This design comes from an exercise in tuning for small area on the open sky130 flow, not from production work. At most, simulation tests tie the RTL to the original design; equivalence was not proved. Not every run is shown, and edits may drop behaviour that the tests do not exercise. Function not checked in run 7: the RTL went through the layout flow alone. In runs 8 to 14 the design's own scripts or RTL, not TritonCTS, make the clock network. No driver is modelled on the clock port, so clock power and skew are understated where the tree is cut down; a real chip needs a root buffer or a tree. Power figures rest on the tool's default switching activity, not on a simulated workload.

Fig. 1: run 1, metal 2
The bar under the picture is 20 um long.
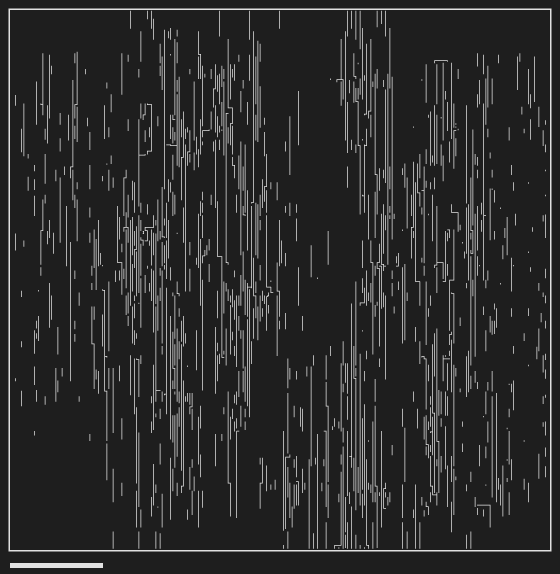
Fig. 2: run 1, pin map
The bar under the picture is 20 um long. Pins as bars across the die edge, other pins in gray.
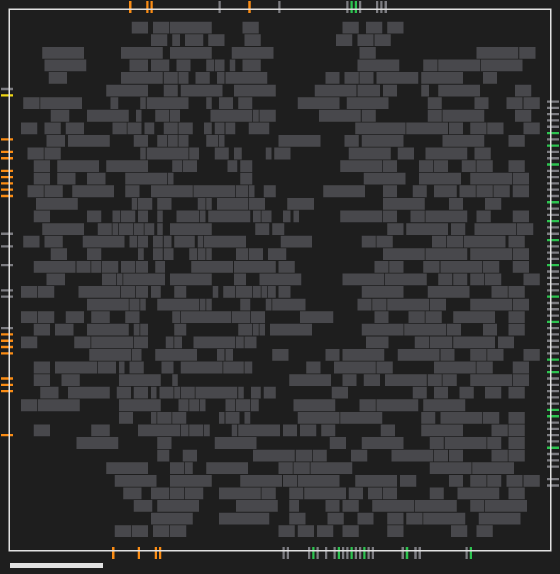
Fig. 3: run 1, M1 wires
The bar under the picture is 20 um long.
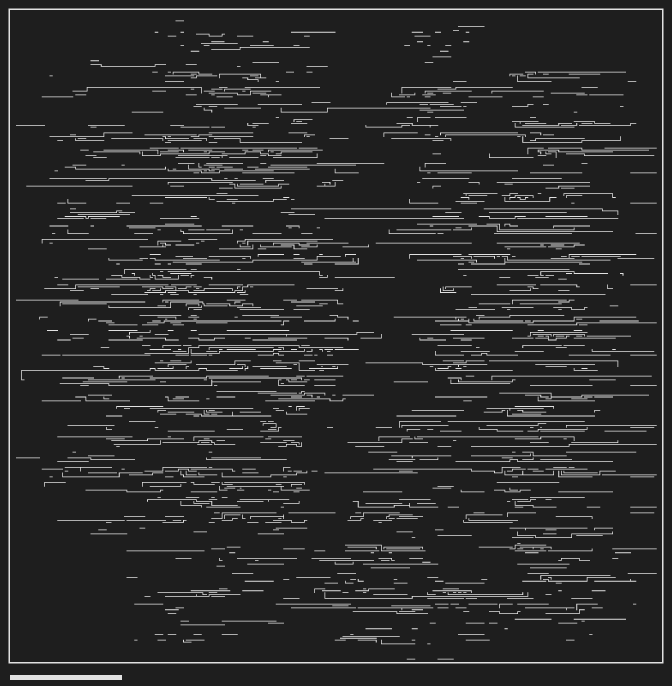
===== design/flow/design.v =====
typedef struct packed {
    logic [7:0] port0_count;
    logic [7:0] port1_count;
    logic [7:0] port2_count;
} config_t;
module axi_stream_router (
    input  logic         clk,
    input  logic         rst,
    input  logic         s_tvalid,
    input  logic [21:0]   s_tdata,
    output logic         s_tready,
    input  logic         config_tvalid,
    input  logic [23:0] config_tdata,  
    output logic         config_tready,
    output logic         m0_tvalid,
    output logic [21:0]   m0_tdata,
    input  logic         m0_tready,
    output logic         m1_tvalid,
    output logic [21:0]   m1_tdata,
    input  logic         m1_tready,
    output logic         m2_tvalid,
    output logic [21:0]   m2_tdata,
    input  logic         m2_tready
);
    typedef enum logic [2:0] {
        IDLE, CONFIG_READ, ROUTE_M0, ROUTE_M1, ROUTE_M2, DONE
    } state_t;
    state_t pre_state, next_state;
    config_t config_struct;
    logic [7:0] config_data[0:2];  
    logic [7:0] count0, count1, count2;
    logic flag;
    always_ff @(posedge clk or posedge rst) begin
        if (rst)
            pre_state <= IDLE;
        else
            pre_state <= next_state;
    end
    always_comb begin
        case (pre_state)
            IDLE:
                next_state = CONFIG_READ;
            CONFIG_READ:
                    if(config_tvalid && config_tready) next_state = ROUTE_M0;
                    else next_state = CONFIG_READ;
            ROUTE_M0:
                next_state = ((count0 == config_struct.port0_count) && m0_tvalid && m0_tready) ? ROUTE_M1 : ROUTE_M0;
            ROUTE_M1:
                next_state = ((count1 == config_struct.port1_count) && m1_tvalid && m1_tready) ? ROUTE_M2 : ROUTE_M1;
            ROUTE_M2:
                next_state = ((count2 == config_struct.port2_count) && m2_tvalid && m2_tready) ? DONE : ROUTE_M2;
            DONE:
                next_state = IDLE;
            default:
                next_state = IDLE;
        endcase
    end
    always_ff @(posedge clk or posedge rst) begin
        if (rst) begin
            m0_tdata <= 0;
            m1_tdata <= 0;
            m2_tdata <= 0;
            m0_tvalid<=0;
            m1_tvalid<=0;
            m2_tvalid<=0;
            count0 <= 0;
            count1 <= 0;
            count2 <= 0;
            config_struct<=0;
        end else  begin
            case (pre_state)
                IDLE: begin
                   m0_tdata <= 0;
                   m1_tdata <= 0;
                   m2_tdata <= 0;
                   m0_tvalid<=0;
                   m1_tvalid<=0;
                   m2_tvalid<=0;
                   count0 <= 0;
                   count1 <= 0;
                   count2 <= 0;
                   flag <= 0;
                end
                CONFIG_READ: begin
                     config_struct<=config_tdata;
                  end
                ROUTE_M0: begin
                    m1_tvalid<=0;
                    m2_tvalid<=0;
                    if(s_tvalid && s_tready && m0_tready) begin   
                        m0_tdata <= s_tdata;
                        m0_tvalid <= s_tvalid;
                        count0 <= count0+1'b1;
                    end
                    else begin
                        m0_tdata <=  m0_tdata;
                        m0_tvalid <= 1'b0;
                       count0 <= count0;
                    end
                end 
                ROUTE_M1: begin
                    m0_tvalid<=0;
                    m2_tvalid<=0;
                 if(s_tvalid && s_tready && m1_tready) begin
                        m1_tdata <= s_tdata;
                        m1_tvalid <= s_tvalid;
                        count1 <= count1+1'b1;
                    end
                    else begin
                        m1_tdata <=  m1_tdata;
                        m1_tvalid <= 1'b0;
                        count1 <= count1;
                    end
                  end
                ROUTE_M2: begin
                   m0_tvalid<=0;
                    m1_tvalid<=0;
                    if(s_tvalid && s_tready && m2_tready) begin
                        m2_tdata <= s_tdata;
                        m2_tvalid <= s_tvalid;
                       count2 <= count2+1'b1;
                    end
                    else begin
                        m2_tdata <=  m2_tdata;
                        m2_tvalid <= 1'b0;
                       count2 <= count2;
                    end
                end 
                DONE: begin
                   m0_tdata <= 0;
                   m1_tdata <= 0;
                   m2_tdata <= 0;
                   m0_tvalid<=0;
                   m1_tvalid<=0;
                   m2_tvalid<=0;
                end
           default: begin
                    m0_tdata <= 0;
                    m1_tdata <= 0;
                    m2_tdata <= 0;
                end
            endcase
        end
    end
    always_comb begin
            case(pre_state)
                IDLE: begin
                    s_tready = 1'b0;
                    config_tready = 1'b0;
                end
                CONFIG_READ: begin
                    s_tready = 1'b0;
                    config_tready = 1'b1;
                end
                ROUTE_M0: begin
                    s_tready = 1'b1;
                    config_tready = 1'b0;
                end 
                ROUTE_M1: begin
                    s_tready = 1'b1;
                    config_tready = 1'b0;
                end
                ROUTE_M2: begin
                    s_tready = 1'b1;
                    config_tready = 1'b0;
                end 
                DONE: begin
                    s_tready = 1'b0;
                    config_tready = 1'b0;
                end
           default: begin
                    s_tready = 1'b0;
                    config_tready = 1'b0;
                end  
           endcase
    end
endmodule

===== design/flow/run.sh =====
#!/bin/bash
# synth_recipe.tcl (not shown) runs the flow's synth.tcl, then flattens the netlist and writes it again
# the make line also repeats each setting of config.mk as NAME=value (left out here)
make -C /OpenROAD-flow-scripts/flow DESIGN_CONFIG=/design/flow/config.mk WORK_HOME=/design/flow/orfs CLKGATE_MAP_FILE= SYNTH_SCRIPT=/design/flow/synth_recipe.tcl finish

===== design/flow/config.mk =====
export PLATFORM = sky130hd
export DESIGN_NAME = axi_stream_router
export DESIGN_NICKNAME = axi_stream_router
export VERILOG_FILES = /design/flow/design.v
export SDC_FILE = /design/flow/constraint.sdc
export NUM_CORES = 4
export LEC_CHECK = 0
export CAP_MARGIN = 20
export CORE_MARGIN = 2
export CORE_UTILIZATION = 40
export PLACE_DENSITY = 0.6
export SLEW_MARGIN = 20

===== design/flow/constraint.sdc =====
create_clock -name core_clock -period 4.0 [get_ports {clk}]
set_input_delay 0.8000 -clock core_clock [delete_from_list [all_inputs] [get_ports {clk}]]
set_output_delay 0.8000 -clock core_clock [all_outputs]
set_load 0.01 [all_outputs]

==> reports/metrics.csv, run 1 <==
stage;metric;value;unit
synthesis;synth-simple-area-share;10.2;%
timing;skew;0.00789;ns
timing;rsz0062_at_grt;no;
timing;fmax;310;MHz
clocking;cts.repair.resized;0;
clocking;cts_made_buffers;17;
route;viasPerCell;5.35;
route;met2_length;5310;um
status;status;complete, no violations;
worst_hold_path;hp-start;m0_tdata[21];
finish;num_antenna_cells;0;
synthesis;synth_cells;399;
finish;comb.multi_input.count;251;
finish;final_common_cell;clkdlybuf4s50_1;
critical_path;crit_slowest_cell;dfrtp_1;
floorplanning;ios;124;
global_route;grt_first_pass_wirelength;19600;um
critical_path;path_delay_family;flip-flops;
placed_design;dp_hpwl;8240;um
floorplanning;die-area;13600;sq um
critical_path;r2r_slack;1.82;ns
power;power_switching;1.39;mW
finish;final_cells;710;
timing;hold_viol_final;0;
worst_hold_path;hold_depth;1;
floorplanning;taps;172;
synthesis;ys.flop_type;dfrtp_1;
synthesis;avgSynthCellArea;12.7;sq um
power;netSwitchingFraction;28.4;%
synthesis;synth_cell_types;45;
timing;final_max_slew_viol_count;0;
critical_path;path_depth;3;
route;wl_met3;747;um
critical_path;endpoint_kind;output port;
power;comb-power;1.39;mW
floorplanning;core.rowCount;41;
clocking;clock-sinks;120;
synthesis;yosysWarnings;1;
clocking;cts_hold_buf;0;
finish;final_cell_mix;clkdlybuf4s50_1, dfrtp_1, a22o_1, mux2_2, xor2_1;
power;p_per_area;686;nW/um^2
finish;multi_input_area;1960;sq um
power;p_comb_share;28.4;%
timing;whs;0.500;ns
finish;seq_share;42.2;%
global_route;use_met3;4.72;%
power;p_seq;1.93;mW
synthesis;synth_most_common_cell;dfrtp_1;
timing;post-route-period-util;80.7;%
finish;largest_reg_flops;24;
synthesis;synth-compound-area-share;14.6;%
critical_path;worst-setup-path-type;reg2out;
clocking;cts_buffer_depth;2;
placed_design;dp_cells;679;
critical_path;worstPathRequired;3.20;ns
synthesis;synth_xor_area_share;6.72;%
timing;worst_pin_slew;1.03;ns
floorplanning;initial_core_util;40.6;%
finish;final_nets;582;
synthesis;syn_nets;455;
finish;area_share_clock_buf_inv;8.65;%
placed_design;gp_congestion;0.861;
timing;finalSetupViolCount;0;
critical_path;crit_chain;or3b_4, o21ai_0, clkdlybuf4s50_1;
global_route;grt_usage;19.0;%
power;p_leak;3.11;nW
synthesis;synth.top_cell.area_share;59.1;%
critical_path;timing.rr.end;m1_tdata[16];
route;drtIter0Drc;263;
finish;register_area;3000;sq um
critical_path;crit_end;s_tready;
clocking;htree_levels;4;
synthesis;synth_common_cells;dfrtp_1, a22o_1, mux2_2, xor2_1, nor2_1;
power;pg_clk;1.57;mW
flow_run;cap_violations;0;
route;wl_met1;5940;um
route;wl_per_cell;17.3;um
finish;final_util;56.9;%
critical_path;arrival;2.43;ns
power;vdd_drop_max;0.245;mV
About Fig. 1:
share of all routed wire: 43%
nets with wire on the layer: 531
wire length on this layer: 5310 um
main direction: vertical
total number of vias: 3801
WL final: 12300 um

About Fig. 2:
legend:
  yellow:
    port: config_tready
    pins: 1
    direction: output
    edge: west
  green:
    port: s_tdata
    pins: 22
    direction: input
    edge: 14 east, 6 south, 2 north
  orange:
    port: config_tdata
    pins: 24
    direction: input
    edge: 16 west, 4 south, 4 north
die extent in x: 117 um
# port buffers: 123
Vert. Die Dim: 117 um

About Fig. 3:
wire length on this layer: 5940 um
nets with wire on the layer: 503

## Run 2: what changed since run 1
==> design/flow/design.v (replaced) <==
typedef struct packed {
    logic [7:0] port0_count;
    logic [7:0] port1_count;
    logic [7:0] port2_count;
} config_t;
module axi_stream_router (
    input  logic         clk,
    input  logic         rst,
    input  logic         s_tvalid,
    input  logic [21:0]  s_tdata,
    output logic         s_tready,
    input  logic         config_tvalid,
    input  logic [23:0]  config_tdata,
    output logic         config_tready,
    output logic         m0_tvalid,
    output logic [21:0]  m0_tdata,
    input  logic         m0_tready,
    output logic         m1_tvalid,
    output logic [21:0]  m1_tdata,
    input  logic         m1_tready,
    output logic         m2_tvalid,
    output logic [21:0]  m2_tdata,
    input  logic         m2_tready
);
    logic [2:0]  ph;
    logic [21:0] data;
    logic [7:0]  rem;      
    logic [7:0]  cnt1, cnt2;
    wire st_idle   = ~ph[2] & ~ph[0];
    wire st_config =  ph[0] & ~ph[1];
    wire st_r0     =  ph[1] & ~ph[2];
    wire st_r1     =  ph[2] &  ph[0];
    wire st_r2     =  ph[1] & ~ph[0];
    wire st_done   =  ph[2] & ~ph[1];
    assign s_tready      = ph[1];
    assign config_tready = st_config;
    wire cap0 = st_r0 & s_tvalid & m0_tready;
    wire cap1 = st_r1 & s_tvalid & m1_tready;
    wire cap2 = st_r2 & s_tvalid & m2_tready;
    wire cap  = cap0 | cap1 | cap2;
    wire zero = (rem == 8'd0);
    wire fin  = zero & ((st_r0 & m0_tvalid & m0_tready) |
                        (st_r1 & m1_tvalid & m1_tready) |
                        (st_r2 & m2_tvalid & m2_tready));
    wire adv = st_idle | st_done | (st_config & config_tvalid) | fin;
    always_ff @(posedge clk or posedge rst) begin
        if (rst) begin
            ph        <= 3'b000;
            m0_tvalid <= 1'b0;
            m1_tvalid <= 1'b0;
            m2_tvalid <= 1'b0;
        end else begin
            if (adv) ph <= {ph[1], ph[0], ~ph[2]};
            m0_tvalid <= cap0;
            m1_tvalid <= cap1;
            m2_tvalid <= cap2;
        end
    end
    always_ff @(posedge clk) begin
        data <= s_tdata;
        if (!ph[1]) begin
            rem  <= config_tdata[23:16];
            cnt1 <= config_tdata[15:8];
            cnt2 <= config_tdata[7:0];
        end else if (fin) begin
            rem  <= cnt1;
            cnt1 <= cnt2;
        end else begin
            rem  <= rem - {7'd0, cap};
        end
    end
    assign m0_tdata = data;
    assign m1_tdata = data;
    assign m2_tdata = data;
endmodule
==> design/flow/flow/run.sh (new file) <==
#!/bin/bash
# Standard ORFS layout, with the smallest buffer on the ports and small clock buffers
# without dummy loads in CTS. Each tool's output goes to a log of its own in this folder;
# ORFS keeps per-step logs under orfs/logs/.
set -euo pipefail
bash standard.sh \
  "BUFFER_PORTS_ARGS=-buffer_cell sky130_fd_sc_hd__buf_1" \
  "CTS_ARGS=-sink_clustering_enable -repair_clock_nets -dont_use_dummy_load -buf_list {sky130_fd_sc_hd__clkbuf_2 sky130_fd_sc_hd__clkbuf_4 sky130_fd_sc_hd__clkbuf_8}" \
  finish > make_finish.log 2>&1
==> design/flow/standard.sh (new file) <==
#!/bin/bash
# synth_recipe.tcl (not shown) runs the flow's synth.tcl, then flattens the netlist and writes it again
# the make line also repeats each setting of config.mk as NAME=value (left out here)
make -C /OpenROAD-flow-scripts/flow DESIGN_CONFIG=/design/flow/config.mk WORK_HOME=/design/flow/orfs CLKGATE_MAP_FILE= SYNTH_SCRIPT=/design/flow/synth_recipe.tcl "${@:-finish}"
removed: design/flow/run.sh
==> reports/metrics.csv, run 2 <==
stage;metric;value;unit;change
clocking;cts-root-buf;clkbuf_8;;
critical_path;endpoint_kind;register;;
finish;register_area;1230;sq um;-59%
route;met2_length;1860;um;-65%
finish;largest_reg_flops;22;;-8.3%
power;power_switching;0.207;mW;-85%
route;viasPerCell;4.34;;-19%
clocking;htree_levels;2;;-2
finish;multi_input_area;513;sq um;-74%
clocking;cts.repair.resized;0;;unchanged
timing;fmax;442;MHz;+43%
route;wl_met1;1570;um;-74%
finish;syn2layout_area_growth;12.4;%;
critical_path;crit_start;m1_tready;;
flow_run;cap_violations;0;;unchanged
synthesis;synth_top_family_by_area;buffers and inverters;;
critical_path;crit_slowest_cell;or3_1;;
finish;seq_share;51.3;%;+9.1 points
synthesis;synth_area_leaders;dfxtp_1, edfxtp_1, buf_4;;
global_route;grt_first_pass_wirelength;6020;um;-69%
global_route;use_met2;21.3;%;
finish;comb.multi_input.count;68;;-73%
synthesis;synthArstFlopShare;11.5;%;
placed_design;io_buffers;123;;unchanged
critical_path;path_depth;9;;+6
finish;dominant_cells;registers;;
power;comb-power;0.0872;mW;-94%
finish;n_all_inverters;8;;
clocking;clock-sinks;52;;-57%
critical_path;path_delay_family;simple AND/OR/NAND/NOR gates;;
power;clkPwrFrac;27.8;%;
critical_path;r2r_slack;1.83;ns;about the same
route;wl;3740;um;-70%
timing;final_max_slew_viol_count;0;;unchanged
clocking;cts_buffer_depth;2;;unchanged
floorplanning;initial_core_util;41.6;%;+0.97 points
timing;post-route-period-util;56.5;%;-24 points
clocking;clk_latency;0.30;ns;
placed_design;dpl_cell_area;2330;sq um;
global_route;overflow;0;;
clocking;cts.reportedPaths.clkPinSlew;0.08;ns;
synthesis;synth_cell_types;32;;-29%
finish;area_share_clock_buf_inv;2.87;%;-5.8 points
critical_path;worst_r2r_path_depth;8;;
power;maxPowerGroup;registers;;
timing;whs;0.388;ns;-0.112 ns
power;pg_clk;0.258;mW;-84%
floorplanning;die_w;77.1;um;-34%
finish;multi_input_area_share;21.4;%;
finish;num_antenna_cells;0;;unchanged
power;p_leak;0.899;nW;-71%
critical_path;timing.rr.end;rem[4];;
route;drtIter0Drc;59;;-78%
route;topRoutingLayerUsed;met4;;
timing;fin_tns_setup;0;ns;
floorplanning;die_h;77.1;um;-34%
synthesis;synth-simple-area-share;9.31;%;-0.91 points
global_route;grt_max_degree;33;;
finish;buffers;124;;
placed_design;dp_slack;1.43;ns;
synthesis;synth_xor_area_share;2.46;%;-4.3 points
clocking;cts_tree;done;;
critical_path;worstPathRequired;4.13;ns;+0.93 ns
global_route;grt_antenna_before_repair;0;;
synthesis;syn_nets;233;;-49%
clocking;postCtsSetupRepairBufs;0;;
timing;worst_pin_slew;0.764;ns;-0.266 ns
critical_path;path_max_fanout;3;;
synthesis;ys_seq_area_share;57.6;%;
floorplanning;ios;124;;unchanged
synthesis;synth_seq_cells;52;;
route;wl_met3;272;um;-64%
global_route;use_met3;3.88;%;-0.84 points
power;p_comb_share;9.4;%;-19 points
finish;buf_share;19.6;%;
route;remaining_drc_errors;0;;
synthesis;synth_most_common_cell;buf_4;;
clocking;cts_made_buffers;5;;-12
placed_design;gp_congestion;0.743;;-14%
floorplanning;die-area;5940;sq um;-56%
synthesis;yosysWarnings;1;;unchanged
global_route;met1_usage;15.4;%;
worst_hold_path;hold_path_class;in2async;;
global_route;grt_usage;12.9;%;-6.2 points
synthesis;synth_cells;178;;-55%
placed_design;dp_cells;322;;-53%
finish;final_cells;327;;-54%
critical_path;setup.worst_path.start_class;input pin;;
clocking;cts_hold_buf;0;;unchanged
route;wl_per_cell;11.4;um;-34%
timing;finalSetupViolCount;0;;unchanged
critical_path;cp_common_cell;ha_1;;
timing;hold_viol_final;0;;unchanged
synthesis;ys.flop_type;dfxtp_1;;
route;first_pass_iters;4;;
synthesis;muxShareOfSynthArea;4.22;%;
placed_design;dp_hpwl;2900;um;-65%
route;drtAntennaViolNets;0;;
finish;num-fill-cells;529;;
critical_path;arrival;2.39;ns;-0.04 ns
finish;final_util;46.7;%;-10 points
route;dr_total_vias;1419;;-63%
critical_path;worst-setup-path-type;in2reg;;
timing;min_period;2.26;ns;
synthesis;synth-compound-area-share;6.85;%;-7.8 points
synthesis;synth.top_cell.area_share;28.1;%;-31 points
critical_path;crit_chain;buf_1, and4_1, or3_1, ha_1, ha_1, nor3b_1, xor2_1, nand3_1, o221ai_1;;
timing;skew;0.0150;ns;+0.00715 ns
critical_path;reg2reg_from;ph[0];;
power;vdd_drop_max;0.254;mV;+3.8%
synthesis;synth_common_cells;buf_4, dfxtp_1, edfxtp_1, nand2_1, mux2_2;;
synthesis;avgSynthCellArea;12.0;sq um;-5.8%
power;power;0.928;mW;
finish;n_clock_buffer;5;;
synthesis;syn_area;2140;sq um;
finish;final_cell_mix;buf_1, dfxtp_1, edfxtp_1, nand2_1, mux2_2;;
critical_path;cp_num_buf_inv;1;;
finish;final_nets;314;;-46%
status;status;complete, no violations;;
finish;final_common_cell;buf_1;;
power;netSwitchingFraction;22.3;%;-6.1 points
synthesis;synth_edf_count;16;;
synthesis;synthAdderAreaFrac;1.17;%;
floorplanning;taps;70;;-59%
power;p_int;0.721;mW;
power;p_per_area;387;nW/um^2;-44%
critical_path;crit_end;rem[4];;
power;p_seq;0.583;mW;-70%
timing;rsz0062_at_grt;no;;
Fig. 4: run 2, layout detail
The bar under the picture is 10 um long. Region (43, 4) to (73, 34) um. Cells in gray, sequential cells in the stronger gray; small squares are vias.
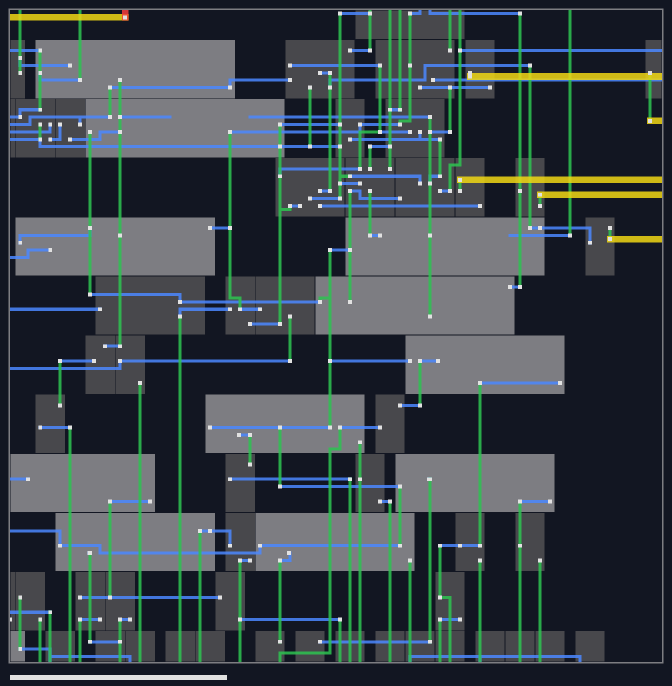
legend:
  red:
    layer: met4
  green:
    layer: met2
  yellow:
    layer: met3
  blue:
    layer: met1
sequential cells in the window: 11
netlist names of flops here include: data (6), ph (3)
cells with their middle in the window: 57
most frequent: buf_1 (34), dfxtp_1 (6), dfrtp_1 (5)

Fig. 5: run 2, placed standard cells
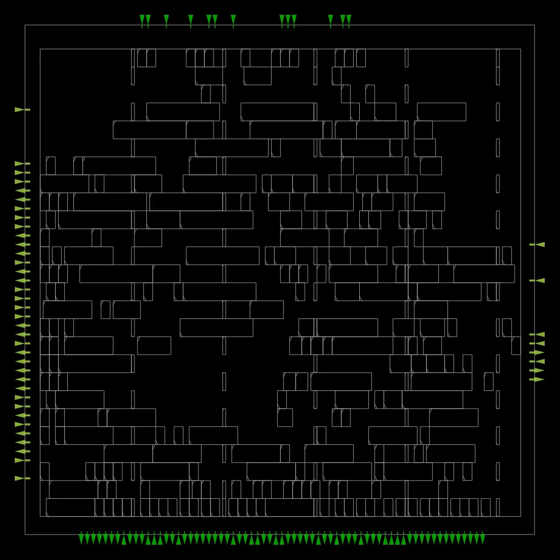
row count: 26
Seq cells: 52
core area: 5140 sq um

## Run 3: what changed since run 2
==> design/flow/run.sh (new file) <==
#!/bin/bash
# synth_recipe.tcl (not shown) runs the flow's synth.tcl, then flattens the netlist and writes it again
# the make line also repeats each setting of config.mk as NAME=value (left out here)
make -C /OpenROAD-flow-scripts/flow DESIGN_CONFIG=/design/flow/config.mk WORK_HOME=/design/flow/orfs CLKGATE_MAP_FILE= SYNTH_SCRIPT=/design/flow/synth_recipe.tcl finish
removed: design/flow/flow/run.sh
removed: design/flow/standard.sh
Fig. 6: run 3, metal 2
The bar under the picture is 20 um long.
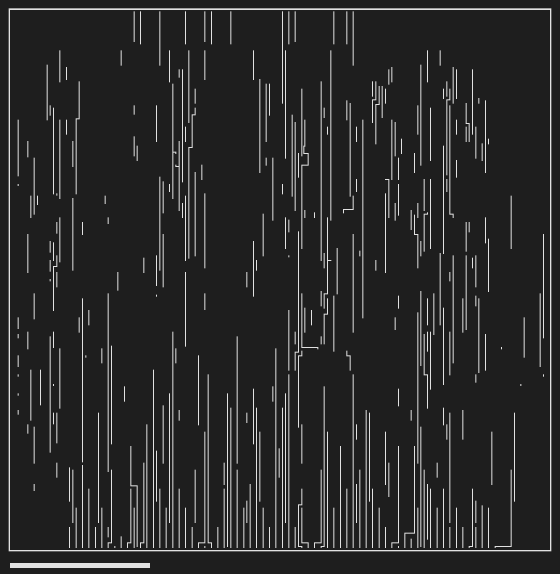
met2 usage: 26.1%
WL final: 4450 um
total number of vias: 1429

==> reports/metrics.csv, run 3 <==
stage;metric;value;unit;change
finish;comb.multi_input.count;68;;unchanged
finish;multi_input_area;513;sq um;unchanged
global_route;grt_first_pass_wirelength;7080;um;+18%
placed_design;dp_cells;323;;+0.31%
critical_path;arrival;1.90;ns;-0.49 ns
critical_path;path_depth;2;;-7
global_route;grt_max_degree;21;;-36%
finish;final_cells;331;;+1.2%
timing;fin_tns_setup;0;ns;unchanged
route;drtIter0Drc;36;;-39%
clocking;clock-sinks;52;;unchanged
synthesis;synth_top_family_by_area;buffers and inverters;;
finish;buffers;125;;+0.81%
clocking;cts.repair.resized;0;;unchanged
timing;min_period;2.70;ns;+0.439 ns
critical_path;worstPathRequired;3.20;ns;-0.93 ns
clocking;clk_latency;0.30;ns;about the same
power;maxPowerGroup;registers;;
power;vdd_drop_max;0.260;mV;+2.1%
global_route;overflow;0;;unchanged
synthesis;synth_most_common_cell;buf_4;;
critical_path;cp_num_buf_inv;2;;+1
placed_design;dp_hpwl;3490;um;+20%
synthesis;syn_nets;233;;unchanged
power;pg_clk;0.349;mW;+35%
flow_run;cap_violations;0;;unchanged
critical_path;timing.rr.end;rem[7];;
finish;multi_input_area_share;15.9;%;-5.4 points
synthesis;avgSynthCellArea;12.0;sq um;unchanged
timing;fmax;370;MHz;-16%
clocking;cts-root-buf;clkbuf_8;;
synthesis;synth_edf_count;16;;unchanged
finish;final_util;62.6;%;+16 points
timing;skew;0.00452;ns;-0.0105 ns
power;p_seq;0.584;mW;about the same
finish;buf_share;38.7;%;+19 points
route;remaining_drc_errors;0;;unchanged
synthesis;synthAdderAreaFrac;1.17;%;unchanged
critical_path;reg2reg_from;ph[1];;
finish;largest_reg_flops;22;;unchanged
floorplanning;die_w;77.1;um;unchanged
route;met2_length;2300;um;+24%
synthesis;yosysWarnings;1;;unchanged
synthesis;synth_area_leaders;dfxtp_1, edfxtp_1, buf_4;;
floorplanning;die_h;77.1;um;unchanged
synthesis;ys.flop_type;dfxtp_1;;
route;topRoutingLayerUsed;met4;;
synthesis;synth-simple-area-share;9.31;%;unchanged
route;wl_met3;324;um;+19%
finish;seq_share;38.2;%;-13 points
power;p_int;0.869;mW;+21%
critical_path;path_max_fanout;19;;+16
timing;whs;0.531;ns;+0.143 ns
finish;dominant_cells;buffers;;
timing;rsz0062_at_grt;no;;
power;p_per_area;341;nW/um^2;-12%
synthesis;synthArstFlopShare;11.5;%;unchanged
synthesis;synth.top_cell.area_share;28.1;%;unchanged
synthesis;synth_common_cells;buf_4, dfxtp_1, edfxtp_1, nand2_1, mux2_2;;
synthesis;synth-compound-area-share;6.85;%;unchanged
timing;post-route-period-util;67.5;%;+11 points
power;clkPwrFrac;31.8;%;+4.0 points
synthesis;synth_cell_types;32;;unchanged
finish;final_nets;315;;+0.32%
critical_path;endpoint_kind;output port;;
critical_path;crit_end;s_tready;;
clocking;cts_buffer_depth;2;;unchanged
power;p_leak;1.26;nW;+40%
finish;num-fill-cells;447;;-16%
synthesis;ys_seq_area_share;57.6;%;unchanged
critical_path;setup.worst_path.start_class;register;;
placed_design;dp_slack;1.06;ns;-0.362 ns
clocking;postCtsSetupRepairBufs;0;;unchanged
synthesis;muxShareOfSynthArea;4.22;%;unchanged
synthesis;synth_xor_area_share;2.46;%;unchanged
floorplanning;ios;124;;unchanged
route;viasPerCell;4.32;;-0.51%
placed_design;io_buffers;123;;unchanged
floorplanning;initial_core_util;41.6;%;unchanged
critical_path;worst_r2r_path_depth;8;;unchanged
power;power;1.10;mW;+18%
synthesis;synth_seq_cells;52;;unchanged
placed_design;dpl_cell_area;3110;sq um;+33%
clocking;cts.reportedPaths.clkPinSlew;0.09;ns;about the same
critical_path;r2r_slack;1.63;ns;-0.20 ns
route;drtAntennaViolNets;0;;unchanged
finish;final_common_cell;clkdlybuf4s50_1;;
timing;finalSetupViolCount;0;;unchanged
status;status;complete, no violations;;
floorplanning;die-area;5940;sq um;unchanged
timing;hold_viol_final;0;;unchanged
critical_path;worst-setup-path-type;reg2out;;
finish;num_antenna_cells;0;;unchanged
floorplanning;coreArea;5140;sq um;unchanged
global_route;use_met3;5.76;%;+1.9 points
route;first_pass_iters;4;;unchanged
global_route;grt_usage;15.3;%;+2.4 points
global_route;met1_usage;17.8;%;+2.5 points
clocking;htree_levels;2;;unchanged
floorplanning;taps;70;;unchanged
finish;register_area;1230;sq um;unchanged
timing;final_max_slew_viol_count;0;;unchanged
worst_hold_path;hold_path_class;reg2reg;;
synthesis;syn_area;2140;sq um;unchanged
finish;syn2layout_area_growth;50.7;%;
finish;n_clock_buffer;5;;unchanged
timing;worst_pin_slew;0.538;ns;-0.225 ns
power;comb-power;0.163;mW;+87%
Fig. 7: run 3, layout detail
The bar under the picture is 10 um long. Region (43, 4) to (73, 34) um. Cells in gray, sequential cells in the stronger gray; small squares are vias.
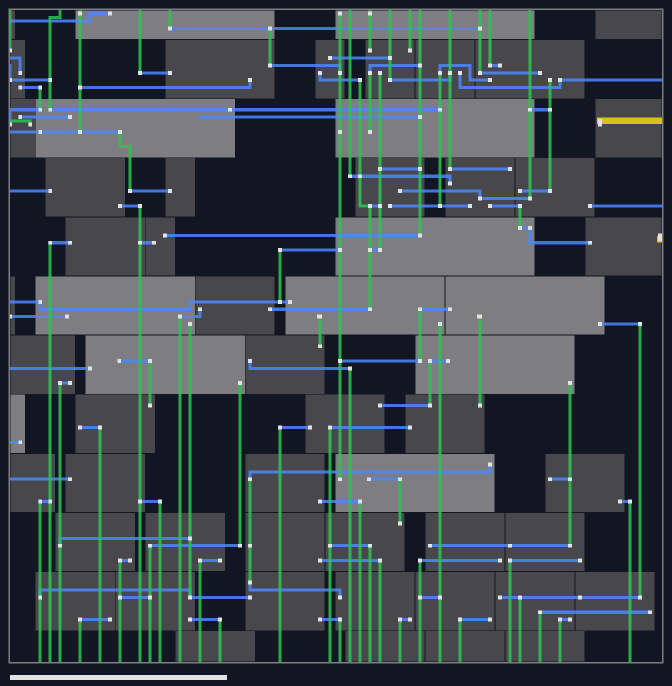
legend:
  blue:
    layer: met1
  green:
    layer: met2
  yellow:
    layer: met3
most frequent: clkdlybuf4s50_1 (32), dfxtp_1 (6), dfrtp_1 (3)
netlist names of flops here include: data (6)
sequential cells in the window: 9
cells with their middle in the window: 51

## Run 4: what changed since run 3
--- a/design/flow/design.v
+++ b/design/flow/design.v
@@ -63,8 +63,7 @@
             cnt1 <= config_tdata[15:8];
             cnt2 <= config_tdata[7:0];
         end else if (fin) begin
-            rem  <= cnt1;
-            cnt1 <= cnt2;
+            rem  <= ph[2] ? cnt2 : cnt1;
         end else begin
             rem  <= rem - {7'd0, cap};
         end
==> design/flow/flow/run.sh (new file) <==
#!/bin/bash
# Standard ORFS layout, with the smallest buffer on the ports and a small clock tree
# without dummy loads. Each tool's output goes to a log of its own in this folder;
# ORFS keeps per-step logs under orfs/logs/.
set -euo pipefail
bash standard.sh \
  "BUFFER_PORTS_ARGS=-buffer_cell sky130_fd_sc_hd__buf_1" \
  "CTS_ARGS=-repair_clock_nets -dont_use_dummy_load -root_buf sky130_fd_sc_hd__clkbuf_16 -buf_list {sky130_fd_sc_hd__clkbuf_16}" \
  finish > make_finish.log 2>&1
==> design/flow/standard.sh (new file) <==
#!/bin/bash
# synth_recipe.tcl (not shown) runs the flow's synth.tcl, then flattens the netlist and writes it again
# the make line also repeats each setting of config.mk as NAME=value (left out here)
make -C /OpenROAD-flow-scripts/flow DESIGN_CONFIG=/design/flow/config.mk WORK_HOME=/design/flow/orfs CLKGATE_MAP_FILE= SYNTH_SCRIPT=/design/flow/synth_recipe.tcl "${@:-finish}"
removed: design/flow/run.sh
Fig. 8: run 4, metal 2
The bar under the picture is 20 um long.
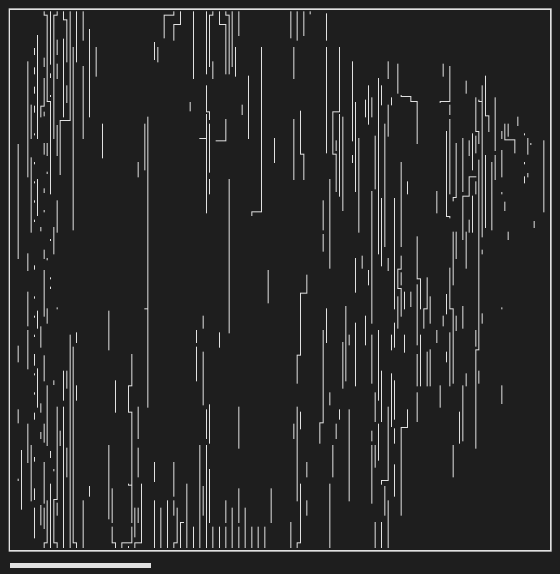
total number of vias: 1412
met2 usage: 22.3%

==> reports/metrics.csv, run 4 <==
stage;metric;value;unit;change
power;power;1.05;mW;-4.2%
critical_path;worstPathRequired;4.17;ns;+0.97 ns
finish;multi_input_area_share;19.9;%;+4.0 points
clocking;cts_hold_buf;0;;
clocking;postCtsSetupRepairBufs;0;;unchanged
synthesis;synth_xor_area_share;2.50;%;+0.037 points
placed_design;gp_congestion;0.761;;
floorplanning;ios;124;;unchanged
floorplanning;die_w;76.5;um;-0.69%
route;wl;3920;um;-12%
synthesis;synthArstFlopShare;11.5;%;unchanged
critical_path;setup.worst_path.start_class;register;;
clocking;clk_latency;0.28;ns;-0.02 ns
placed_design;io_buffers;123;;unchanged
timing;worst_pin_slew;0.941;ns;+0.403 ns
route;met2_length;1930;um;-16%
floorplanning;taps;70;;unchanged
critical_path;cp_common_cell;ha_1;;
finish;buf_share;19.2;%;-20 points
synthesis;syn_area;2100;sq um;-1.5%
route;drtIter0Drc;43;;+19%
finish;n_clock_buffer;5;;unchanged
synthesis;synth_top_cell_by_area;dfxtp_1;;
synthesis;synth_cell_types;38;;+19%
critical_path;arrival;2.93;ns;+1.03 ns
critical_path;path_max_fanout;18;;-1
placed_design;dp_cells;310;;-4.0%
global_route;grt-busiest-layer;met2;;
clocking;cts-root-buf;clkbuf_16;;
timing;post-route-period-util;68.9;%;+1.4 points
finish;final_common_cell;buf_1;;
power;p_per_area;437;nW/um^2;+28%
synthesis;synth_seq_cells;52;;unchanged
timing;hold_viol_final;0;;unchanged
finish;final_util;47.1;%;-16 points
critical_path;worst_r2r_path_depth;9;;+1
power;p_comb_share;8.0;%;
global_route;grt_max_degree;27;;+29%
critical_path;worst-setup-path-type;reg2reg;;
synthesis;synth_common_cells;buf_4, dfxtp_1, edfxtp_1, mux2i_1;;
power;p_int;0.830;mW;-4.6%
synthesis;syn_nets;223;;-4.3%
critical_path;crit_end;rem[6];;
finish;final_nets;302;;-4.1%
critical_path;timing.rr.end;rem[6];;
synthesis;synth-simple-area-share;7.31;%;-2.0 points
synthesis;synth.top_cell.area_share;28.5;%;+0.42 points
route;wl_met3;340;um;+4.9%
finish;comb.multi_input.count;60;;-12%
floorplanning;initial_core_util;41.2;%;-0.35 points
synthesis;synth_area_leaders;dfxtp_1, edfxtp_1, buf_4;;
flow_run;cap_violations;0;;unchanged
timing;rsz0062_at_grt;no;;
power;p_seq;0.584;mW;about the same
timing;skew;0.0118;ns;+0.00723 ns
finish;num-fill-cells;506;;+13%
route;first_pass_iters;4;;unchanged
global_route;grt_first_pass_wirelength;6120;um;-14%
floorplanning;coreArea;5110;sq um;-0.63%
clocking;cts.reportedPaths.clkPinSlew;0.06;ns;-0.03 ns
critical_path;path_delay_family;simple AND/OR/NAND/NOR gates;;
timing;final_max_slew_viol_count;0;;unchanged
worst_hold_path;hold_path_class;in2async;;
route;remaining_drc_errors;0;;unchanged
global_route;met1_usage;16.3;%;-1.5 points
global_route;grt_pass1_vias;1274;;
power;netSwitchingFraction;21.1;%;
synthesis;yosysWarnings;1;;unchanged
timing;setup_ws;1.24;ns;
synthesis;synth_top_family_by_area;buffers and inverters;;
synthesis;muxShareOfSynthArea;6.36;%;+2.1 points
synthesis;synthAdderAreaFrac;1.19;%;+0.017 points
clocking;cts_buffer_depth;2;;unchanged
global_route;grt_usage;13.6;%;-1.7 points
power;seqPwrFrac;55.5;%;
power;comb-power;0.0846;mW;-48%
floorplanning;die_h;76.5;um;-0.69%
power;maxPowerGroup;registers;;
global_route;overflow;0;;unchanged
placed_design;dpl_cell_area;2280;sq um;-27%
finish;multi_input_area;479;sq um;-6.6%
route;drtAntennaViolNets;0;;unchanged
finish;final_cells;315;;-4.8%
power;p_leak;0.871;nW;-31%
clocking;clock-sinks;52;;unchanged
synthesis;synth_edf_count;16;;unchanged
clocking;htree_levels;2;;unchanged
timing;whs;0.415;ns;-0.116 ns
placed_design;dp_slack;1.11;ns;+0.0510 ns
finish;buffers;123;;-1.6%
finish;area_share_clock_buf_inv;5.21;%;
finish;register_area;1230;sq um;unchanged
global_route;use_met3;4.62;%;-1.1 points
critical_path;r2r_slack;1.24;ns;-0.39 ns
timing;finalSetupViolCount;0;;unchanged
clocking;cts.repair.resized;0;;unchanged
synthesis;synth_most_common_cell;buf_4;;
route;topRoutingLayerUsed;met4;;
finish;dominant_cells;registers;;
synthesis;avgSynthCellArea;12.5;sq um;+4.4%
power;vdd_drop_max;0.186;mV;-28%
route;viasPerCell;4.48;;+3.8%
power;clkPwrFrac;36.4;%;+4.6 points
floorplanning;die-area;5860;sq um;-1.4%
critical_path;cp_num_buf_inv;0;;-2
global_route;grt_antenna_before_repair;0;;
status;status;complete, no violations;;
finish;n_all_inverters;5;;
finish;seq_share;51.2;%;+13 points
critical_path;reg2reg_from;ph[1];;
placed_design;dp_hpwl;2920;um;-16%
finish;num_antenna_cells;0;;unchanged
critical_path;crit_chain;nand2_1, nor3b_1, or3_1, ha_1, ha_1, or3b_2, nor3_1, xor2_1, a31o_2;;
timing;fin_tns_setup;0;ns;unchanged
timing;fmax;363;MHz;-2.0%
finish;syn2layout_area_growth;14.2;%;
route;wl_per_cell;12.5;um;
synthesis;synth-compound-area-share;5.41;%;-1.4 points
critical_path;path_depth;9;;+7
power;pg_clk;0.383;mW;+9.7%
synthesis;ys.flop_type;dfxtp_1;;
synthesis;ys_seq_area_share;58.5;%;+0.86 points
timing;min_period;2.76;ns;+0.0565 ns
critical_path;endpoint_kind;register;;
critical_path;crit_start;ph[1];;
finish;largest_reg_flops;22;;unchanged
Fig. 9: run 4, layout detail
The bar under the picture is 10 um long. Region (42, 4) to (72, 34) um. Cells in gray, sequential cells in the stronger gray; small squares are vias.
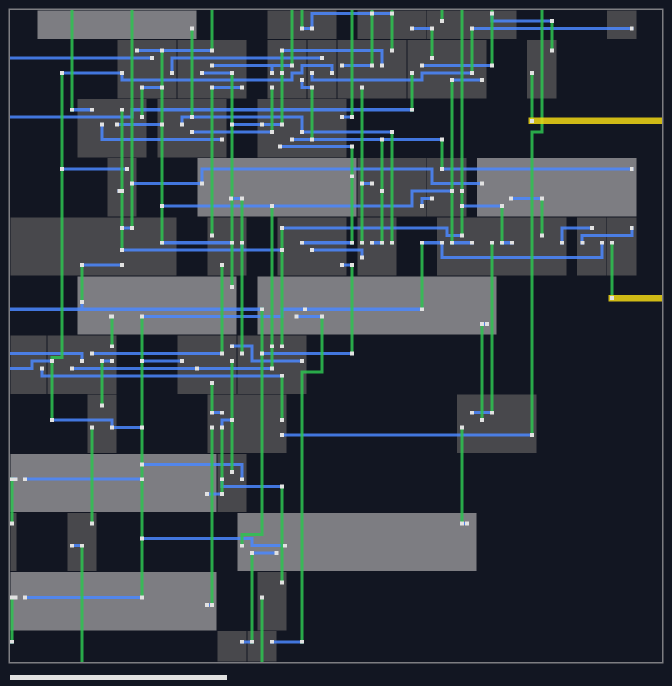
legend:
  yellow:
    layer: met3
  blue:
    layer: met1
  green:
    layer: met2
cells with their middle in the window: 38
sequential cells in the window: 7
netlist names of flops here include: rem (3), cnt1 (2), cnt2 (2)
most frequent: buf_1 (6), nand2_1 (4), edfxtp_1 (4)

## Run 5: what changed since run 4
--- a/design/flow/flow/run.sh
+++ b/design/flow/flow/run.sh
@@ -5,5 +5,5 @@
 set -euo pipefail
 bash standard.sh \
   "BUFFER_PORTS_ARGS=-buffer_cell sky130_fd_sc_hd__buf_1" \
-  "CTS_ARGS=-repair_clock_nets -dont_use_dummy_load -root_buf sky130_fd_sc_hd__clkbuf_16 -buf_list {sky130_fd_sc_hd__clkbuf_16}" \
+  "CTS_ARGS=-sink_clustering_enable -sink_clustering_size 30 -sink_clustering_max_diameter 200 -repair_clock_nets -dont_use_dummy_load -root_buf sky130_fd_sc_hd__clkbuf_8 -buf_list {sky130_fd_sc_hd__clkbuf_8}" \
   finish > make_finish.log 2>&1
Fig. 10: run 5, layout detail
The bar under the picture is 10 um long. Region (42, 4) to (72, 34) um. Cells in gray, sequential cells in the stronger gray; small squares are vias.
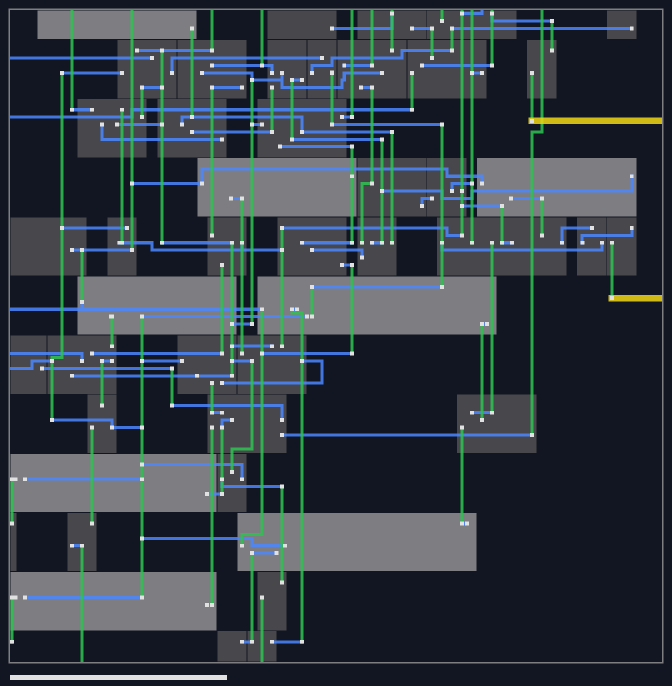

Fig. 11: run 5, metal 2
The bar under the picture is 20 um long.
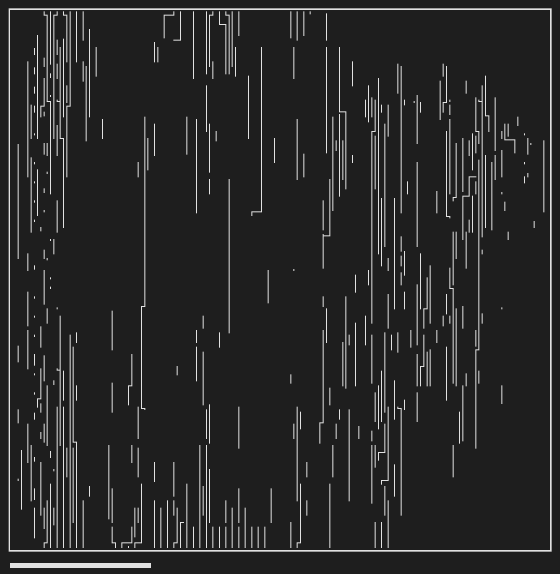
main direction: vertical
nets with wire on the layer: 270
longest straight run: 30.1 um
share of all routed wire: 49%
total number of vias: 1419
met2 usage: 22.1%
WL final: 3900 um

==> reports/metrics.csv, run 5 <==
stage;metric;value;unit;change
status;status;complete, no violations;;
route;wl_per_cell;12.4;um;-0.48%
critical_path;r2r_slack;1.24;ns;about the same
floorplanning;die_h;76.5;um;unchanged
timing;rsz0062_at_grt;no;;
finish;final_util;46.0;%;-1.1 points
synthesis;synth_cell_types;38;;unchanged
critical_path;path_depth;9;;unchanged
global_route;grt_usage;13.4;%;-0.21 points
power;clkPwrFrac;28.3;%;-8.1 points
power;vdd_drop_max;0.174;mV;-6.7%
timing;whs;0.401;ns;-0.0140 ns
power;p_comb_share;9.1;%;+1.1 points
finish;final_cells;315;;unchanged
finish;buf_share;19.7;%;+0.46 points
power;seqPwrFrac;62.7;%;+7.2 points
finish;multi_input_area_share;20.4;%;+0.48 points
synthesis;synth-simple-area-share;7.31;%;unchanged
critical_path;reg2reg_from;ph[1];;
route;drtIter0Drc;27;;-37%
clocking;clk_latency;0.30;ns;+0.02 ns
power;netSwitchingFraction;22.5;%;+1.4 points
critical_path;endpoint_kind;register;;
timing;setup_ws;1.24;ns;-0.00295 ns
global_route;grt_first_pass_wirelength;6090;um;-0.57%
placed_design;dp_slack;1.11;ns;unchanged
finish;comb.multi_input.count;60;;unchanged
route;first_pass_iters;4;;unchanged
floorplanning;coreArea;5110;sq um;unchanged
finish;buffers;123;;unchanged
finish;final_nets;302;;unchanged
route;topRoutingLayerUsed;met4;;
synthesis;synth-compound-area-share;5.41;%;unchanged
power;maxPowerGroup;registers;;
timing;fin_tns_setup;0;ns;unchanged
timing;worst_pin_slew;0.944;ns;+0.00293 ns
finish;final_cell_mix;buf_1, dfxtp_1, edfxtp_1, mux2i_1;;
finish;num-fill-cells;511;;+0.99%
global_route;met1_usage;16.3;%;about the same
critical_path;cp_num_buf_inv;0;;unchanged
synthesis;synth.top_cell.area_share;28.5;%;unchanged
synthesis;ys_seq_area_share;58.5;%;unchanged
floorplanning;taps;70;;unchanged
timing;skew;0.0178;ns;+0.00604 ns
critical_path;worst-setup-path-type;reg2reg;;
power;comb-power;0.0846;mW;about the same
placed_design;dp_cells;310;;unchanged
route;drtAntennaViolNets;0;;unchanged
flow_run;cap_violations;0;;unchanged
clocking;postCtsSetupRepairBufs;0;;unchanged
finish;area_share_clock_buf_inv;2.93;%;-2.3 points
floorplanning;ios;124;;unchanged
finish;dominant_cells;registers;;
clocking;clock-sinks;52;;unchanged
synthesis;synth_common_cells;buf_4, dfxtp_1, edfxtp_1, mux2i_1;;
timing;final_max_slew_viol_count;0;;unchanged
finish;final_common_cell;buf_1;;
finish;largest_reg_flops;22;;unchanged
power;p_per_area;397;nW/um^2;-9.3%
floorplanning;die_w;76.5;um;unchanged
clocking;cts_hold_buf;0;;unchanged
critical_path;worst_r2r_path_depth;9;;unchanged
synthesis;synth_most_common_cell;buf_4;;
route;remaining_drc_errors;0;;unchanged
finish;register_area;1230;sq um;unchanged
synthesis;synthAdderAreaFrac;1.19;%;unchanged
critical_path;worstPathRequired;4.19;ns;+0.02 ns
synthesis;syn_nets;223;;unchanged
clocking;cts_buffer_depth;2;;unchanged
clocking;cts-root-buf;clkbuf_8;;
placed_design;dpl_cell_area;2280;sq um;unchanged
finish;num_antenna_cells;0;;unchanged
timing;finalSetupViolCount;0;;unchanged
critical_path;timing.rr.end;rem[6];;
critical_path;arrival;2.95;ns;+0.02 ns
placed_design;dp_hpwl;2920;um;unchanged
finish;multi_input_area;479;sq um;unchanged
synthesis;synth_top_family_by_area;buffers and inverters;;
clocking;cts.repair.resized;0;;unchanged
finish;seq_share;52.5;%;+1.2 points
critical_path;crit_start;ph[1];;
timing;hold_viol_final;0;;unchanged
synthesis;muxShareOfSynthArea;6.36;%;unchanged
synthesis;synth_area_leaders;dfxtp_1, edfxtp_1, buf_4;;
power;pg_clk;0.263;mW;-31%
synthesis;syn_area;2100;sq um;unchanged
route;wl_met3;361;um;+6.2%
synthesis;yosysWarnings;1;;unchanged
finish;n_clock_buffer;5;;unchanged
synthesis;synth_edf_count;16;;unchanged
global_route;grt-busiest-layer;met2;;
timing;fmax;362;MHz;-0.11%
finish;design.seq.count;52;;
power;p_seq;0.583;mW;about the same
placed_design;gp_congestion;0.761;;unchanged
floorplanning;die-area;5860;sq um;unchanged
critical_path;crit_end;rem[6];;
critical_path;path_max_fanout;18;;unchanged
route;met2_length;1930;um;-0.21%
finish;top_register;data;;
synthesis;ys.flop_type;dfxtp_1;;
timing;post-route-period-util;69.0;%;+0.074 points
synthesis;synth_top_cell_by_area;dfxtp_1;;
synthesis;synthArstFlopShare;11.5;%;unchanged
power;p_leak;0.846;nW;-2.9%
clocking;cts.reportedPaths.clkPinSlew;0.08;ns;+0.02 ns
placed_design;io_buffers;123;;unchanged
finish;syn2layout_area_growth;11.5;%;
floorplanning;initial_core_util;41.2;%;unchanged
worst_hold_path;hold_path_class;in2async;;
synthesis;synth_seq_cells;52;;unchanged
global_route;grt_pass1_vias;1278;;+0.31%
critical_path;setup.worst_path.start_class;register;;
route;viasPerCell;4.50;;+0.50%
critical_path;slowest_delay;0.72;ns;
clocking;htree_levels;2;;unchanged
global_route;grt_antenna_before_repair;0;;unchanged
timing;min_period;2.76;ns;+0.00295 ns
finish;drive_gt1_share;6.53;%;
route;wl_met1;1560;um;
global_route;use_met3;4.27;%;-0.36 points
critical_path;crit_chain;nand2_1, nor3b_1, or3_1, ha_1, ha_1, or3b_2, nor3_1, xor2_1, a31o_2;;
global_route;grt_max_degree;27;;unchanged
power;power;0.931;mW;-11%
global_route;overflow;0;;unchanged
finish;n_all_inverters;5;;unchanged
critical_path;path_delay_family;simple AND/OR/NAND/NOR gates;;
synthesis;avgSynthCellArea;12.5;sq um;unchanged
critical_path;cp_common_cell;ha_1;;
power;p_int;0.721;mW;-13%
synthesis;synth_xor_area_share;2.50;%;unchanged
## Run 6: what changed since run 5
==> design/flow/flow/run.sh (replaced) <==
#!/bin/bash
# Standard ORFS layout, with the smallest buffer on the ports and a small clock tree
# without dummy loads. Each tool's output goes to a log of its own in this folder;
# ORFS keeps per-step logs under orfs/logs/.
set -euo pipefail
bash standard.sh \
  "BUFFER_PORTS_ARGS=-buffer_cell sky130_fd_sc_hd__buf_1" \
  "CTS_ARGS=-sink_clustering_enable -repair_clock_nets -dont_use_dummy_load -root_buf sky130_fd_sc_hd__clkbuf_8 -buf_list {sky130_fd_sc_hd__clkbuf_8}" \
  finish > make_finish.log 2>&1
Fig. 12: run 6, M1 wires
The bar under the picture is 20 um long.
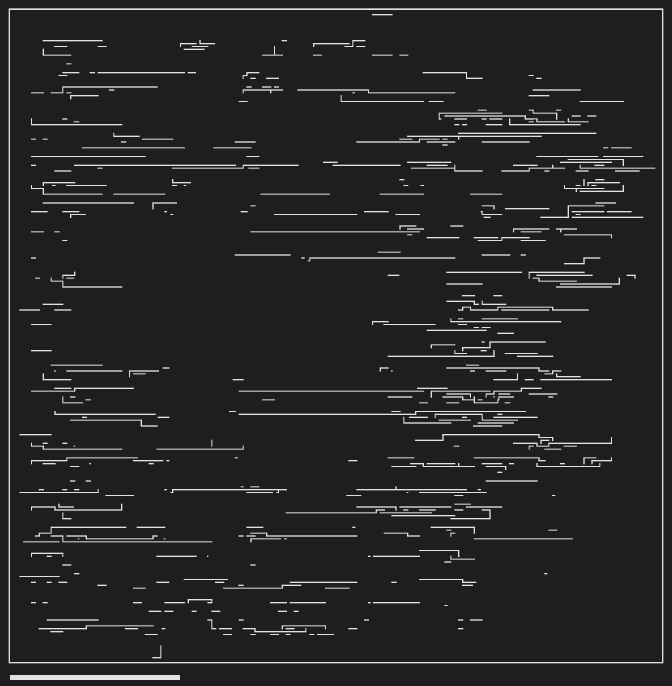
main direction: horizontal
nets with wire on the layer: 230
share of all routed wire: 40%
longest straight run: 21.6 um
grt met1 use: 16.3%

==> reports/metrics.csv, run 6 <==
stage;metric;value;unit;change
status;status;complete, no violations;;
finish;area_share_clock_buf_inv;2.93;%;unchanged
power;comb-power;0.0846;mW;about the same
critical_path;path_max_fanout;18;;unchanged
placed_design;dpl_cell_area;2280;sq um;unchanged
critical_path;path_delay_family;simple AND/OR/NAND/NOR gates;;
critical_path;worst_r2r_path_depth;9;;unchanged
finish;drive_gt1_share;6.53;%;unchanged
finish;num-fill-cells;511;;unchanged
route;wl;3900;um;unchanged
power;p_seq;0.583;mW;about the same
finish;buf_share;19.7;%;unchanged
power;p_int;0.721;mW;unchanged
critical_path;worst-setup-path-type;reg2reg;;
timing;fin_tns_setup;0;ns;unchanged
synthesis;synth_top_family_by_area;buffers and inverters;;
finish;seq_share;52.5;%;unchanged
critical_path;path_depth;9;;unchanged
synthesis;ys_seq_area_share;58.5;%;unchanged
synthesis;avgSynthCellArea;12.5;sq um;unchanged
clocking;clock-sinks;52;;unchanged
power;pg_clk;0.263;mW;about the same
timing;post-route-period-util;69.0;%;unchanged
power;p_per_area;397;nW/um^2;unchanged
finish;n_clock_buffer;5;;unchanged
synthesis;synth_seq_cells;52;;unchanged
finish;largest_reg_flops;22;;unchanged
clocking;cts.reportedPaths.clkPinSlew;0.08;ns;about the same
timing;hold_viol_final;0;;unchanged
timing;finalSetupViolCount;0;;unchanged
finish;top_register;data;;
power;power_switching;0.210;mW;
timing;whs;0.401;ns;unchanged
route;viasPerCell;4.50;;unchanged
power;vdd_drop_max;0.174;mV;unchanged
global_route;overflow;0;;unchanged
timing;skew;0.0178;ns;unchanged
route;wl_met3;361;um;unchanged
clocking;cts_hold_buf;0;;unchanged
route;drtAntennaViolNets;0;;unchanged
synthesis;synth_cell_types;38;;unchanged
power;maxPowerGroup;registers;;
clocking;htree_levels;2;;unchanged
synthesis;synth.top_cell.area_share;28.5;%;unchanged
synthesis;synth-simple-area-share;7.31;%;unchanged
placed_design;dp_cells;310;;unchanged
critical_path;r2r_slack;1.24;ns;about the same
placed_design;gp_congestion;0.761;;unchanged
placed_design;dp_slack;1.11;ns;unchanged
finish;final_common_cell;buf_1;;
critical_path;reg2reg_from;ph[1];;
synthesis;synthArstFlopShare;11.5;%;unchanged
route;dr_total_vias;1419;;unchanged
clocking;clk_latency;0.30;ns;about the same
finish;final_nets;302;;unchanged
global_route;grt_usage;13.4;%;unchanged
finish;final_cell_mix;buf_1, dfxtp_1, edfxtp_1, mux2i_1;;
finish;final_util;46.0;%;unchanged
route;first_pass_iters;4;;unchanged
critical_path;crit_start;ph[1];;
finish;comb.multi_input.count;60;;unchanged
timing;setup_ws;1.24;ns;unchanged
synthesis;synth_top_cell_by_area;dfxtp_1;;
critical_path;endpoint_kind;register;;
synthesis;synth_xor_area_share;2.50;%;unchanged
route;drtIter0Drc;27;;unchanged
global_route;use_met3;4.27;%;unchanged
route;remaining_drc_errors;0;;unchanged
power;clkPwrFrac;28.3;%;about the same
synthesis;synthAdderAreaFrac;1.19;%;unchanged
clocking;cts_made_buffers;5;;
route;topRoutingLayerUsed;met4;;
clocking;cts_buffer_depth;2;;unchanged
critical_path;arrival;2.95;ns;about the same
synthesis;synth_area_leaders;dfxtp_1, edfxtp_1, buf_4;;
critical_path;crit_end;rem[6];;
placed_design;dp_hpwl;2920;um;unchanged
finish;multi_input_area_share;20.4;%;unchanged
synthesis;syn_nets;223;;unchanged
power;seqPwrFrac;62.7;%;about the same
clocking;postCtsSetupRepairBufs;0;;unchanged
clocking;cts.repair.resized;0;;unchanged
synthesis;syn_area;2100;sq um;unchanged
synthesis;synth-compound-area-share;5.41;%;unchanged
critical_path;timing.rr.end;rem[6];;
critical_path;slowest_delay;0.72;ns;about the same
synthesis;muxShareOfSynthArea;6.36;%;unchanged
global_route;grt_first_pass_wirelength;6090;um;unchanged
finish;register_area;1230;sq um;unchanged
power;p_leak;0.846;nW;unchanged
critical_path;crit_chain;nand2_1, nor3b_1, or3_1, ha_1, ha_1, or3b_2, nor3_1, xor2_1, a31o_2;;
synthesis;ys.flop_type;dfxtp_1;;
flow_run;cap_violations;0;;unchanged
route;met2_length;1930;um;unchanged
route;wl_met1;1560;um;unchanged
finish;buffers;123;;unchanged
synthesis;synth_edf_count;16;;unchanged
finish;num_antenna_cells;0;;unchanged
power;p_comb_share;9.1;%;about the same
power;netSwitchingFraction;22.5;%;unchanged
clocking;cts-root-buf;clkbuf_8;;
finish;syn2layout_area_growth;11.5;%;unchanged
floorplanning;initial_core_util;41.2;%;unchanged
floorplanning;taps;70;;unchanged
critical_path;worstPathRequired;4.19;ns;about the same
global_route;use_met2;22.1;%;unchanged
timing;final_max_slew_viol_count;0;;unchanged
critical_path;cp_num_buf_inv;0;;unchanged
finish;design.seq.count;52;;unchanged
global_route;grt-busiest-layer;met2;;
floorplanning;die-area;5860;sq um;unchanged
synthesis;synth_most_common_cell;buf_4;;
synthesis;yosysWarnings;1;;unchanged
global_route;grt_antenna_before_repair;0;;unchanged
timing;worst_pin_slew;0.944;ns;unchanged
critical_path;setup.worst_path.start_class;register;;
global_route;grt_pass1_vias;1278;;unchanged
route;wl_per_cell;12.4;um;unchanged
timing;min_period;2.76;ns;unchanged
finish;final_cells;315;;unchanged
finish;multi_input_area;479;sq um;unchanged
finish;n_all_inverters;5;;unchanged
synthesis;synth_cells;168;;
timing;fmax;362;MHz;unchanged
placed_design;io_buffers;123;;unchanged
timing;rsz0062_at_grt;no;;
power;power;0.931;mW;unchanged
synthesis;synth_common_cells;buf_4, dfxtp_1, edfxtp_1, mux2i_1;;
critical_path;cp_common_cell;ha_1;;
floorplanning;ios;124;;unchanged
global_route;grt_max_degree;27;;unchanged
finish;dominant_cells;registers;;
worst_hold_path;hold_path_class;in2async;;
Fig. 13: run 6, pin map
The bar under the picture is 20 um long. Pins as bars across the die edge, other pins in gray.
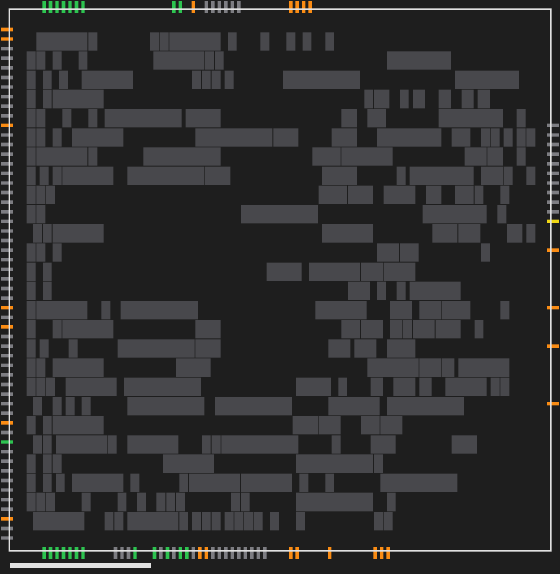
die extent in x: 76.5 um
Vert. Die Dim: 76.5 um

## Run 7: what changed since run 6
--- a/design/flow/design.v
+++ b/design/flow/design.v
@@ -56,16 +56,23 @@
             m2_tvalid <= cap2;
         end
     end
+    wire f0 = fin & ~ph[2];
+    wire f1 = fin &  ph[2] & ph[0];
+    wire capc = cap & ~fin;
+    logic [7:0] t;
+    always_comb begin
+        t[0] = capc;
+        for (int i = 1; i < 8; i++) t[i] = t[i-1] & ~rem[i-1];
+    end
+    wire [7:0] tog = t | ({8{f0}} & cnt1) | ({8{f1}} & cnt2);
     always_ff @(posedge clk) begin
         data <= s_tdata;
         if (!ph[1]) begin
             rem  <= config_tdata[23:16];
             cnt1 <= config_tdata[15:8];
             cnt2 <= config_tdata[7:0];
-        end else if (fin) begin
-            rem  <= ph[2] ? cnt2 : cnt1;
         end else begin
-            rem  <= rem - {7'd0, cap};
+            rem  <= rem ^ tog;
         end
     end
     assign m0_tdata = data;
==> design/flow/flow/run.sh (replaced) <==
#!/bin/bash
# Standard ORFS layout with three changes:
#  - synthesis maps the logic with an area-oriented ABC script (flow/abc_area.script)
#    instead of ORFS's speed script; everything else in synthesis is the standard flow's own script;
#  - the port buffers use the smallest buffer cell;
#  - CTS uses clkbuf_8 only and inserts no dummy loads.
# Each tool's output goes to a log of its own in this folder (make_finish.log holds the
# make run; ORFS keeps per-step logs under orfs/logs/).
set -euo pipefail
WD=$(pwd)
cat > "$WD/synth_area.tcl" <<TCL
puts "synth_area.tcl: mapping with $WD/flow/abc_area.script"
proc abc {args} {
  set i [lsearch -exact \$args -script]
  if {\$i >= 0} { set args [lreplace \$args \$i [expr {\$i + 1}] -script $WD/flow/abc_area.script] }
  yosys abc {*}\$args
}
source $WD/synth_recipe.tcl
TCL
bash standard.sh \
  "SYNTH_SCRIPT=$WD/synth_area.tcl" \
  "BUFFER_PORTS_ARGS=-buffer_cell sky130_fd_sc_hd__buf_1" \
  "CTS_ARGS=-sink_clustering_enable -repair_clock_nets -dont_use_dummy_load -root_buf sky130_fd_sc_hd__clkbuf_8 -buf_list {sky130_fd_sc_hd__clkbuf_8}" \
  finish > make_finish.log 2>&1
==> design/flow/flow/abc_area.script (new file) <==
&get -n
&st
&dch
&nf -a -R 1000
&put
==> reports/metrics.csv, run 7 <==
stage;metric;value;unit;change
finish;n_clock_buffer;5;;unchanged
route;first_pass_iters;4;;unchanged
critical_path;r2r_slack;1.19;ns;-0.05 ns
route;drtAntennaViolNets;0;;unchanged
global_route;grt_antenna_before_repair;0;;unchanged
timing;fin_tns_setup;0;ns;unchanged
synthesis;synth_top_family_by_area;buffers and inverters;;
synthesis;synth_top_cell_by_area;dfxtp_1;;
status;status;complete, no violations;;
finish;n_all_inverters;3;;-2
synthesis;synthArstFlopShare;11.5;%;unchanged
finish;register_area;1230;sq um;unchanged
critical_path;path_max_fanout;21;;+3
critical_path;path_delay_family;simple AND/OR/NAND/NOR gates;;
synthesis;synth_cell_types;23;;-39%
floorplanning;initial_core_util;41.4;%;+0.20 points
timing;post-route-period-util;70.3;%;+1.3 points
finish;drive_gt1_share;2.38;%;-4.1 points
placed_design;dp_slack;1.21;ns;+0.0907 ns
clocking;clock-sinks;52;;unchanged
finish;buffers;124;;+0.81%
placed_design;dp_hpwl;2830;um;-2.9%
timing;final_max_slew_viol_count;0;;unchanged
route;wl_met3;267;um;-26%
finish;comb.multi_input.count;68;;+13%
timing;finalSetupViolCount;0;;unchanged
global_route;grt_pass1_vias;1209;;-5.4%
clocking;postCtsSetupRepairBufs;0;;unchanged
finish;dominant_cells;registers;;
timing;fmax;356;MHz;-1.9%
power;p_leak;0.793;nW;-6.3%
placed_design;io_buffers;123;;unchanged
synthesis;ys_seq_area_share;63.0;%;+4.5 points
critical_path;setup.worst_path.start_class;register;;
power;power_switching;0.207;mW;-1.3%
finish;seq_share;54.8;%;+2.3 points
floorplanning;die-area;5460;sq um;-6.7%
critical_path;cp_num_buf_inv;1;;+1
synthesis;ys.flop_type;dfxtp_1;;
critical_path;worst-setup-path-type;reg2reg;;
synthesis;synthAdderAreaFrac;0;%;-1.2 points
critical_path;crit_end;rem[7];;
timing;whs;0.345;ns;-0.0563 ns
power;power;0.922;mW;-0.92%
timing;hold_viol_final;0;;unchanged
global_route;grt-busiest-layer;met2;;
critical_path;timing.rr.end;rem[7];;
finish;design.seq.count;52;;unchanged
placed_design;dp_cells;314;;+1.3%
power;clkPwrFrac;28.3;%;about the same
finish;multi_input_area;383;sq um;-20%
route;met2_length;1770;um;-8.1%
finish;multi_input_area_share;17.0;%;-3.4 points
finish;num-fill-cells;453;;-11%
route;topRoutingLayerUsed;met4;;
synthesis;synth_xor_area_share;3.58;%;+1.1 points
finish;top_register;data;;
power;p_per_area;410;nW/um^2;+3.5%
clocking;htree_levels;2;;unchanged
clocking;cts_hold_buf;0;;unchanged
power;p_int;0.715;mW;-0.80%
finish;area_share_clock_buf_inv;3.06;%;+0.13 points
clocking;cts.repair.resized;0;;unchanged
global_route;overflow;0;;unchanged
global_route;met1_usage;16.4;%;+0.13 points
power;pg_clk;0.261;mW;about the same
finish;final_cell_mix;buf_1, dfxtp_1, nor2_1, edfxtp_1, a21oi_1;;
finish;largest_reg_flops;22;;unchanged
route;wl_met1;1570;um;+0.77%
power;vdd_drop_max;0.191;mV;+9.8%
finish;final_util;47.6;%;+1.6 points
global_route;grt_usage;13.0;%;-0.32 points
synthesis;syn_area;1960;sq um;-7.1%
critical_path;path_depth;12;;+3
Fig. 14: run 7, layout detail
The bar under the picture is 10 um long. Region (40, 3) to (70, 33) um. Cells in gray, sequential cells in the stronger gray; small squares are vias.
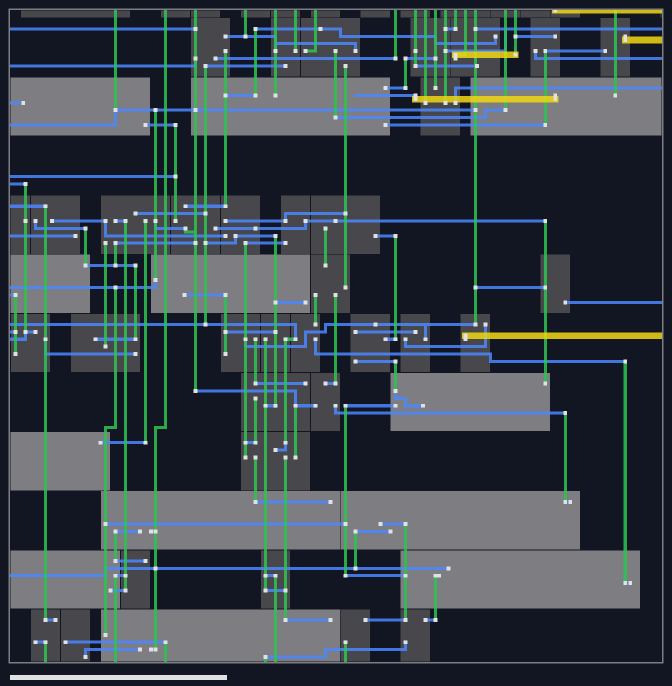
legend:
  green:
    layer: met2
  yellow:
    layer: met3
  blue:
    layer: met1
netlist names of flops here include: rem (4), cnt1 (2), cnt2 (2)
cells with their middle in the window: 44
most frequent: buf_1 (10), nor2_1 (5)
sequential cells in the window: 10

Fig. 15: run 7, metal 2
The bar under the picture is 20 um long.
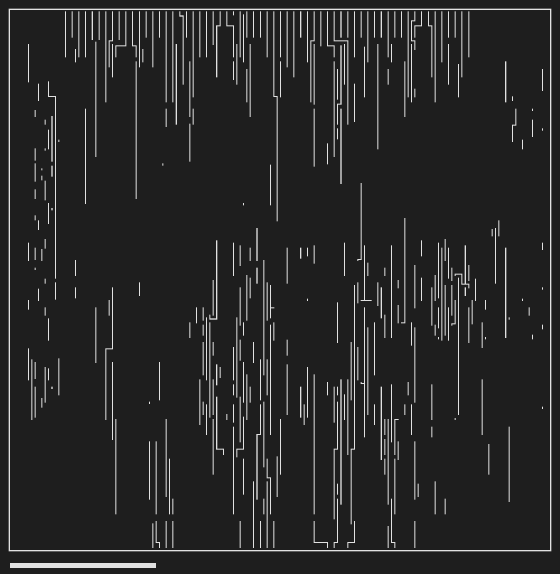
met2 usage: 20.6%
total number of vias: 1371
WL final: 3660 um

## Run 8: files that changed since run 7, shown whole
==> design/flow/design.v <==
typedef struct packed {
    logic [7:0] port0_count;
    logic [7:0] port1_count;
    logic [7:0] port2_count;
} config_t;
module axi_stream_router (
    input  logic         clk,
    input  logic         rst,
    input  logic         s_tvalid,
    input  logic [21:0]  s_tdata,
    output logic         s_tready,
    input  logic         config_tvalid,
    input  logic [23:0]  config_tdata,
    output logic         config_tready,
    output logic         m0_tvalid,
    output logic [21:0]  m0_tdata,
    input  logic         m0_tready,
    output logic         m1_tvalid,
    output logic [21:0]  m1_tdata,
    input  logic         m1_tready,
    output logic         m2_tvalid,
    output logic [21:0]  m2_tdata,
    input  logic         m2_tready
);
    logic [2:0]  ph;
    logic [21:0] data;
    logic [7:0]  rem;
    logic [7:0]  cnt1, cnt2;
    assign s_tready      = ph[1];
    assign config_tready = ph[0] & ~ph[1];
    wire cap0 = ph[1] & ~ph[2] & s_tvalid & m0_tready;
    wire cap1 = ph[2] &  ph[0] & s_tvalid & m1_tready;
    wire cap2 = ph[1] & ~ph[0] & s_tvalid & m2_tready;
    wire cap  = cap0 | cap1 | cap2;
    wire zero = (rem == 8'd0);
    wire fin0 = zero & m0_tvalid & m0_tready & ~ph[2];
    wire fin1 = zero & m1_tvalid & m1_tready &  ph[0];
    wire fin2 = zero & m2_tvalid & m2_tready &  ph[1];
    wire fin  = fin0 | fin1 | fin2;
    always_ff @(posedge clk or posedge rst) begin
        if (rst) begin
            ph        <= 3'b000;
            m0_tvalid <= 1'b0;
            m1_tvalid <= 1'b0;
            m2_tvalid <= 1'b0;
        end else begin
            ph[0]     <= ph[0] ? ~fin1 : ~ph[2];
            ph[1]     <= ph[1] ? ~fin2 : (ph[0] & config_tvalid);
            ph[2]     <= ph[2] ? ph[1] : fin0;
            m0_tvalid <= cap0;
            m1_tvalid <= cap1;
            m2_tvalid <= cap2;
        end
    end
    wire capc = cap & ~fin;
    logic [7:0] t;
    always_comb begin
        t[0] = capc;
        for (int i = 1; i < 8; i++) t[i] = t[i-1] & ~rem[i-1];
    end
    wire [7:0] tog = t | ({8{fin0}} & cnt1) | ({8{fin1}} & cnt2);
    always_ff @(posedge clk) begin
        data <= s_tdata;
        if (!ph[1]) begin
            rem  <= config_tdata[23:16];
            cnt1 <= config_tdata[15:8];
            cnt2 <= config_tdata[7:0];
        end else begin
            rem  <= rem ^ tog;
        end
    end
    assign m0_tdata = data;
    assign m1_tdata = data;
    assign m2_tdata = data;
endmodule
==> design/flow/flow/run.sh <==
#!/bin/bash
# Standard ORFS layout with three changes:
#  - synthesis maps the logic with an area-oriented ABC script (flow/abc_area.script)
#    instead of ORFS's speed script; everything else in synthesis is the standard flow's own script;
#  - the port buffers use the smallest buffer cell;
#  - the clock tree is 2 clkbuf_16, one per group of registers (flow/cts_pre.tcl).
# Each tool's output goes to a log of its own in this folder (make_finish.log holds the
# make run; ORFS keeps per-step logs under orfs/logs/).
set -euo pipefail
WD=$(pwd)
cat > "$WD/synth_area.tcl" <<TCL
puts "synth_area.tcl: mapping with $WD/flow/abc_area.script"
proc abc {args} {
  set i [lsearch -exact \$args -script]
  if {\$i >= 0} { set args [lreplace \$args \$i [expr {\$i + 1}] -script $WD/flow/abc_area.script] }
  yosys abc {*}\$args
}
source $WD/synth_recipe.tcl
TCL
export CLK_BUF_CELL=sky130_fd_sc_hd__clkbuf_16
export CLK_BUF_GROUPS=2
bash standard.sh \
  "SYNTH_SCRIPT=$WD/synth_area.tcl" \
  "BUFFER_PORTS_ARGS=-buffer_cell sky130_fd_sc_hd__buf_1" \
  "PRE_CTS_TCL=$WD/flow/cts_pre.tcl" \
  finish > make_finish.log 2>&1
==> design/flow/flow/cts_pre.tcl <==
# Clock tree: the registers' clock pins are split into CLK_BUF_GROUPS groups by position
# (k-means), and each group gets one clock buffer at its centre, driven by the clock port.
# This replaces TritonCTS, which builds a root and four leaf buffers for this small design.
set cts_block [ord::get_db_block]
set cts_dbu [$cts_block getDbUnitsPerMicron]
set cts_net [$cts_block findNet clk]
set cts_k $::env(CLK_BUF_GROUPS)
set pins {}
foreach it [$cts_net getITerms] {
  set inst [$it getInst]
  set box [$inst getBBox]
  lappend pins [list "[$inst getName]/[[$it getMTerm] getName]" \
    [expr { ([$box xMin] + [$box xMax]) / 2.0 / $cts_dbu }] \
    [expr { ([$box yMin] + [$box yMax]) / 2.0 / $cts_dbu }]]
}
set pins [lsort -real -index 1 $pins]
set n [llength $pins]
# start from k slices along x
set cents {}
for { set c 0 } { $c < $cts_k } { incr c } {
  set p [lindex $pins [expr { int(($c + 0.5) * $n / $cts_k) }]]
  lappend cents [list [lindex $p 1] [lindex $p 2]]
}
for { set iter 0 } { $iter < 50 } { incr iter } {
  set groups {}
  for { set c 0 } { $c < $cts_k } { incr c } { lappend groups {} }
  foreach p $pins {
    set best 0
    set bd 1e30
    for { set c 0 } { $c < $cts_k } { incr c } {
      set dx [expr { [lindex $p 1] - [lindex $cents $c 0] }]
      set dy [expr { [lindex $p 2] - [lindex $cents $c 1] }]
      set d [expr { $dx * $dx + $dy * $dy }]
      if { $d < $bd } { set bd $d; set best $c }
    }
    lset groups $best [concat [lindex $groups $best] [list $p]]
  }
  set cents {}
  foreach g $groups {
    set sx 0.0; set sy 0.0
    foreach p $g { set sx [expr { $sx + [lindex $p 1] }]; set sy [expr { $sy + [lindex $p 2] }] }
    set m [expr { max(1, [llength $g]) }]
    lappend cents [list [expr { $sx / $m }] [expr { $sy / $m }]]
  }
}
set c 0
foreach g $groups cent $cents {
  if { [llength $g] == 0 } { continue }
  set loads {}
  foreach p $g { lappend loads [get_pins [lindex $p 0]] }
  puts "cts_pre: group $c, [llength $g] clock pins, $::env(CLK_BUF_CELL) at $cent"
  insert_buffer -buffer_cell $::env(CLK_BUF_CELL) -net clk -load_pins $loads -location $cent \
    -buffer_name clkbuf_leaf_$c -net_name clk_leaf_$c
  incr c
}
rename clock_tree_synthesis tritoncts_clock_tree_synthesis
proc clock_tree_synthesis { args } {
  puts "clock_tree_synthesis replaced by the clock buffers above"
  set_propagated_clock [all_clocks]
}
==> reports/metrics.csv, run 8 <==
stage;metric;value;unit;change
status;status;complete, no violations;;
timing;fin_tns_setup;0;ns;unchanged
timing;post-route-period-util;77.6;%;+7.3 points
route;met2_length;1670;um;-5.9%
finish;num-fill-cells;459;;+1.3%
finish;syn2layout_area_growth;14.4;%;
timing;finalSetupViolCount;0;;unchanged
finish;fin_area;2230;sq um;
global_route;grt-busiest-layer;met2;;
power;clkPwrFrac;21.4;%;-6.9 points
route;drtAntennaViolNets;0;;unchanged
timing;final_max_slew_viol_count;0;;unchanged
placed_design;dp_cells;310;;-1.3%
placed_design;dp_slack;0.921;ns;-0.284 ns
finish;drive_gt1_share;1.63;%;-0.75 points
finish;dominant_cells;registers;;
finish;largest_reg_flops;22;;unchanged
route;wl_met1;1520;um;-3.6%
critical_path;worst-setup-path-type;reg2reg;;
placed_design;io_buffers;123;;unchanged
timing;whs;0.493;ns;+0.149 ns
route;topRoutingLayerUsed;met4;;
route;wl;3560;um;-2.7%
timing;hold_viol_final;0;;unchanged
global_route;use_met2;20.1;%;-0.50 points
finish;top_register;data;;
finish;final_cell_mix;buf_1, dfxtp_1, edfxtp_1, nor2_1, a21oi_1;;
critical_path;path_delay_family;simple AND/OR/NAND/NOR gates;;
global_route;grt_usage;12.0;%;-1.1 points
critical_path;timing.rr.end;rem[7];;
global_route;grt_pass1_vias;1211;;+0.17%
synthesis;synth_top_family_by_area;buffers and inverters;;
finish;design.seq.count;52;;unchanged
synthesis;synth_area_leaders;dfxtp_1, edfxtp_1, buf_4;;
timing;fmax;322;MHz;-9.4%
synthesis;ys.flop_type;dfxtp_1;;
critical_path;setup.worst_path.start_class;register;;
route;first_pass_iters;4;;unchanged
global_route;met1_usage;17.0;%;+0.55 points
critical_path;crit_end;rem[7];;
finish;final_util;47.2;%;-0.42 points
critical_path;cp_num_buf_inv;0;;-1
power;pg_clk;0.214;mW;-18%
global_route;grt_antenna_before_repair;0;;unchanged
synthesis;avgSynthCellArea;12.0;sq um;
finish;multi_input_area;370;sq um;-3.3%
critical_path;path_depth;12;;unchanged
finish;comb.multi_input.count;62;;-8.8%
placed_design;dpl_cell_area;2180;sq um;
synthesis;synth_xor_area_share;3.60;%;+0.016 points
power;vdd_drop_max;0.313;mV;+64%
global_route;use_met3;1.65;%;
critical_path;r2r_slack;0.90;ns;-0.29 ns
power;p_leak;0.788;nW;-0.54%
synthesis;synth_cell_types;23;;unchanged
power;power;1.00;mW;+8.5%
synthesis;syn_area;1950;sq um;-0.45%
power;p_int;0.763;mW;+6.6%
floorplanning;die-area;5440;sq um;-0.42%
route;wl_met3;337;um;+26%
finish;multi_input_area_share;16.6;%;-0.41 points
clocking;postCtsSetupRepairBufs;0;;unchanged
power;power_switching;0.237;mW;+15%
synthesis;synth_top_cell_by_area;dfxtp_1;;
clocking;cts_hold_buf;0;;unchanged
clocking;cts.repair.resized;0;;unchanged
critical_path;path_max_fanout;9;;-57%
finish;register_area;1230;sq um;unchanged
synthesis;synthArstFlopShare;11.5;%;unchanged
synthesis;ys_seq_area_share;63.2;%;+0.28 points
global_route;overflow;0;;unchanged
Fig. 16: run 8, layout detail
The bar under the picture is 10 um long. Region (40, 3) to (70, 33) um. Cells in gray, sequential cells in the stronger gray; small squares are vias.
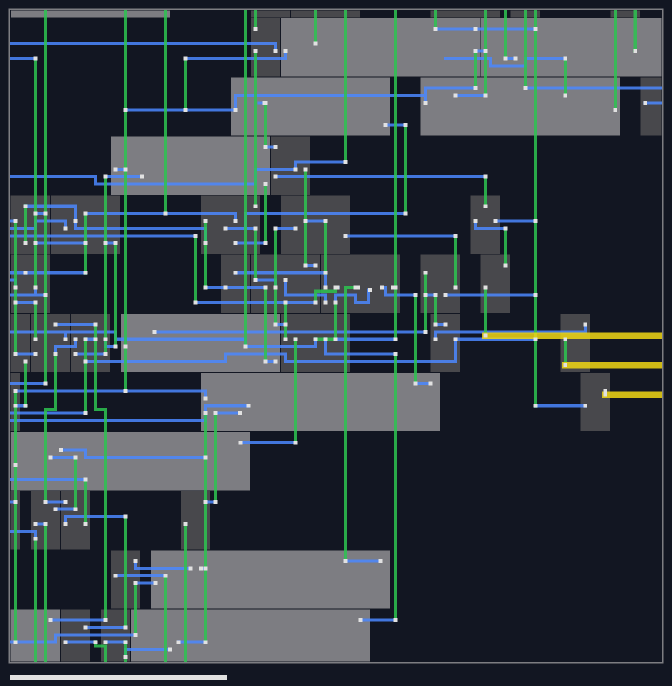
legend:
  blue:
    layer: met1
  yellow:
    layer: met3
  green:
    layer: met2
netlist names of flops here include: rem (3), cnt1 (2), cnt2 (2)
cells with their middle in the window: 36
sequential cells in the window: 10
most frequent: buf_1 (9)

Fig. 17: run 8, pin map
The bar under the picture is 20 um long. Pins as bars across the die edge, other pins in gray.
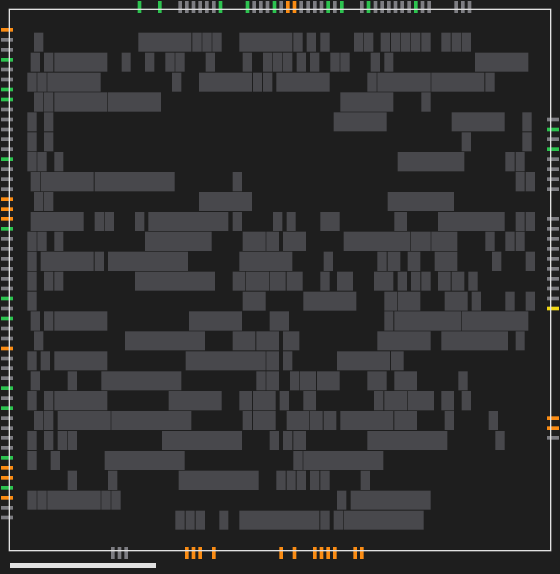
legend:
  orange:
    port: config_tdata
    pins: 24
    direction: input
    edge: 12 south, 8 west, 2 north, 2 east
  green:
    port: s_tdata
    pins: 22
    direction: input
    edge: 11 west, 9 north, 2 east
  yellow:
    port: config_tready
    pins: 1
    direction: output
    edge: east
all pins by edge: 50 west, 38 north, 21 east, 15 south

## Run 9: what changed since run 8
--- a/design/flow/flow/run.sh
+++ b/design/flow/flow/run.sh
@@ -3,7 +3,7 @@
 #  - synthesis maps the logic with an area-oriented ABC script (flow/abc_area.script)
 #    instead of ORFS's speed script; everything else in synthesis is the standard flow's own script;
 #  - the port buffers use the smallest buffer cell;
-#  - the clock tree is 2 clkbuf_16, one per group of registers (flow/cts_pre.tcl).
+#  - the clock tree is 3 clkbuf_8, one per group of registers (flow/cts_pre.tcl).
 # Each tool's output goes to a log of its own in this folder (make_finish.log holds the
 # make run; ORFS keeps per-step logs under orfs/logs/).
 set -euo pipefail
@@ -17,8 +17,8 @@
 }
 source $WD/synth_recipe.tcl
 TCL
-export CLK_BUF_CELL=sky130_fd_sc_hd__clkbuf_16
-export CLK_BUF_GROUPS=2
+export CLK_BUF_CELL=sky130_fd_sc_hd__clkbuf_8
+export CLK_BUF_GROUPS=3
 bash standard.sh \
   "SYNTH_SCRIPT=$WD/synth_area.tcl" \
   "BUFFER_PORTS_ARGS=-buffer_cell sky130_fd_sc_hd__buf_1" \
==> reports/metrics.csv, run 9 <==
stage;metric;value;unit;change
placed_design;dp_cells;310;;unchanged
global_route;grt_pass1_vias;1216;;+0.41%
finish;num-fill-cells;462;;+0.65%
finish;design.seq.count;52;;unchanged
route;wl_met3;338;um;+0.30%
route;drtIter0Drc;46;;
floorplanning;die-area;5440;sq um;unchanged
critical_path;crit_chain;or4_1, nor2_1, nand3_1, nor2_1, nor4_1, nor2b_1, nor2b_1, nand2b_1, nor4_1, a222oi_1, xor2_1, a21oi_1;;
timing;fin_tns_setup;0;ns;unchanged
timing;whs;0.491;ns;-0.00187 ns
route;first_pass_iters;4;;unchanged
route;met2_length;1650;um;-0.66%
power;power;0.982;mW;-1.8%
finish;multi_input_area_share;16.7;%;+0.066 points
synthesis;synth_xor_area_share;3.60;%;unchanged
clocking;cts_hold_buf;0;;unchanged
placed_design;dpl_cell_area;2180;sq um;unchanged
power;p_comb_share;14.6;%;
finish;dominant_cells;registers;;
global_route;grt-busiest-layer;met2;;
power;clkPwrFrac;19.8;%;-1.6 points
synthesis;synth_edf_count;16;;
flow_run;cap_violations;0;;
timing;finalSetupViolCount;0;;unchanged
finish;drive_gt1_share;2.03;%;+0.40 points
power;p_leak;0.785;nW;-0.39%
critical_path;worst-setup-path-type;reg2reg;;
route;wl_per_cell;11.4;um;
synthesis;avgSynthCellArea;12.0;sq um;unchanged
synthesis;syn_area;1950;sq um;unchanged
power;pg_clk;0.194;mW;-9.3%
synthesis;synth_cells;162;;
critical_path;crit_end;rem[7];;
power;power_switching;0.241;mW;+1.6%
finish;multi_input_area;370;sq um;unchanged
finish;n_all_inverters;4;;
placed_design;gp_congestion;0.835;;
finish;final_util;47.0;%;-0.19 points
synthesis;ys_seq_area_share;63.2;%;unchanged
global_route;use_met2;20.6;%;+0.50 points
finish;final_nets;301;;
timing;final_max_slew_viol_count;0;;unchanged
status;status;complete, no violations;;
critical_path;endpoint_kind;register;;
finish;top_register;data;;
power;seqPwrFrac;65.6;%;
timing;worst_pin_slew;0.712;ns;
global_route;grt_antenna_before_repair;0;;unchanged
global_route;overflow;0;;unchanged
placed_design;io_buffers;123;;unchanged
clocking;cts.repair.resized;0;;unchanged
critical_path;worstPathRequired;4.00;ns;
critical_path;path_depth;12;;unchanged
route;wl_met1;1530;um;+1.2%
route;viasPerCell;4.33;;
synthesis;synthArstFlopShare;11.5;%;unchanged
power;p_int;0.741;mW;-2.9%
synthesis;synth_cell_types;23;;unchanged
floorplanning;coreArea;4720;sq um;
critical_path;setup.worst_path.start_class;register;;
clocking;postCtsSetupRepairBufs;0;;unchanged
finish;seq_share;55.5;%;
timing;post-route-period-util;78.2;%;+0.60 points
route;topRoutingLayerUsed;met4;;
finish;final_common_cell;buf_1;;
global_route;met1_usage;17.1;%;+0.087 points
floorplanning;ios;124;;
clocking;clk_latency;0.16;ns;
floorplanning;core.rowCount;25;;
global_route;use_met3;1.65;%;unchanged
critical_path;timing.rr.end;rem[7];;
finish;comb.multi_input.count;62;;unchanged
floorplanning;initial_core_util;41.2;%;
route;remaining_drc_errors;0;;
critical_path;slowest_delay;0.53;ns;
placed_design;dp_slack;0.921;ns;unchanged
floorplanning;taps;67;;
timing;hold_viol_final;0;;unchanged
synthesis;synth_top_family_by_area;buffers and inverters;;
critical_path;path_delay_family;simple AND/OR/NAND/NOR gates;;
finish;fin_area;2220;sq um;-0.39%
power;vdd_drop_max;0.256;mV;-18%
critical_path;cp_num_buf_inv;0;;unchanged
placed_design;dp_hpwl;2740;um;
synthesis;synth_common_cells;buf_4, dfxtp_1, edfxtp_1, nor2_1, a21oi_1;;
synthesis;synth-compound-area-share;6.43;%;
critical_path;arrival;3.13;ns;
finish;largest_reg_flops;22;;unchanged
synthesis;synth_top_cell_by_area;dfxtp_1;;
route;wl;3580;um;+0.76%
worst_hold_path;hold_path_class;in2async;;
global_route;grt_usage;12.2;%;+0.23 points
timing;fmax;320;MHz;-0.77%
route;drtAntennaViolNets;0;;unchanged
critical_path;r2r_slack;0.87;ns;-0.02 ns
finish;final_cells;313;;
timing;slew_headroom;52.6;%;
critical_path;path_max_fanout;9;;unchanged
finish;register_area;1230;sq um;unchanged
synthesis;ys.flop_type;dfxtp_1;;
synthesis;synth_area_leaders;dfxtp_1, edfxtp_1, buf_4;;
synthesis;synth.top_cell.area_share;30.8;%;
finish;final_cell_mix;buf_1, dfxtp_1, edfxtp_1, nor2_1, a21oi_1;;
finish;syn2layout_area_growth;13.9;%;
Fig. 18: run 9, M1 wires
The bar under the picture is 20 um long.
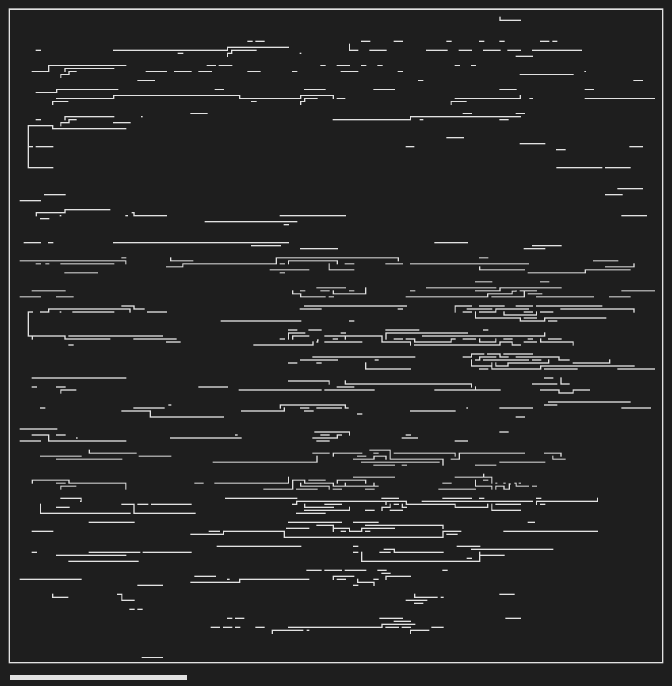
share of all routed wire: 43%
wire length on this layer: 1530 um
nets with wire on the layer: 233
longest straight run: 19.8 um

Fig. 19: run 9, pin map
The bar under the picture is 20 um long. Pins as bars across the die edge, other pins in gray.
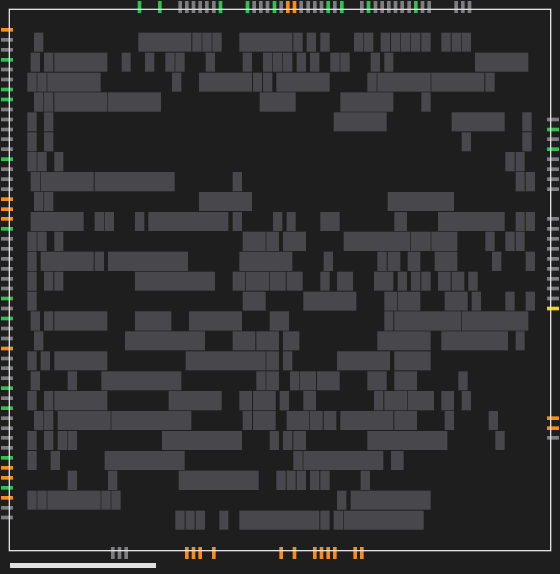
legend:
  yellow:
    port: config_tready
    pins: 1
    direction: output
    edge: east
  orange:
    port: config_tdata
    pins: 24
    direction: input
    edge: 12 south, 8 west, 2 north, 2 east
  green:
    port: s_tdata
    pins: 22
    direction: input
    edge: 11 west, 9 north, 2 east
all pins by edge: 50 west, 38 north, 21 east, 15 south
die extent in x: 73.8 um
Vert. Die Dim: 73.8 um

Fig. 20: run 9, metal 2
The bar under the picture is 20 um long.
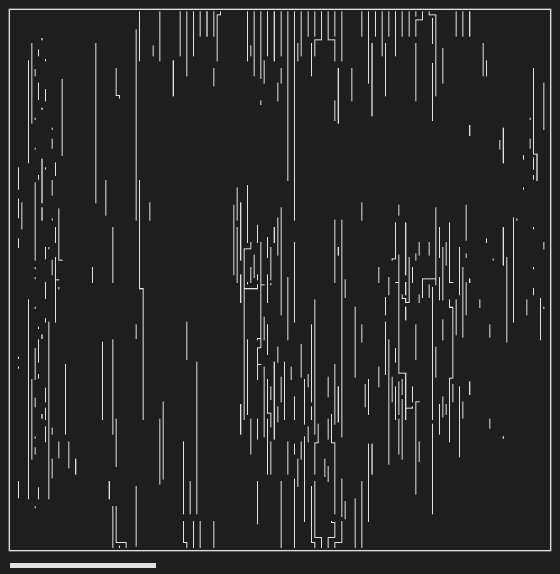

## Run 10: what changed since run 9
--- a/design/flow/design.v
+++ b/design/flow/design.v
@@ -52,21 +52,21 @@
             m2_tvalid <= cap2;
         end
     end
+    wire fcfg = ph[0] & ~ph[1] & config_tvalid;
     wire capc = cap & ~fin;
     logic [7:0] t;
     always_comb begin
         t[0] = capc;
         for (int i = 1; i < 8; i++) t[i] = t[i-1] & ~rem[i-1];
     end
-    wire [7:0] tog = t | ({8{fin0}} & cnt1) | ({8{fin1}} & cnt2);
+    wire [7:0] tog = t | ({8{fcfg}} & config_tdata[23:16]) |
+                     ({8{fin0}} & cnt1) | ({8{fin1}} & cnt2);
     always_ff @(posedge clk) begin
         data <= s_tdata;
+        rem  <= (~ph[2] & ~ph[0]) ? 8'd0 : rem ^ tog;
         if (!ph[1]) begin
-            rem  <= config_tdata[23:16];
             cnt1 <= config_tdata[15:8];
             cnt2 <= config_tdata[7:0];
-        end else begin
-            rem  <= rem ^ tog;
         end
     end
     assign m0_tdata = data;
Fig. 21: run 10, metal 2
The bar under the picture is 20 um long.
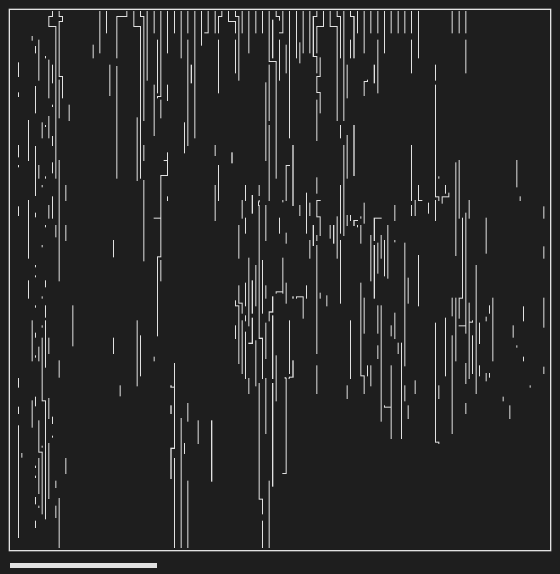
nets with wire on the layer: 254
longest straight run: 20.6 um

==> reports/metrics.csv, run 10 <==
stage;metric;value;unit;change
power;comb-power;0.131;mW;
critical_path;crit_end;rem[7];;
timing;rsz0062_at_grt;no;;
critical_path;arrival;2.63;ns;-0.50 ns
synthesis;synth_seq_cells;52;;
global_route;grt_first_pass_wirelength;4830;um;
finish;multi_input_area_share;16.0;%;-0.65 points
critical_path;timing.rr.end;rem[7];;
route;drtIter0Drc;75;;+63%
critical_path;cp_common_cell;nor2_1;;
critical_path;endpoint_kind;register;;
synthesis;synth_xor_area_share;0;%;-3.6 points
global_route;use_met2;18.5;%;-2.1 points
clocking;postCtsSetupRepairBufs;0;;unchanged
synthesis;synth_area_leaders;dfxtp_1, edfxtp_1, buf_4;;
synthesis;syn_area;1920;sq um;-1.3%
power;p_per_area;453;nW/um^2;
floorplanning;initial_core_util;41.2;%;about the same
synthesis;synth_top_family_by_area;buffers and inverters;;
power;clkPwrFrac;19.7;%;about the same
finish;final_cells;289;;-7.7%
global_route;use_met3;1.65;%;unchanged
synthesis;ys_seq_area_share;64.1;%;+0.87 points
synthesis;synth.top_cell.area_share;31.3;%;+0.42 points
status;status;complete, no violations;;
critical_path;worst-setup-path-type;reg2reg;;
power;p_comb_share;13.4;%;-1.2 points
global_route;grt-busiest-layer;met2;;
synthesis;syn_nets;205;;
critical_path;path_max_fanout;10;;+1
global_route;grt_antenna_before_repair;0;;unchanged
timing;final_max_slew_viol_count;0;;unchanged
timing;fin_tns_setup;0;ns;unchanged
finish;top_register;data;;
timing;setup_ws;1.43;ns;
finish;num_antenna_cells;0;;
route;remaining_drc_errors;0;;unchanged
route;topRoutingLayerUsed;met4;;
synthesis;synth-compound-area-share;11.9;%;+5.5 points
finish;syn2layout_area_growth;12.9;%;
timing;min_period;2.57;ns;
route;wl;3520;um;-1.7%
clocking;clk_latency;0.17;ns;about the same
critical_path;crit_start;rem[1];;
critical_path;path_depth;11;;-1
synthesis;muxShareOfSynthArea;0;%;
synthesis;synth_top_cell_by_area;dfxtp_1;;
placed_design;dpl_cell_area;2130;sq um;-2.3%
power;p_int;0.741;mW;about the same
synthesis;synth_edf_count;16;;unchanged
clocking;cts_hold_buf;0;;unchanged
power;power_switching;0.241;mW;-0.23%
synthesis;synth_most_common_cell;buf_4;;
synthesis;synth_cells;152;;-6.2%
critical_path;reg2reg_from;rem[1];;
synthesis;ys.flop_type;dfxtp_1;;
synthesis;synth_common_cells;buf_4, dfxtp_1, edfxtp_1, a21oi_1;;
timing;fmax;389;MHz;+22%
global_route;grt_max_degree;23;;
route;first_pass_iters;5;;+1
floorplanning;die_w;73.3;um;-0.64%
route;drtAntennaViolNets;0;;unchanged
finish;seq_share;56.8;%;+1.3 points
global_route;grt_usage;11.0;%;-1.2 points
finish;dominant_cells;registers;;
route;met2_length;1610;um;-2.8%
critical_path;r2r_slack;1.43;ns;+0.56 ns
power;p_leak;0.782;nW;-0.46%
clocking;cts.repair.resized;0;;unchanged
finish;n_all_inverters;3;;-1
critical_path;slowest_delay;0.54;ns;about the same
synthesis;synthArstFlopShare;11.5;%;unchanged
timing;worst_pin_slew;0.398;ns;-0.314 ns
floorplanning;taps;54;;-19%
critical_path;crit_chain;or4_1, nor2_1, and4_1, nor2_1, o31a_1, o21a_1, nand2b_1, or3_1, o21ai_0, o22ai_1, a21oi_1;;
power;power;0.982;mW;about the same
synthesis;synth_cell_types;22;;-4.3%
global_route;met1_usage;15.7;%;-1.4 points
route;wl_met1;1510;um;-1.4%
floorplanning;core.rowCount;25;;unchanged
timing;skew;0.0312;ns;
finish;fin_area;2170;sq um;-2.3%
finish;final_util;46.5;%;-0.44 points
timing;whs;0.470;ns;-0.0208 ns
critical_path;crit_slowest_cell;or4_1;;
critical_path;worst_r2r_path_depth;11;;
floorplanning;ios;124;;unchanged
global_route;overflow;0;;unchanged
finish;final_nets;290;;-3.7%
floorplanning;coreArea;4660;sq um;-1.3%
timing;post-route-period-util;64.2;%;-14 points
power;netSwitchingFraction;24.5;%;
power;maxPowerGroup;registers;;
clocking;cts.reportedPaths.clkPinSlew;0.12;ns;
floorplanning;die-area;5370;sq um;-1.3%
route;wl_met3;355;um;+5.0%
critical_path;setup.worst_path.start_class;register;;
placed_design;io_buffers;123;;unchanged
route;dr_total_vias;1373;;
critical_path;path_delay_family;simple AND/OR/NAND/NOR gates;;
finish;final_cell_mix;buf_1, dfxtp_1, edfxtp_1, a21oi_1;;
placed_design;dp_slack;1.35;ns;+0.430 ns
finish;largest_reg_flops;22;;unchanged
finish;design.seq.count;52;;unchanged
timing;hold_viol_final;0;;unchanged
finish;drive_gt1_share;1.70;%;-0.33 points
placed_design;gp_congestion;0.830;;-0.63%
finish;register_area;1230;sq um;unchanged
timing;finalSetupViolCount;0;;unchanged
global_route;grt_pass1_vias;1102;;-9.4%
synthesis;synth-simple-area-share;6.19;%;
power;pg_clk;0.193;mW;about the same
synthesis;avgSynthCellArea;12.6;sq um;+5.1%
flow_run;cap_violations;0;;unchanged
critical_path;cp_num_buf_inv;0;;unchanged
finish;comb.multi_input.count;53;;-15%
placed_design;dp_cells;286;;-7.7%
power;p_seq;0.657;mW;
finish;multi_input_area;348;sq um;-6.1%
route;wl_per_cell;12.2;um;+6.5%
floorplanning;die_h;73.3;um;-0.64%
finish;final_common_cell;buf_1;;
worst_hold_path;hold_path_class;in2async;;
critical_path;worstPathRequired;4.06;ns;+0.06 ns
finish;num-fill-cells;451;;-2.4%
placed_design;dp_hpwl;2680;um;-2.4%
power;vdd_drop_max;0.214;mV;-16%
power;seqPwrFrac;66.9;%;+1.3 points
route;viasPerCell;4.75;;+9.8%
timing;slew_headroom;73.5;%;+21 points
Fig. 22: run 10, M1 wires
The bar under the picture is 20 um long.
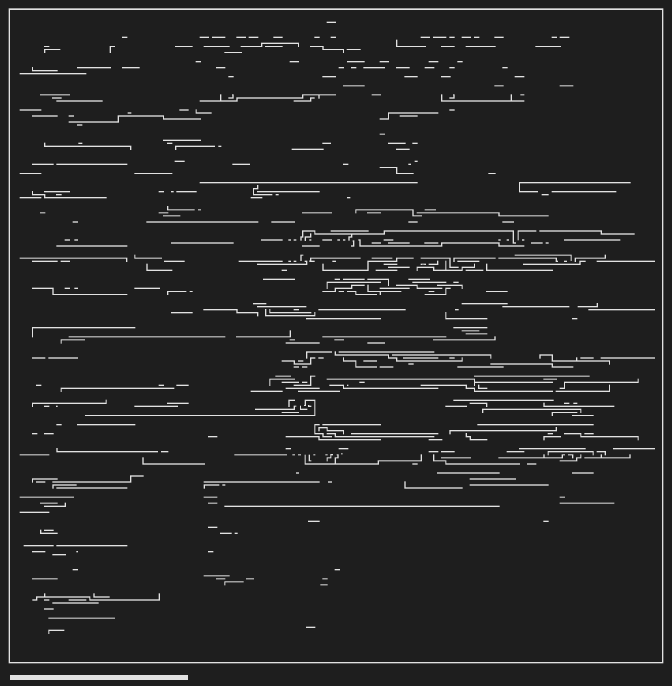
wire length on this layer: 1510 um
nets with wire on the layer: 227
longest straight run: 30.8 um
share of all routed wire: 43%

## Run 11: what changed since run 10
--- a/design/flow/config.mk
+++ b/design/flow/config.mk
@@ -6,7 +6,7 @@
 export NUM_CORES = 4
 export LEC_CHECK = 0
 export CAP_MARGIN = 20
-export CORE_MARGIN = 2
-export CORE_UTILIZATION = 40
-export PLACE_DENSITY = 0.6
+export CORE_AREA = 3 3 77 77
+export DIE_AREA = 0 0 80 80
+export PLACE_DENSITY = 0.9
 export SLEW_MARGIN = 20
==> reports/metrics.csv, run 11 <==
stage;metric;value;unit;change
finish;largest_reg_flops;22;;unchanged
finish;num_antenna_cells;0;;unchanged
synthesis;synth_top_family_by_area;buffers and inverters;;
floorplanning;ios;124;;unchanged
finish;comb.multi_input.count;53;;unchanged
synthesis;synth_most_common_cell;buf_4;;
critical_path;cp_num_buf_inv;0;;unchanged
critical_path;timing.rr.end;rem[7];;
critical_path;crit_chain;or4_1, nor2_1, and4_1, nor2_1, o31a_1, o21a_1, nand2b_1, or3_1, o21ai_0, o22ai_1, a21oi_1;;
critical_path;crit_start;rem[0];;
global_route;grt_usage;11.3;%;+0.27 points
placed_design;io_buffers;123;;unchanged
global_route;use_met3;2.48;%;+0.84 points
floorplanning;die_w;80;um;+9.2%
finish;final_util;41.9;%;-4.6 points
finish;multi_input_area;348;sq um;unchanged
global_route;grt-busiest-layer;met2;;
critical_path;slowest_delay;0.54;ns;about the same
route;drtAntennaViolNets;0;;unchanged
finish;multi_input_area_share;15.9;%;-0.092 points
placed_design;dp_hpwl;3220;um;+20%
clocking;cts.reportedPaths.clkPinSlew;0.11;ns;about the same
power;p_leak;0.776;nW;-0.68%
timing;skew;0.0113;ns;-0.0199 ns
critical_path;crit_slowest_cell;or4_1;;
global_route;grt_first_pass_wirelength;5820;um;+21%
timing;rsz0062_at_grt;no;;
global_route;grt_max_degree;20;;-13%
clocking;postCtsSetupRepairBufs;0;;unchanged
synthesis;synth_top_cell_by_area;dfxtp_1;;
critical_path;crit_end;rem[7];;
floorplanning;coreArea;5200;sq um;+12%
timing;hold_viol_final;0;;unchanged
route;first_pass_iters;4;;-1
critical_path;cp_common_cell;nor2_1;;
finish;syn2layout_area_growth;13.6;%;
finish;n_all_inverters;3;;unchanged
global_route;grt_pass1_vias;1246;;+13%
route;drtIter0Drc;86;;+15%
finish;final_nets;289;;-0.34%
finish;register_area;1230;sq um;unchanged
status;status;complete, no violations;;
synthesis;synthArstFlopShare;11.5;%;unchanged
critical_path;path_delay_family;simple AND/OR/NAND/NOR gates;;
worst_hold_path;hold_path_class;in2async;;
power;pg_clk;0.197;mW;+2%
critical_path;path_max_fanout;10;;unchanged
critical_path;reg2reg_from;rem[0];;
placed_design;dp_cells;301;;+5.2%
power;p_per_area;453;nW/um^2;about the same
global_route;grt_antenna_before_repair;0;;unchanged
synthesis;ys.flop_type;dfxtp_1;;
route;topRoutingLayerUsed;met4;;
timing;finalSetupViolCount;0;;unchanged
power;seqPwrFrac;66.7;%;-0.2 points
clocking;clk_latency;0.16;ns;about the same
finish;dominant_cells;registers;;
placed_design;gp_congestion;0.797;;-4.0%
power;clkPwrFrac;19.9;%;+0.2 points
synthesis;synth_common_cells;buf_4, dfxtp_1, edfxtp_1, a21oi_1;;
floorplanning;die_h;80;um;+9.2%
critical_path;endpoint_kind;register;;
synthesis;synth_seq_cells;52;;unchanged
timing;slew_headroom;61.8;%;-12 points
synthesis;ys_seq_area_share;64.1;%;unchanged
synthesis;synth_area_leaders;dfxtp_1, edfxtp_1, buf_4;;
finish;seq_share;56.5;%;-0.33 points
power;power_switching;0.248;mW;+2.8%
synthesis;syn_nets;205;;unchanged
timing;fmax;394;MHz;+1.1%
floorplanning;die-area;6400;sq um;+19%
synthesis;synth_cell_types;22;;unchanged
timing;final_max_slew_viol_count;0;;unchanged
finish;final_cells;304;;+5.2%
floorplanning;taps;70;;+30%
finish;num-fill-cells;523;;+16%
power;power;0.987;mW;+0.60%
floorplanning;core.rowCount;26;;+4.0%
floorplanning;initial_core_util;36.9;%;-4.3 points
timing;setup_ws;1.46;ns;+0.0286 ns
global_route;overflow;0;;unchanged
timing;min_period;2.54;ns;-0.0286 ns
Fig. 23: run 11, M1 wires
The bar under the picture is 20 um long.
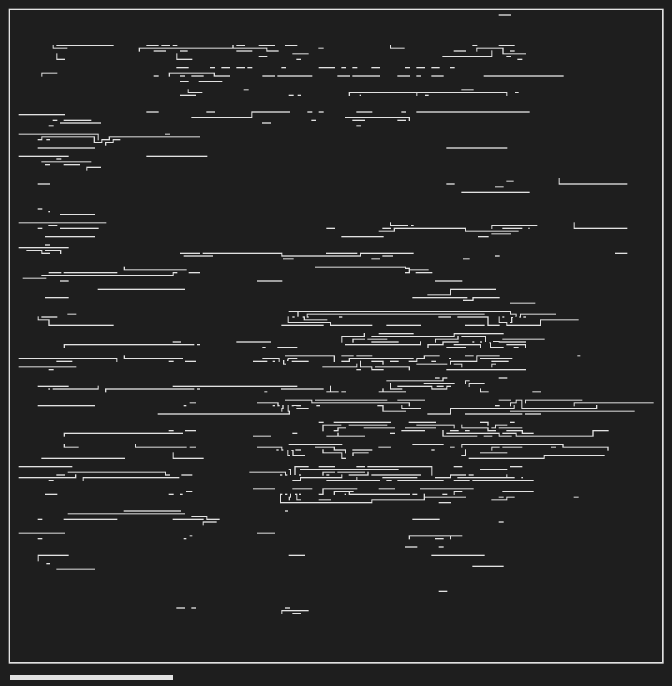
share of all routed wire: 39%
main direction: horizontal
wire length on this layer: 1550 um
WL final: 4010 um
total number of vias: 1377

Fig. 24: run 11, metal 2
The bar under the picture is 20 um long.
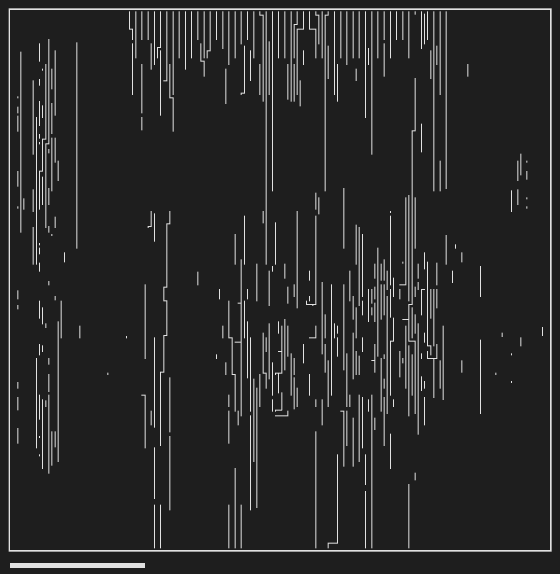
longest straight run: 37.4 um
wire length on this layer: 2000 um
nets with wire on the layer: 254
main direction: vertical
met2 usage: 19.5%

## Run 12: what changed since run 11
--- a/design/flow/flow/run.sh
+++ b/design/flow/flow/run.sh
@@ -3,7 +3,7 @@
 #  - synthesis maps the logic with an area-oriented ABC script (flow/abc_area.script)
 #    instead of ORFS's speed script; everything else in synthesis is the standard flow's own script;
 #  - the port buffers use the smallest buffer cell;
-#  - the clock tree is 3 clkbuf_8, one per group of registers (flow/cts_pre.tcl).
+#  - the clock tree is 4 buf_4, one per group of registers (flow/cts_pre.tcl).
 # Each tool's output goes to a log of its own in this folder (make_finish.log holds the
 # make run; ORFS keeps per-step logs under orfs/logs/).
 set -euo pipefail
@@ -17,8 +17,8 @@
 }
 source $WD/synth_recipe.tcl
 TCL
-export CLK_BUF_CELL=sky130_fd_sc_hd__clkbuf_8
-export CLK_BUF_GROUPS=3
+export CLK_BUF_CELL=sky130_fd_sc_hd__buf_4
+export CLK_BUF_GROUPS=4
 bash standard.sh \
   "SYNTH_SCRIPT=$WD/synth_area.tcl" \
   "BUFFER_PORTS_ARGS=-buffer_cell sky130_fd_sc_hd__buf_1" \
==> reports/metrics.csv, run 12 <==
stage;metric;value;unit;change
status;status;complete, no violations;;
critical_path;path_delay_family;simple AND/OR/NAND/NOR gates;;
global_route;grt_usage;11.4;%;+0.072 points
global_route;grt_first_pass_wirelength;5870;um;+0.82%
finish;comb.multi_input.count;53;;unchanged
finish;seq_share;56.7;%;+0.29 points
timing;fin_tns_setup;0;ns;
finish;final_cells;305;;+0.33%
critical_path;path_max_fanout;10;;unchanged
global_route;use_met3;2.26;%;-0.23 points
clocking;cts.reportedPaths.clkPinSlew;0.12;ns;about the same
critical_path;r2r_slack;1.46;ns;
route;wl;4000;um;-0.20%
floorplanning;initial_core_util;36.9;%;unchanged
timing;fmax;393;MHz;-0.17%
timing;min_period;2.54;ns;+0.00432 ns
placed_design;dp_cells;301;;unchanged
synthesis;ys_seq_area_share;64.1;%;unchanged
clocking;postCtsSetupRepairBufs;0;;unchanged
power;netSwitchingFraction;25.2;%;
floorplanning;die_h;80;um;unchanged
synthesis;synth_top_family_by_area;buffers and inverters;;
critical_path;crit_start;rem[1];;
finish;dominant_cells;registers;;
critical_path;crit_slowest_cell;or4_1;;
route;topRoutingLayerUsed;met4;;
timing;final_max_slew_viol_count;0;;unchanged
floorplanning;die_w;80;um;unchanged
global_route;overflow;0;;unchanged
power;p_leak;0.774;nW;-0.30%
clocking;cts.repair.resized;0;;
timing;rsz0062_at_grt;no;;
critical_path;reg2reg_from;rem[1];;
synthesis;synth_common_cells;buf_4, dfxtp_1, edfxtp_1, a21oi_1;;
finish;num_antenna_cells;0;;unchanged
finish;n_all_inverters;3;;unchanged
global_route;grt_pass1_vias;1266;;+1.6%
timing;hold_viol_final;0;;unchanged
critical_path;arrival;2.60;ns;
critical_path;cp_num_buf_inv;0;;unchanged
finish;multi_input_area;348;sq um;unchanged
power;pg_clk;0.176;mW;-11%
synthesis;synth_most_common_cell;buf_4;;
finish;multi_input_area_share;16.0;%;+0.083 points
finish;syn2layout_area_growth;13.0;%;
finish;fin_area;2170;sq um;
synthesis;synth_cell_types;22;;unchanged
global_route;grt_max_degree;19;;-5.0%
critical_path;timing.rr.end;rem[7];;
floorplanning;coreArea;5200;sq um;unchanged
finish;num-fill-cells;526;;+0.57%
timing;setup_ws;1.46;ns;-0.00432 ns
finish;final_nets;290;;+0.35%
global_route;use_met2;19.6;%;+0.17 points
route;drtIter0Drc;77;;-10%
power;seqPwrFrac;68.1;%;+1.4 points
global_route;grt-busiest-layer;met2;;
critical_path;endpoint_kind;register;;
placed_design;io_buffers;123;;unchanged
synthesis;synth_seq_cells;52;;unchanged
global_route;grt_antenna_before_repair;0;;unchanged
synthesis;synth_top_cell_by_area;dfxtp_1;;
floorplanning;core.rowCount;26;;unchanged
synthesis;synth_area_leaders;dfxtp_1, edfxtp_1, buf_4;;
synthesis;synthArstFlopShare;11.5;%;unchanged
power;clkPwrFrac;18.2;%;-1.7 points
finish;register_area;1230;sq um;unchanged
placed_design;dp_hpwl;3220;um;unchanged
finish;final_common_cell;buf_1;;
timing;slew_headroom;61.7;%;-0.12 points
timing;post-route-period-util;63.6;%;
timing;finalSetupViolCount;0;;unchanged
timing;skew;0.0190;ns;+0.00769 ns
power;power;0.967;mW;-2.1%
critical_path;crit_end;rem[7];;
critical_path;cp_common_cell;nor2_1;;
floorplanning;die-area;6400;sq um;unchanged
worst_hold_path;hold_path_class;reg2reg;;
critical_path;crit_chain;or4_1, nor2_1, and4_1, nor2_1, o31a_1, o21a_1, nand2b_1, or3_1, o21ai_0, o22ai_1, a21oi_1;;
synthesis;syn_nets;205;;unchanged
clocking;clk_latency;0.15;ns;about the same
placed_design;gp_congestion;0.797;;unchanged
power;p_per_area;446;nW/um^2;-1.5%
route;first_pass_iters;4;;unchanged
critical_path;slowest_delay;0.53;ns;about the same
route;dr_total_vias;1373;;-0.29%
power;power_switching;0.244;mW;-1.4%
route;drtAntennaViolNets;0;;unchanged
synthesis;ys.flop_type;dfxtp_1;;
floorplanning;ios;124;;unchanged
placed_design;dp_slack;1.35;ns;
finish;largest_reg_flops;22;;unchanged
Fig. 25: run 12, layout detail
The bar under the picture is 10 um long. Region (45, 5) to (75, 35) um. Cells in gray, sequential cells in the stronger gray; small squares are vias.
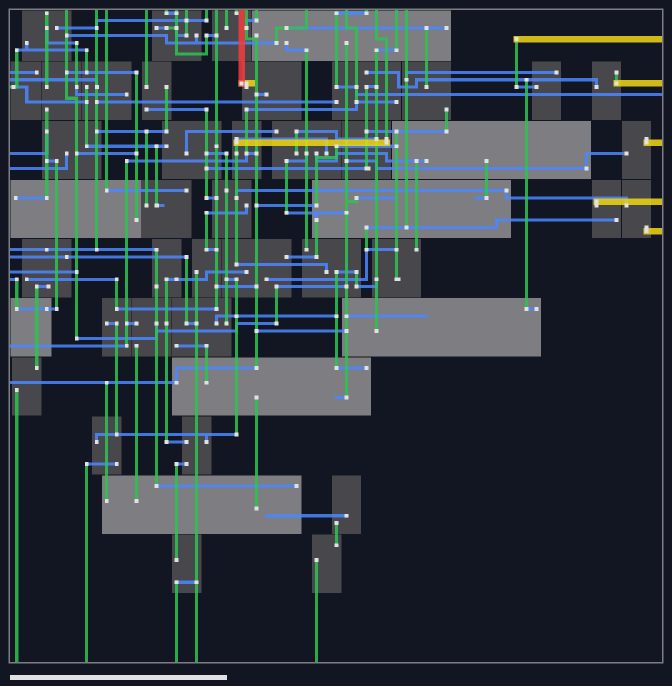

Fig. 26: run 12, placed standard cells
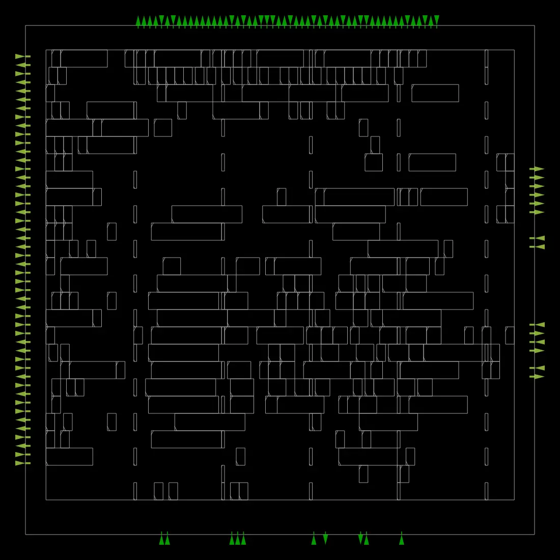
# Taps: 70
Core Util, Final: 41.7%

## Run 13: what changed since run 12
--- a/design/flow/flow/run.sh
+++ b/design/flow/flow/run.sh
@@ -1,6 +1,6 @@
 #!/bin/bash
 # Standard ORFS layout with three changes:
-#  - synthesis maps the logic with an area-oriented ABC script (flow/abc_area.script)
+#  - synthesis maps the logic with an area-oriented ABC script with mfs3 area recovery (flow/abc_area.script)
 #    instead of ORFS's speed script; everything else in synthesis is the standard flow's own script;
 #  - the port buffers use the smallest buffer cell;
 #  - the clock tree is 4 buf_4, one per group of registers (flow/cts_pre.tcl).
==> design/flow/flow/abc_area.script (replaced) <==
&get -n
&st
&dch
&nf -a -R 1000
&put
mfs3 -a
topo
--- a/design/flow/flow/cts_pre.tcl
+++ b/design/flow/flow/cts_pre.tcl
@@ -1,5 +1,5 @@
-# Clock tree: the registers' clock pins are split into CLK_BUF_GROUPS groups by position
-# (k-means), and each group gets one clock buffer at its centre, driven by the clock port.
+# Clock tree: the registers' clock pins are split into CLK_BUF_GROUPS groups of equal size by
+# position (k-means), and each group gets one clock buffer at its centre, driven by the clock port.
 # This replaces TritonCTS, which builds a root and four leaf buffers for this small design.
 set cts_block [ord::get_db_block]
 set cts_dbu [$cts_block getDbUnitsPerMicron]
@@ -21,19 +21,29 @@
   set p [lindex $pins [expr { int(($c + 0.5) * $n / $cts_k) }]]
   lappend cents [list [lindex $p 1] [lindex $p 2]]
 }
-for { set iter 0 } { $iter < 50 } { incr iter } {
-  set groups {}
-  for { set c 0 } { $c < $cts_k } { incr c } { lappend groups {} }
-  foreach p $pins {
-    set best 0
-    set bd 1e30
+# k-means with equal group sizes: each round assigns the closest pin-centre pairs first, with
+# at most ceil(n / k) pins per group, then moves each centre to the mean of its group.
+set cap [expr { ($n + $cts_k - 1) / $cts_k }]
+for { set iter 0 } { $iter < 30 } { incr iter } {
+  set pairs {}
+  for { set i 0 } { $i < $n } { incr i } {
+    set p [lindex $pins $i]
     for { set c 0 } { $c < $cts_k } { incr c } {
       set dx [expr { [lindex $p 1] - [lindex $cents $c 0] }]
       set dy [expr { [lindex $p 2] - [lindex $cents $c 1] }]
-      set d [expr { $dx * $dx + $dy * $dy }]
-      if { $d < $bd } { set bd $d; set best $c }
+      lappend pairs [list [expr { $dx * $dx + $dy * $dy }] $i $c]
     }
-    lset groups $best [concat [lindex $groups $best] [list $p]]
+  }
+  set pairs [lsort -real -index 0 $pairs]
+  set taken [lrepeat $n 0]
+  set sizes [lrepeat $cts_k 0]
+  set groups [lrepeat $cts_k {}]
+  foreach pr $pairs {
+    lassign $pr d i c
+    if { [lindex $taken $i] || [lindex $sizes $c] >= $cap } { continue }
+    lset taken $i 1
+    lset sizes $c [expr { [lindex $sizes $c] + 1 }]
+    lset groups $c [concat [lindex $groups $c] [list [lindex $pins $i]]]
   }
   set cents {}
   foreach g $groups {
==> reports/metrics.csv, run 13 <==
stage;metric;value;unit;change
status;status;complete, no violations;;
power;power;0.978;mW;+1.1%
synthesis;synth_area_leaders;dfxtp_1, edfxtp_1, buf_4;;
clocking;postCtsSetupRepairBufs;0;;unchanged
finish;n_all_inverters;3;;unchanged
timing;post-route-period-util;64.7;%;+1.0 points
synthesis;synth_top_family_by_area;buffers and inverters;;
synthesis;synth_cell_types;23;;+4.5%
critical_path;path_max_fanout;10;;unchanged
finish;syn2layout_area_growth;13.0;%;about the same
finish;multi_input_area;343;sq um;-1.4%
floorplanning;core.rowCount;26;;unchanged
global_route;grt_usage;11.4;%;+0.053 points
route;dr_total_vias;1408;;+2.5%
timing;skew;0.00994;ns;-0.00907 ns
global_route;grt_pass1_vias;1345;;+6.2%
clocking;cts.repair.resized;0;;unchanged
power;seqPwrFrac;67.7;%;-0.4 points
floorplanning;die_w;80;um;unchanged
synthesis;synthArstFlopShare;11.5;%;unchanged
worst_hold_path;hold_path_class;in2async;;
placed_design;gp_congestion;0.729;;-8.5%
placed_design;io_buffers;123;;unchanged
finish;fin_area;2160;sq um;-0.23%
timing;fmax;387;MHz;-1.6%
placed_design;dp_slack;1.25;ns;-0.0968 ns
finish;final_common_cell;buf_1;;
critical_path;cp_num_buf_inv;1;;+1
finish;multi_input_area_share;15.8;%;-0.19 points
global_route;grt_first_pass_wirelength;5930;um;+1.1%
finish;final_nets;291;;+0.34%
timing;min_period;2.59;ns;+0.0419 ns
global_route;grt_antenna_before_repair;0;;unchanged
finish;num-fill-cells;531;;+0.95%
timing;hold_viol_final;0;;unchanged
finish;seq_share;56.9;%;+0.13 points
critical_path;arrival;2.68;ns;+0.08 ns
route;wl;4110;um;+2.6%
route;first_pass_iters;4;;unchanged
clocking;cts.reportedPaths.clkPinSlew;0.13;ns;about the same
route;topRoutingLayerUsed;met4;;
timing;fin_tns_setup;0;ns;unchanged
global_route;use_met2;19.4;%;-0.25 points
critical_path;crit_start;m0_tready;;
synthesis;synth_top_cell_by_area;dfxtp_1;;
timing;final_max_slew_viol_count;0;;unchanged
finish;dominant_cells;registers;;
power;power_switching;0.256;mW;+4.8%
critical_path;slowest_delay;0.34;ns;-0.19 ns
route;drtAntennaViolNets;0;;unchanged
synthesis;synth_seq_cells;52;;unchanged
finish;final_util;41.6;%;-0.096 points
synthesis;synth_common_cells;buf_4, dfxtp_1, edfxtp_1, a21oi_1;;
timing;slew_headroom;61.1;%;-0.59 points
power;clkPwrFrac;18.9;%;+0.7 points
power;pg_clk;0.185;mW;+5%
critical_path;timing.rr.end;rem[7];;
placed_design;dp_cells;302;;+0.33%
finish;largest_reg_flops;22;;unchanged
finish;comb.multi_input.count;54;;+1.9%
placed_design;dp_hpwl;3170;um;-1.6%
global_route;grt-busiest-layer;met2;;
synthesis;synth_most_common_cell;buf_4;;
synthesis;ys_seq_area_share;64.3;%;+0.17 points
critical_path;crit_chain;buf_1, nor2b_1, and3_1, nor2_1, o31a_1, o21ai_0, nand2b_1, or3_1, o21ai_0, o22ai_1, a21oi_1;;
floorplanning;taps;70;;unchanged
timing;setup_ws;1.41;ns;-0.0419 ns
critical_path;path_delay_family;simple AND/OR/NAND/NOR gates;;
synthesis;syn_nets;206;;+0.49%
critical_path;cp_common_cell;o21ai_0;;
global_route;use_met3;5.19;%;+2.9 points
floorplanning;die-area;6400;sq um;unchanged
Fig. 27: run 13, layout detail
The bar under the picture is 10 um long. Region (45, 5) to (75, 35) um. Cells in gray, sequential cells in the stronger gray; small squares are vias.
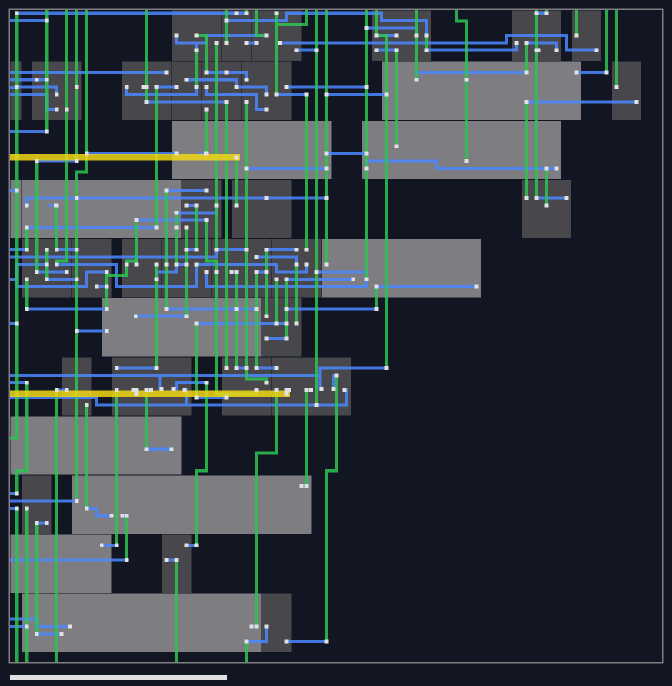

Fig. 28: run 13, M1 wires
The bar under the picture is 20 um long.
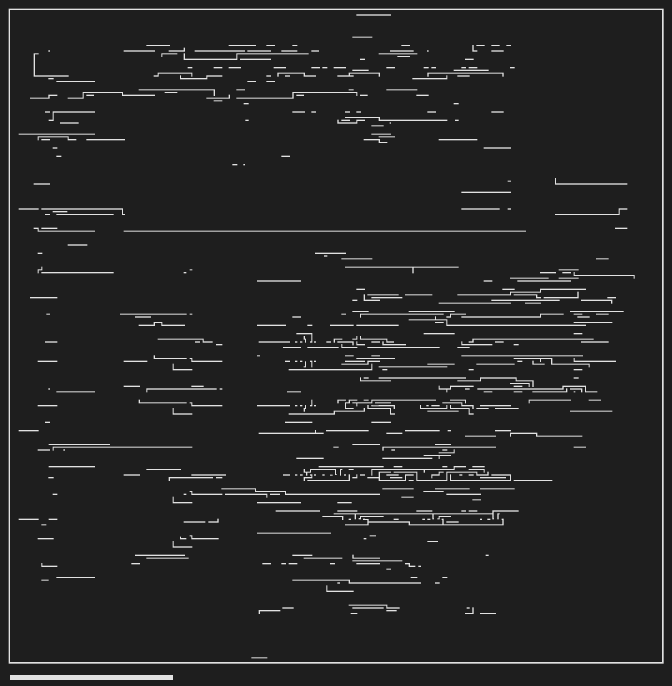
nets with wire on the layer: 221
main direction: horizontal
share of all routed wire: 35%

Fig. 29: run 13, pin map
The bar under the picture is 20 um long. Pins as bars across the die edge, other pins in gray.
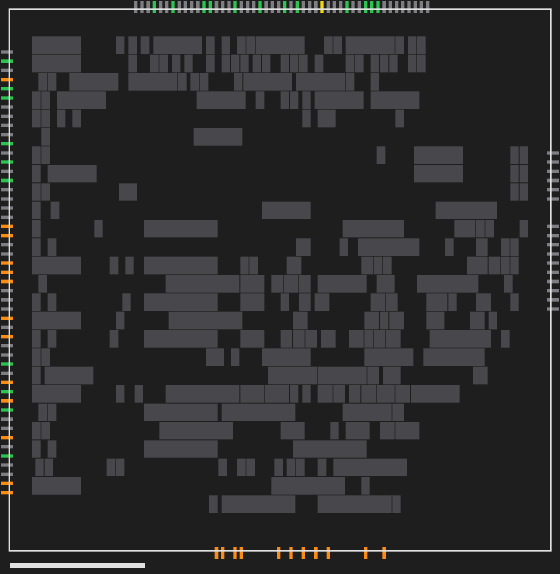

## Run 14: what changed since run 13
--- a/design/flow/flow/run.sh
+++ b/design/flow/flow/run.sh
@@ -3,7 +3,8 @@
 #  - synthesis maps the logic with an area-oriented ABC script with mfs3 area recovery (flow/abc_area.script)
 #    instead of ORFS's speed script; everything else in synthesis is the standard flow's own script;
 #  - the port buffers use the smallest buffer cell;
-#  - the clock tree is 4 buf_4, one per group of registers (flow/cts_pre.tcl).
+#  - the clock tree is 4 buffers, one per group of registers, each sized up from buf_4
+#    until its estimated slew is low enough (flow/cts_pre.tcl).
 # Each tool's output goes to a log of its own in this folder (make_finish.log holds the
 # make run; ORFS keeps per-step logs under orfs/logs/).
 set -euo pipefail
@@ -19,6 +20,7 @@
 TCL
 export CLK_BUF_CELL=sky130_fd_sc_hd__buf_4
 export CLK_BUF_GROUPS=4
+export CLK_SLEW_EST_NS=0.130
 bash standard.sh \
   "SYNTH_SCRIPT=$WD/synth_area.tcl" \
   "BUFFER_PORTS_ARGS=-buffer_cell sky130_fd_sc_hd__buf_1" \
--- a/design/flow/flow/cts_pre.tcl
+++ b/design/flow/flow/cts_pre.tcl
@@ -63,6 +63,30 @@
     -buffer_name clkbuf_leaf_$c -net_name clk_leaf_$c
   incr c
 }
+# Size each clock buffer up until the placement estimate of the slew at its registers' clock
+# pins is at most CLK_SLEW_EST_NS (the estimate reads about 15 ps above the signed-off slew).
+set_propagated_clock [all_clocks]
+set cts_sizes {sky130_fd_sc_hd__buf_4 sky130_fd_sc_hd__buf_6 sky130_fd_sc_hd__clkbuf_8 sky130_fd_sc_hd__clkbuf_16}
+proc cts_worst_slew { inst } {
+  set w 0.0
+  set net [get_nets -of_objects [get_pins [get_full_name $inst]/X]]
+  foreach p [get_pins -of_objects $net -filter "direction == input"] {
+    set s [get_property $p slew_max]
+    if { $s > $w } { set w $s }
+  }
+  return $w
+}
+estimate_parasitics -placement
+foreach inst [get_cells clkbuf_leaf_*] {
+  set i [lsearch -exact $cts_sizes [get_property $inst ref_name]]
+  while { [set w [cts_worst_slew $inst]] > $::env(CLK_SLEW_EST_NS) && $i >= 0 && $i < [llength $cts_sizes] - 1 } {
+    incr i
+    puts "cts_pre: [get_full_name $inst] estimated slew $w ns, now [lindex $cts_sizes $i]"
+    replace_cell $inst [lindex $cts_sizes $i]
+    estimate_parasitics -placement
+  }
+  puts "cts_pre: [get_full_name $inst] [get_property $inst ref_name], estimated slew [cts_worst_slew $inst] ns"
+}
 rename clock_tree_synthesis tritoncts_clock_tree_synthesis
 proc clock_tree_synthesis { args } {
   puts "clock_tree_synthesis replaced by the clock buffers above"
Fig. 30: run 14, pin map
The bar under the picture is 20 um long. Pins as bars across the die edge, other pins in gray.
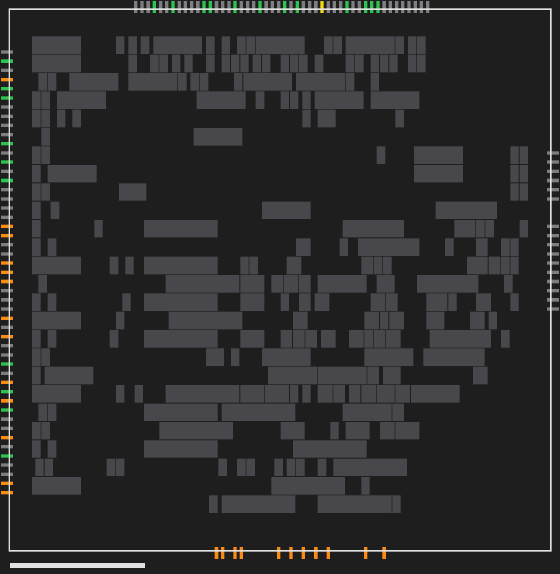
die extent in x: 80 um
Vert. Die Dim: 80 um

==> reports/metrics.csv, run 14 <==
stage;metric;value;unit;change
status;status;complete, no violations;;
clocking;clk_latency;0.16;ns;
placed_design;io_buffers;123;;unchanged
synthesis;synth_cells;153;;
timing;hold_viol_final;0;;unchanged
synthesis;ys_seq_area_share;64.3;%;unchanged
timing;slew_headroom;61.1;%;about the same
clocking;postCtsSetupRepairBufs;0;;unchanged
synthesis;synth_most_common_cell;buf_4;;
finish;dominant_cells;registers;;
global_route;grt_usage;11.4;%;unchanged
critical_path;cp_num_buf_inv;1;;unchanged
timing;skew;0.0349;ns;+0.0250 ns
synthesis;synth_seq_cells;52;;unchanged
route;first_pass_iters;4;;unchanged
timing;post-route-period-util;64.7;%;about the same
critical_path;arrival;2.68;ns;about the same
placed_design;dp_cells;302;;unchanged
power;power;0.985;mW;+0.70%
synthesis;synth_cell_types;23;;unchanged
floorplanning;taps;70;;unchanged
power;p_int;0.729;mW;
route;drtAntennaViolNets;0;;unchanged
synthesis;synthArstFlopShare;11.5;%;unchanged
floorplanning;die-area;6400;sq um;unchanged
critical_path;path_delay_family;simple AND/OR/NAND/NOR gates;;
critical_path;slowest_delay;0.34;ns;about the same
critical_path;worstPathRequired;4.10;ns;
finish;syn2layout_area_growth;13.2;%;
finish;largest_reg_flops;22;;unchanged
finish;final_nets;291;;unchanged
critical_path;path_max_fanout;10;;unchanged
placed_design;gp_congestion;0.729;;unchanged
worst_hold_path;hold_path_class;in2async;;
floorplanning;core.rowCount;26;;unchanged
global_route;grt_pass1_vias;1345;;unchanged
critical_path;crit_start;m0_tready;;
floorplanning;ios;124;;
finish;multi_input_area_share;15.8;%;-0.027 points
placed_design;dp_slack;1.25;ns;unchanged
global_route;grt_antenna_before_repair;0;;unchanged
synthesis;synth_common_cells;buf_4, dfxtp_1, edfxtp_1, a21oi_1;;
synthesis;ys.flop_type;dfxtp_1;;
power;power_switching;0.256;mW;about the same
finish;comb.multi_input.count;54;;unchanged
route;remaining_drc_errors;0;;
global_route;grt_first_pass_wirelength;5930;um;unchanged
power;vdd_drop_max;0.187;mV;
global_route;grt-busiest-layer;met2;;
synthesis;synth_top_family_by_area;buffers and inverters;;
finish;final_util;41.7;%;+0.072 points
critical_path;worst-setup-path-type;in2reg;;
critical_path;crit_chain;buf_1, nor2b_1, and3_1, nor2_1, o31a_1, o21ai_0, nand2b_1, or3_1, o21ai_0, o22ai_1, a21oi_1;;
timing;fin_tns_setup;0;ns;unchanged
synthesis;muxShareOfSynthArea;0;%;
placed_design;dp_hpwl;3170;um;unchanged
synthesis;synth_top_cell_by_area;dfxtp_1;;
timing;setup_ws;1.41;ns;-0.00147 ns
critical_path;timing.rr.end;rem[7];;
power;seqPwrFrac;67.2;%;-0.5 points
critical_path;cp_common_cell;o21ai_0;;
finish;multi_input_area;343;sq um;unchanged
finish;final_common_cell;buf_1;;
clocking;cts.repair.resized;0;;unchanged
synthesis;synth_area_leaders;dfxtp_1, edfxtp_1, buf_4;;
timing;fmax;386;MHz;about the same
route;wl_met1;1420;um;
route;viasPerCell;4.60;;
timing;final_max_slew_viol_count;0;;unchanged
global_route;use_met3;5.19;%;unchanged
power;clkPwrFrac;19.5;%;+0.6 points
floorplanning;initial_core_util;36.8;%;
finish;num_antenna_cells;0;;
finish;seq_share;56.8;%;-0.098 points
finish;n_all_inverters;3;;unchanged
finish;fin_area;2170;sq um;+0.17%
finish;num-fill-cells;532;;+0.19%
clocking;cts.reportedPaths.clkPinSlew;0.12;ns;about the same
timing;min_period;2.59;ns;+0.00147 ns
synthesis;syn_nets;206;;unchanged
route;topRoutingLayerUsed;met4;;
power;pg_clk;0.192;mW;+4%
timing;rsz0062_at_grt;no;;
Fig. 31: run 14, metal 2
The bar under the picture is 20 um long.
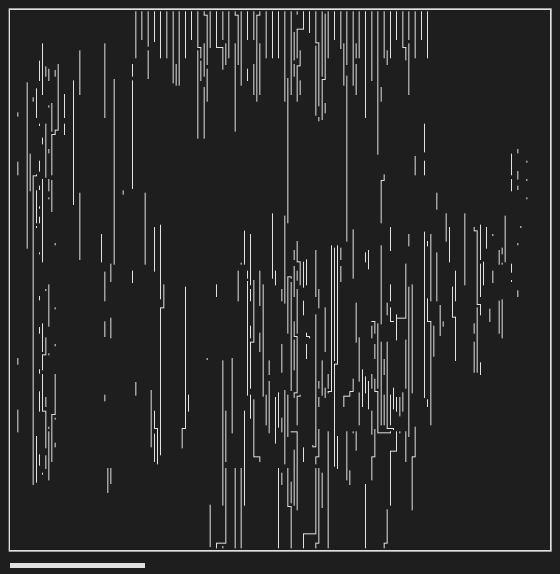
wire length on this layer: 2050 um
longest straight run: 45.7 um
main direction: vertical
share of all routed wire: 50%
WL final: 4110 um
met2 usage: 19.4%
total number of vias: 1409

Re-timed with assumed drivers on the ports (clkbuf_16 on the clock, buf_2 on other inputs), run 14 has 1.436 ns of setup slack against 1.412 ns with ideal ports, and 1.248 ns once port delays also move by the mid clock arrival of 0.188 ns.
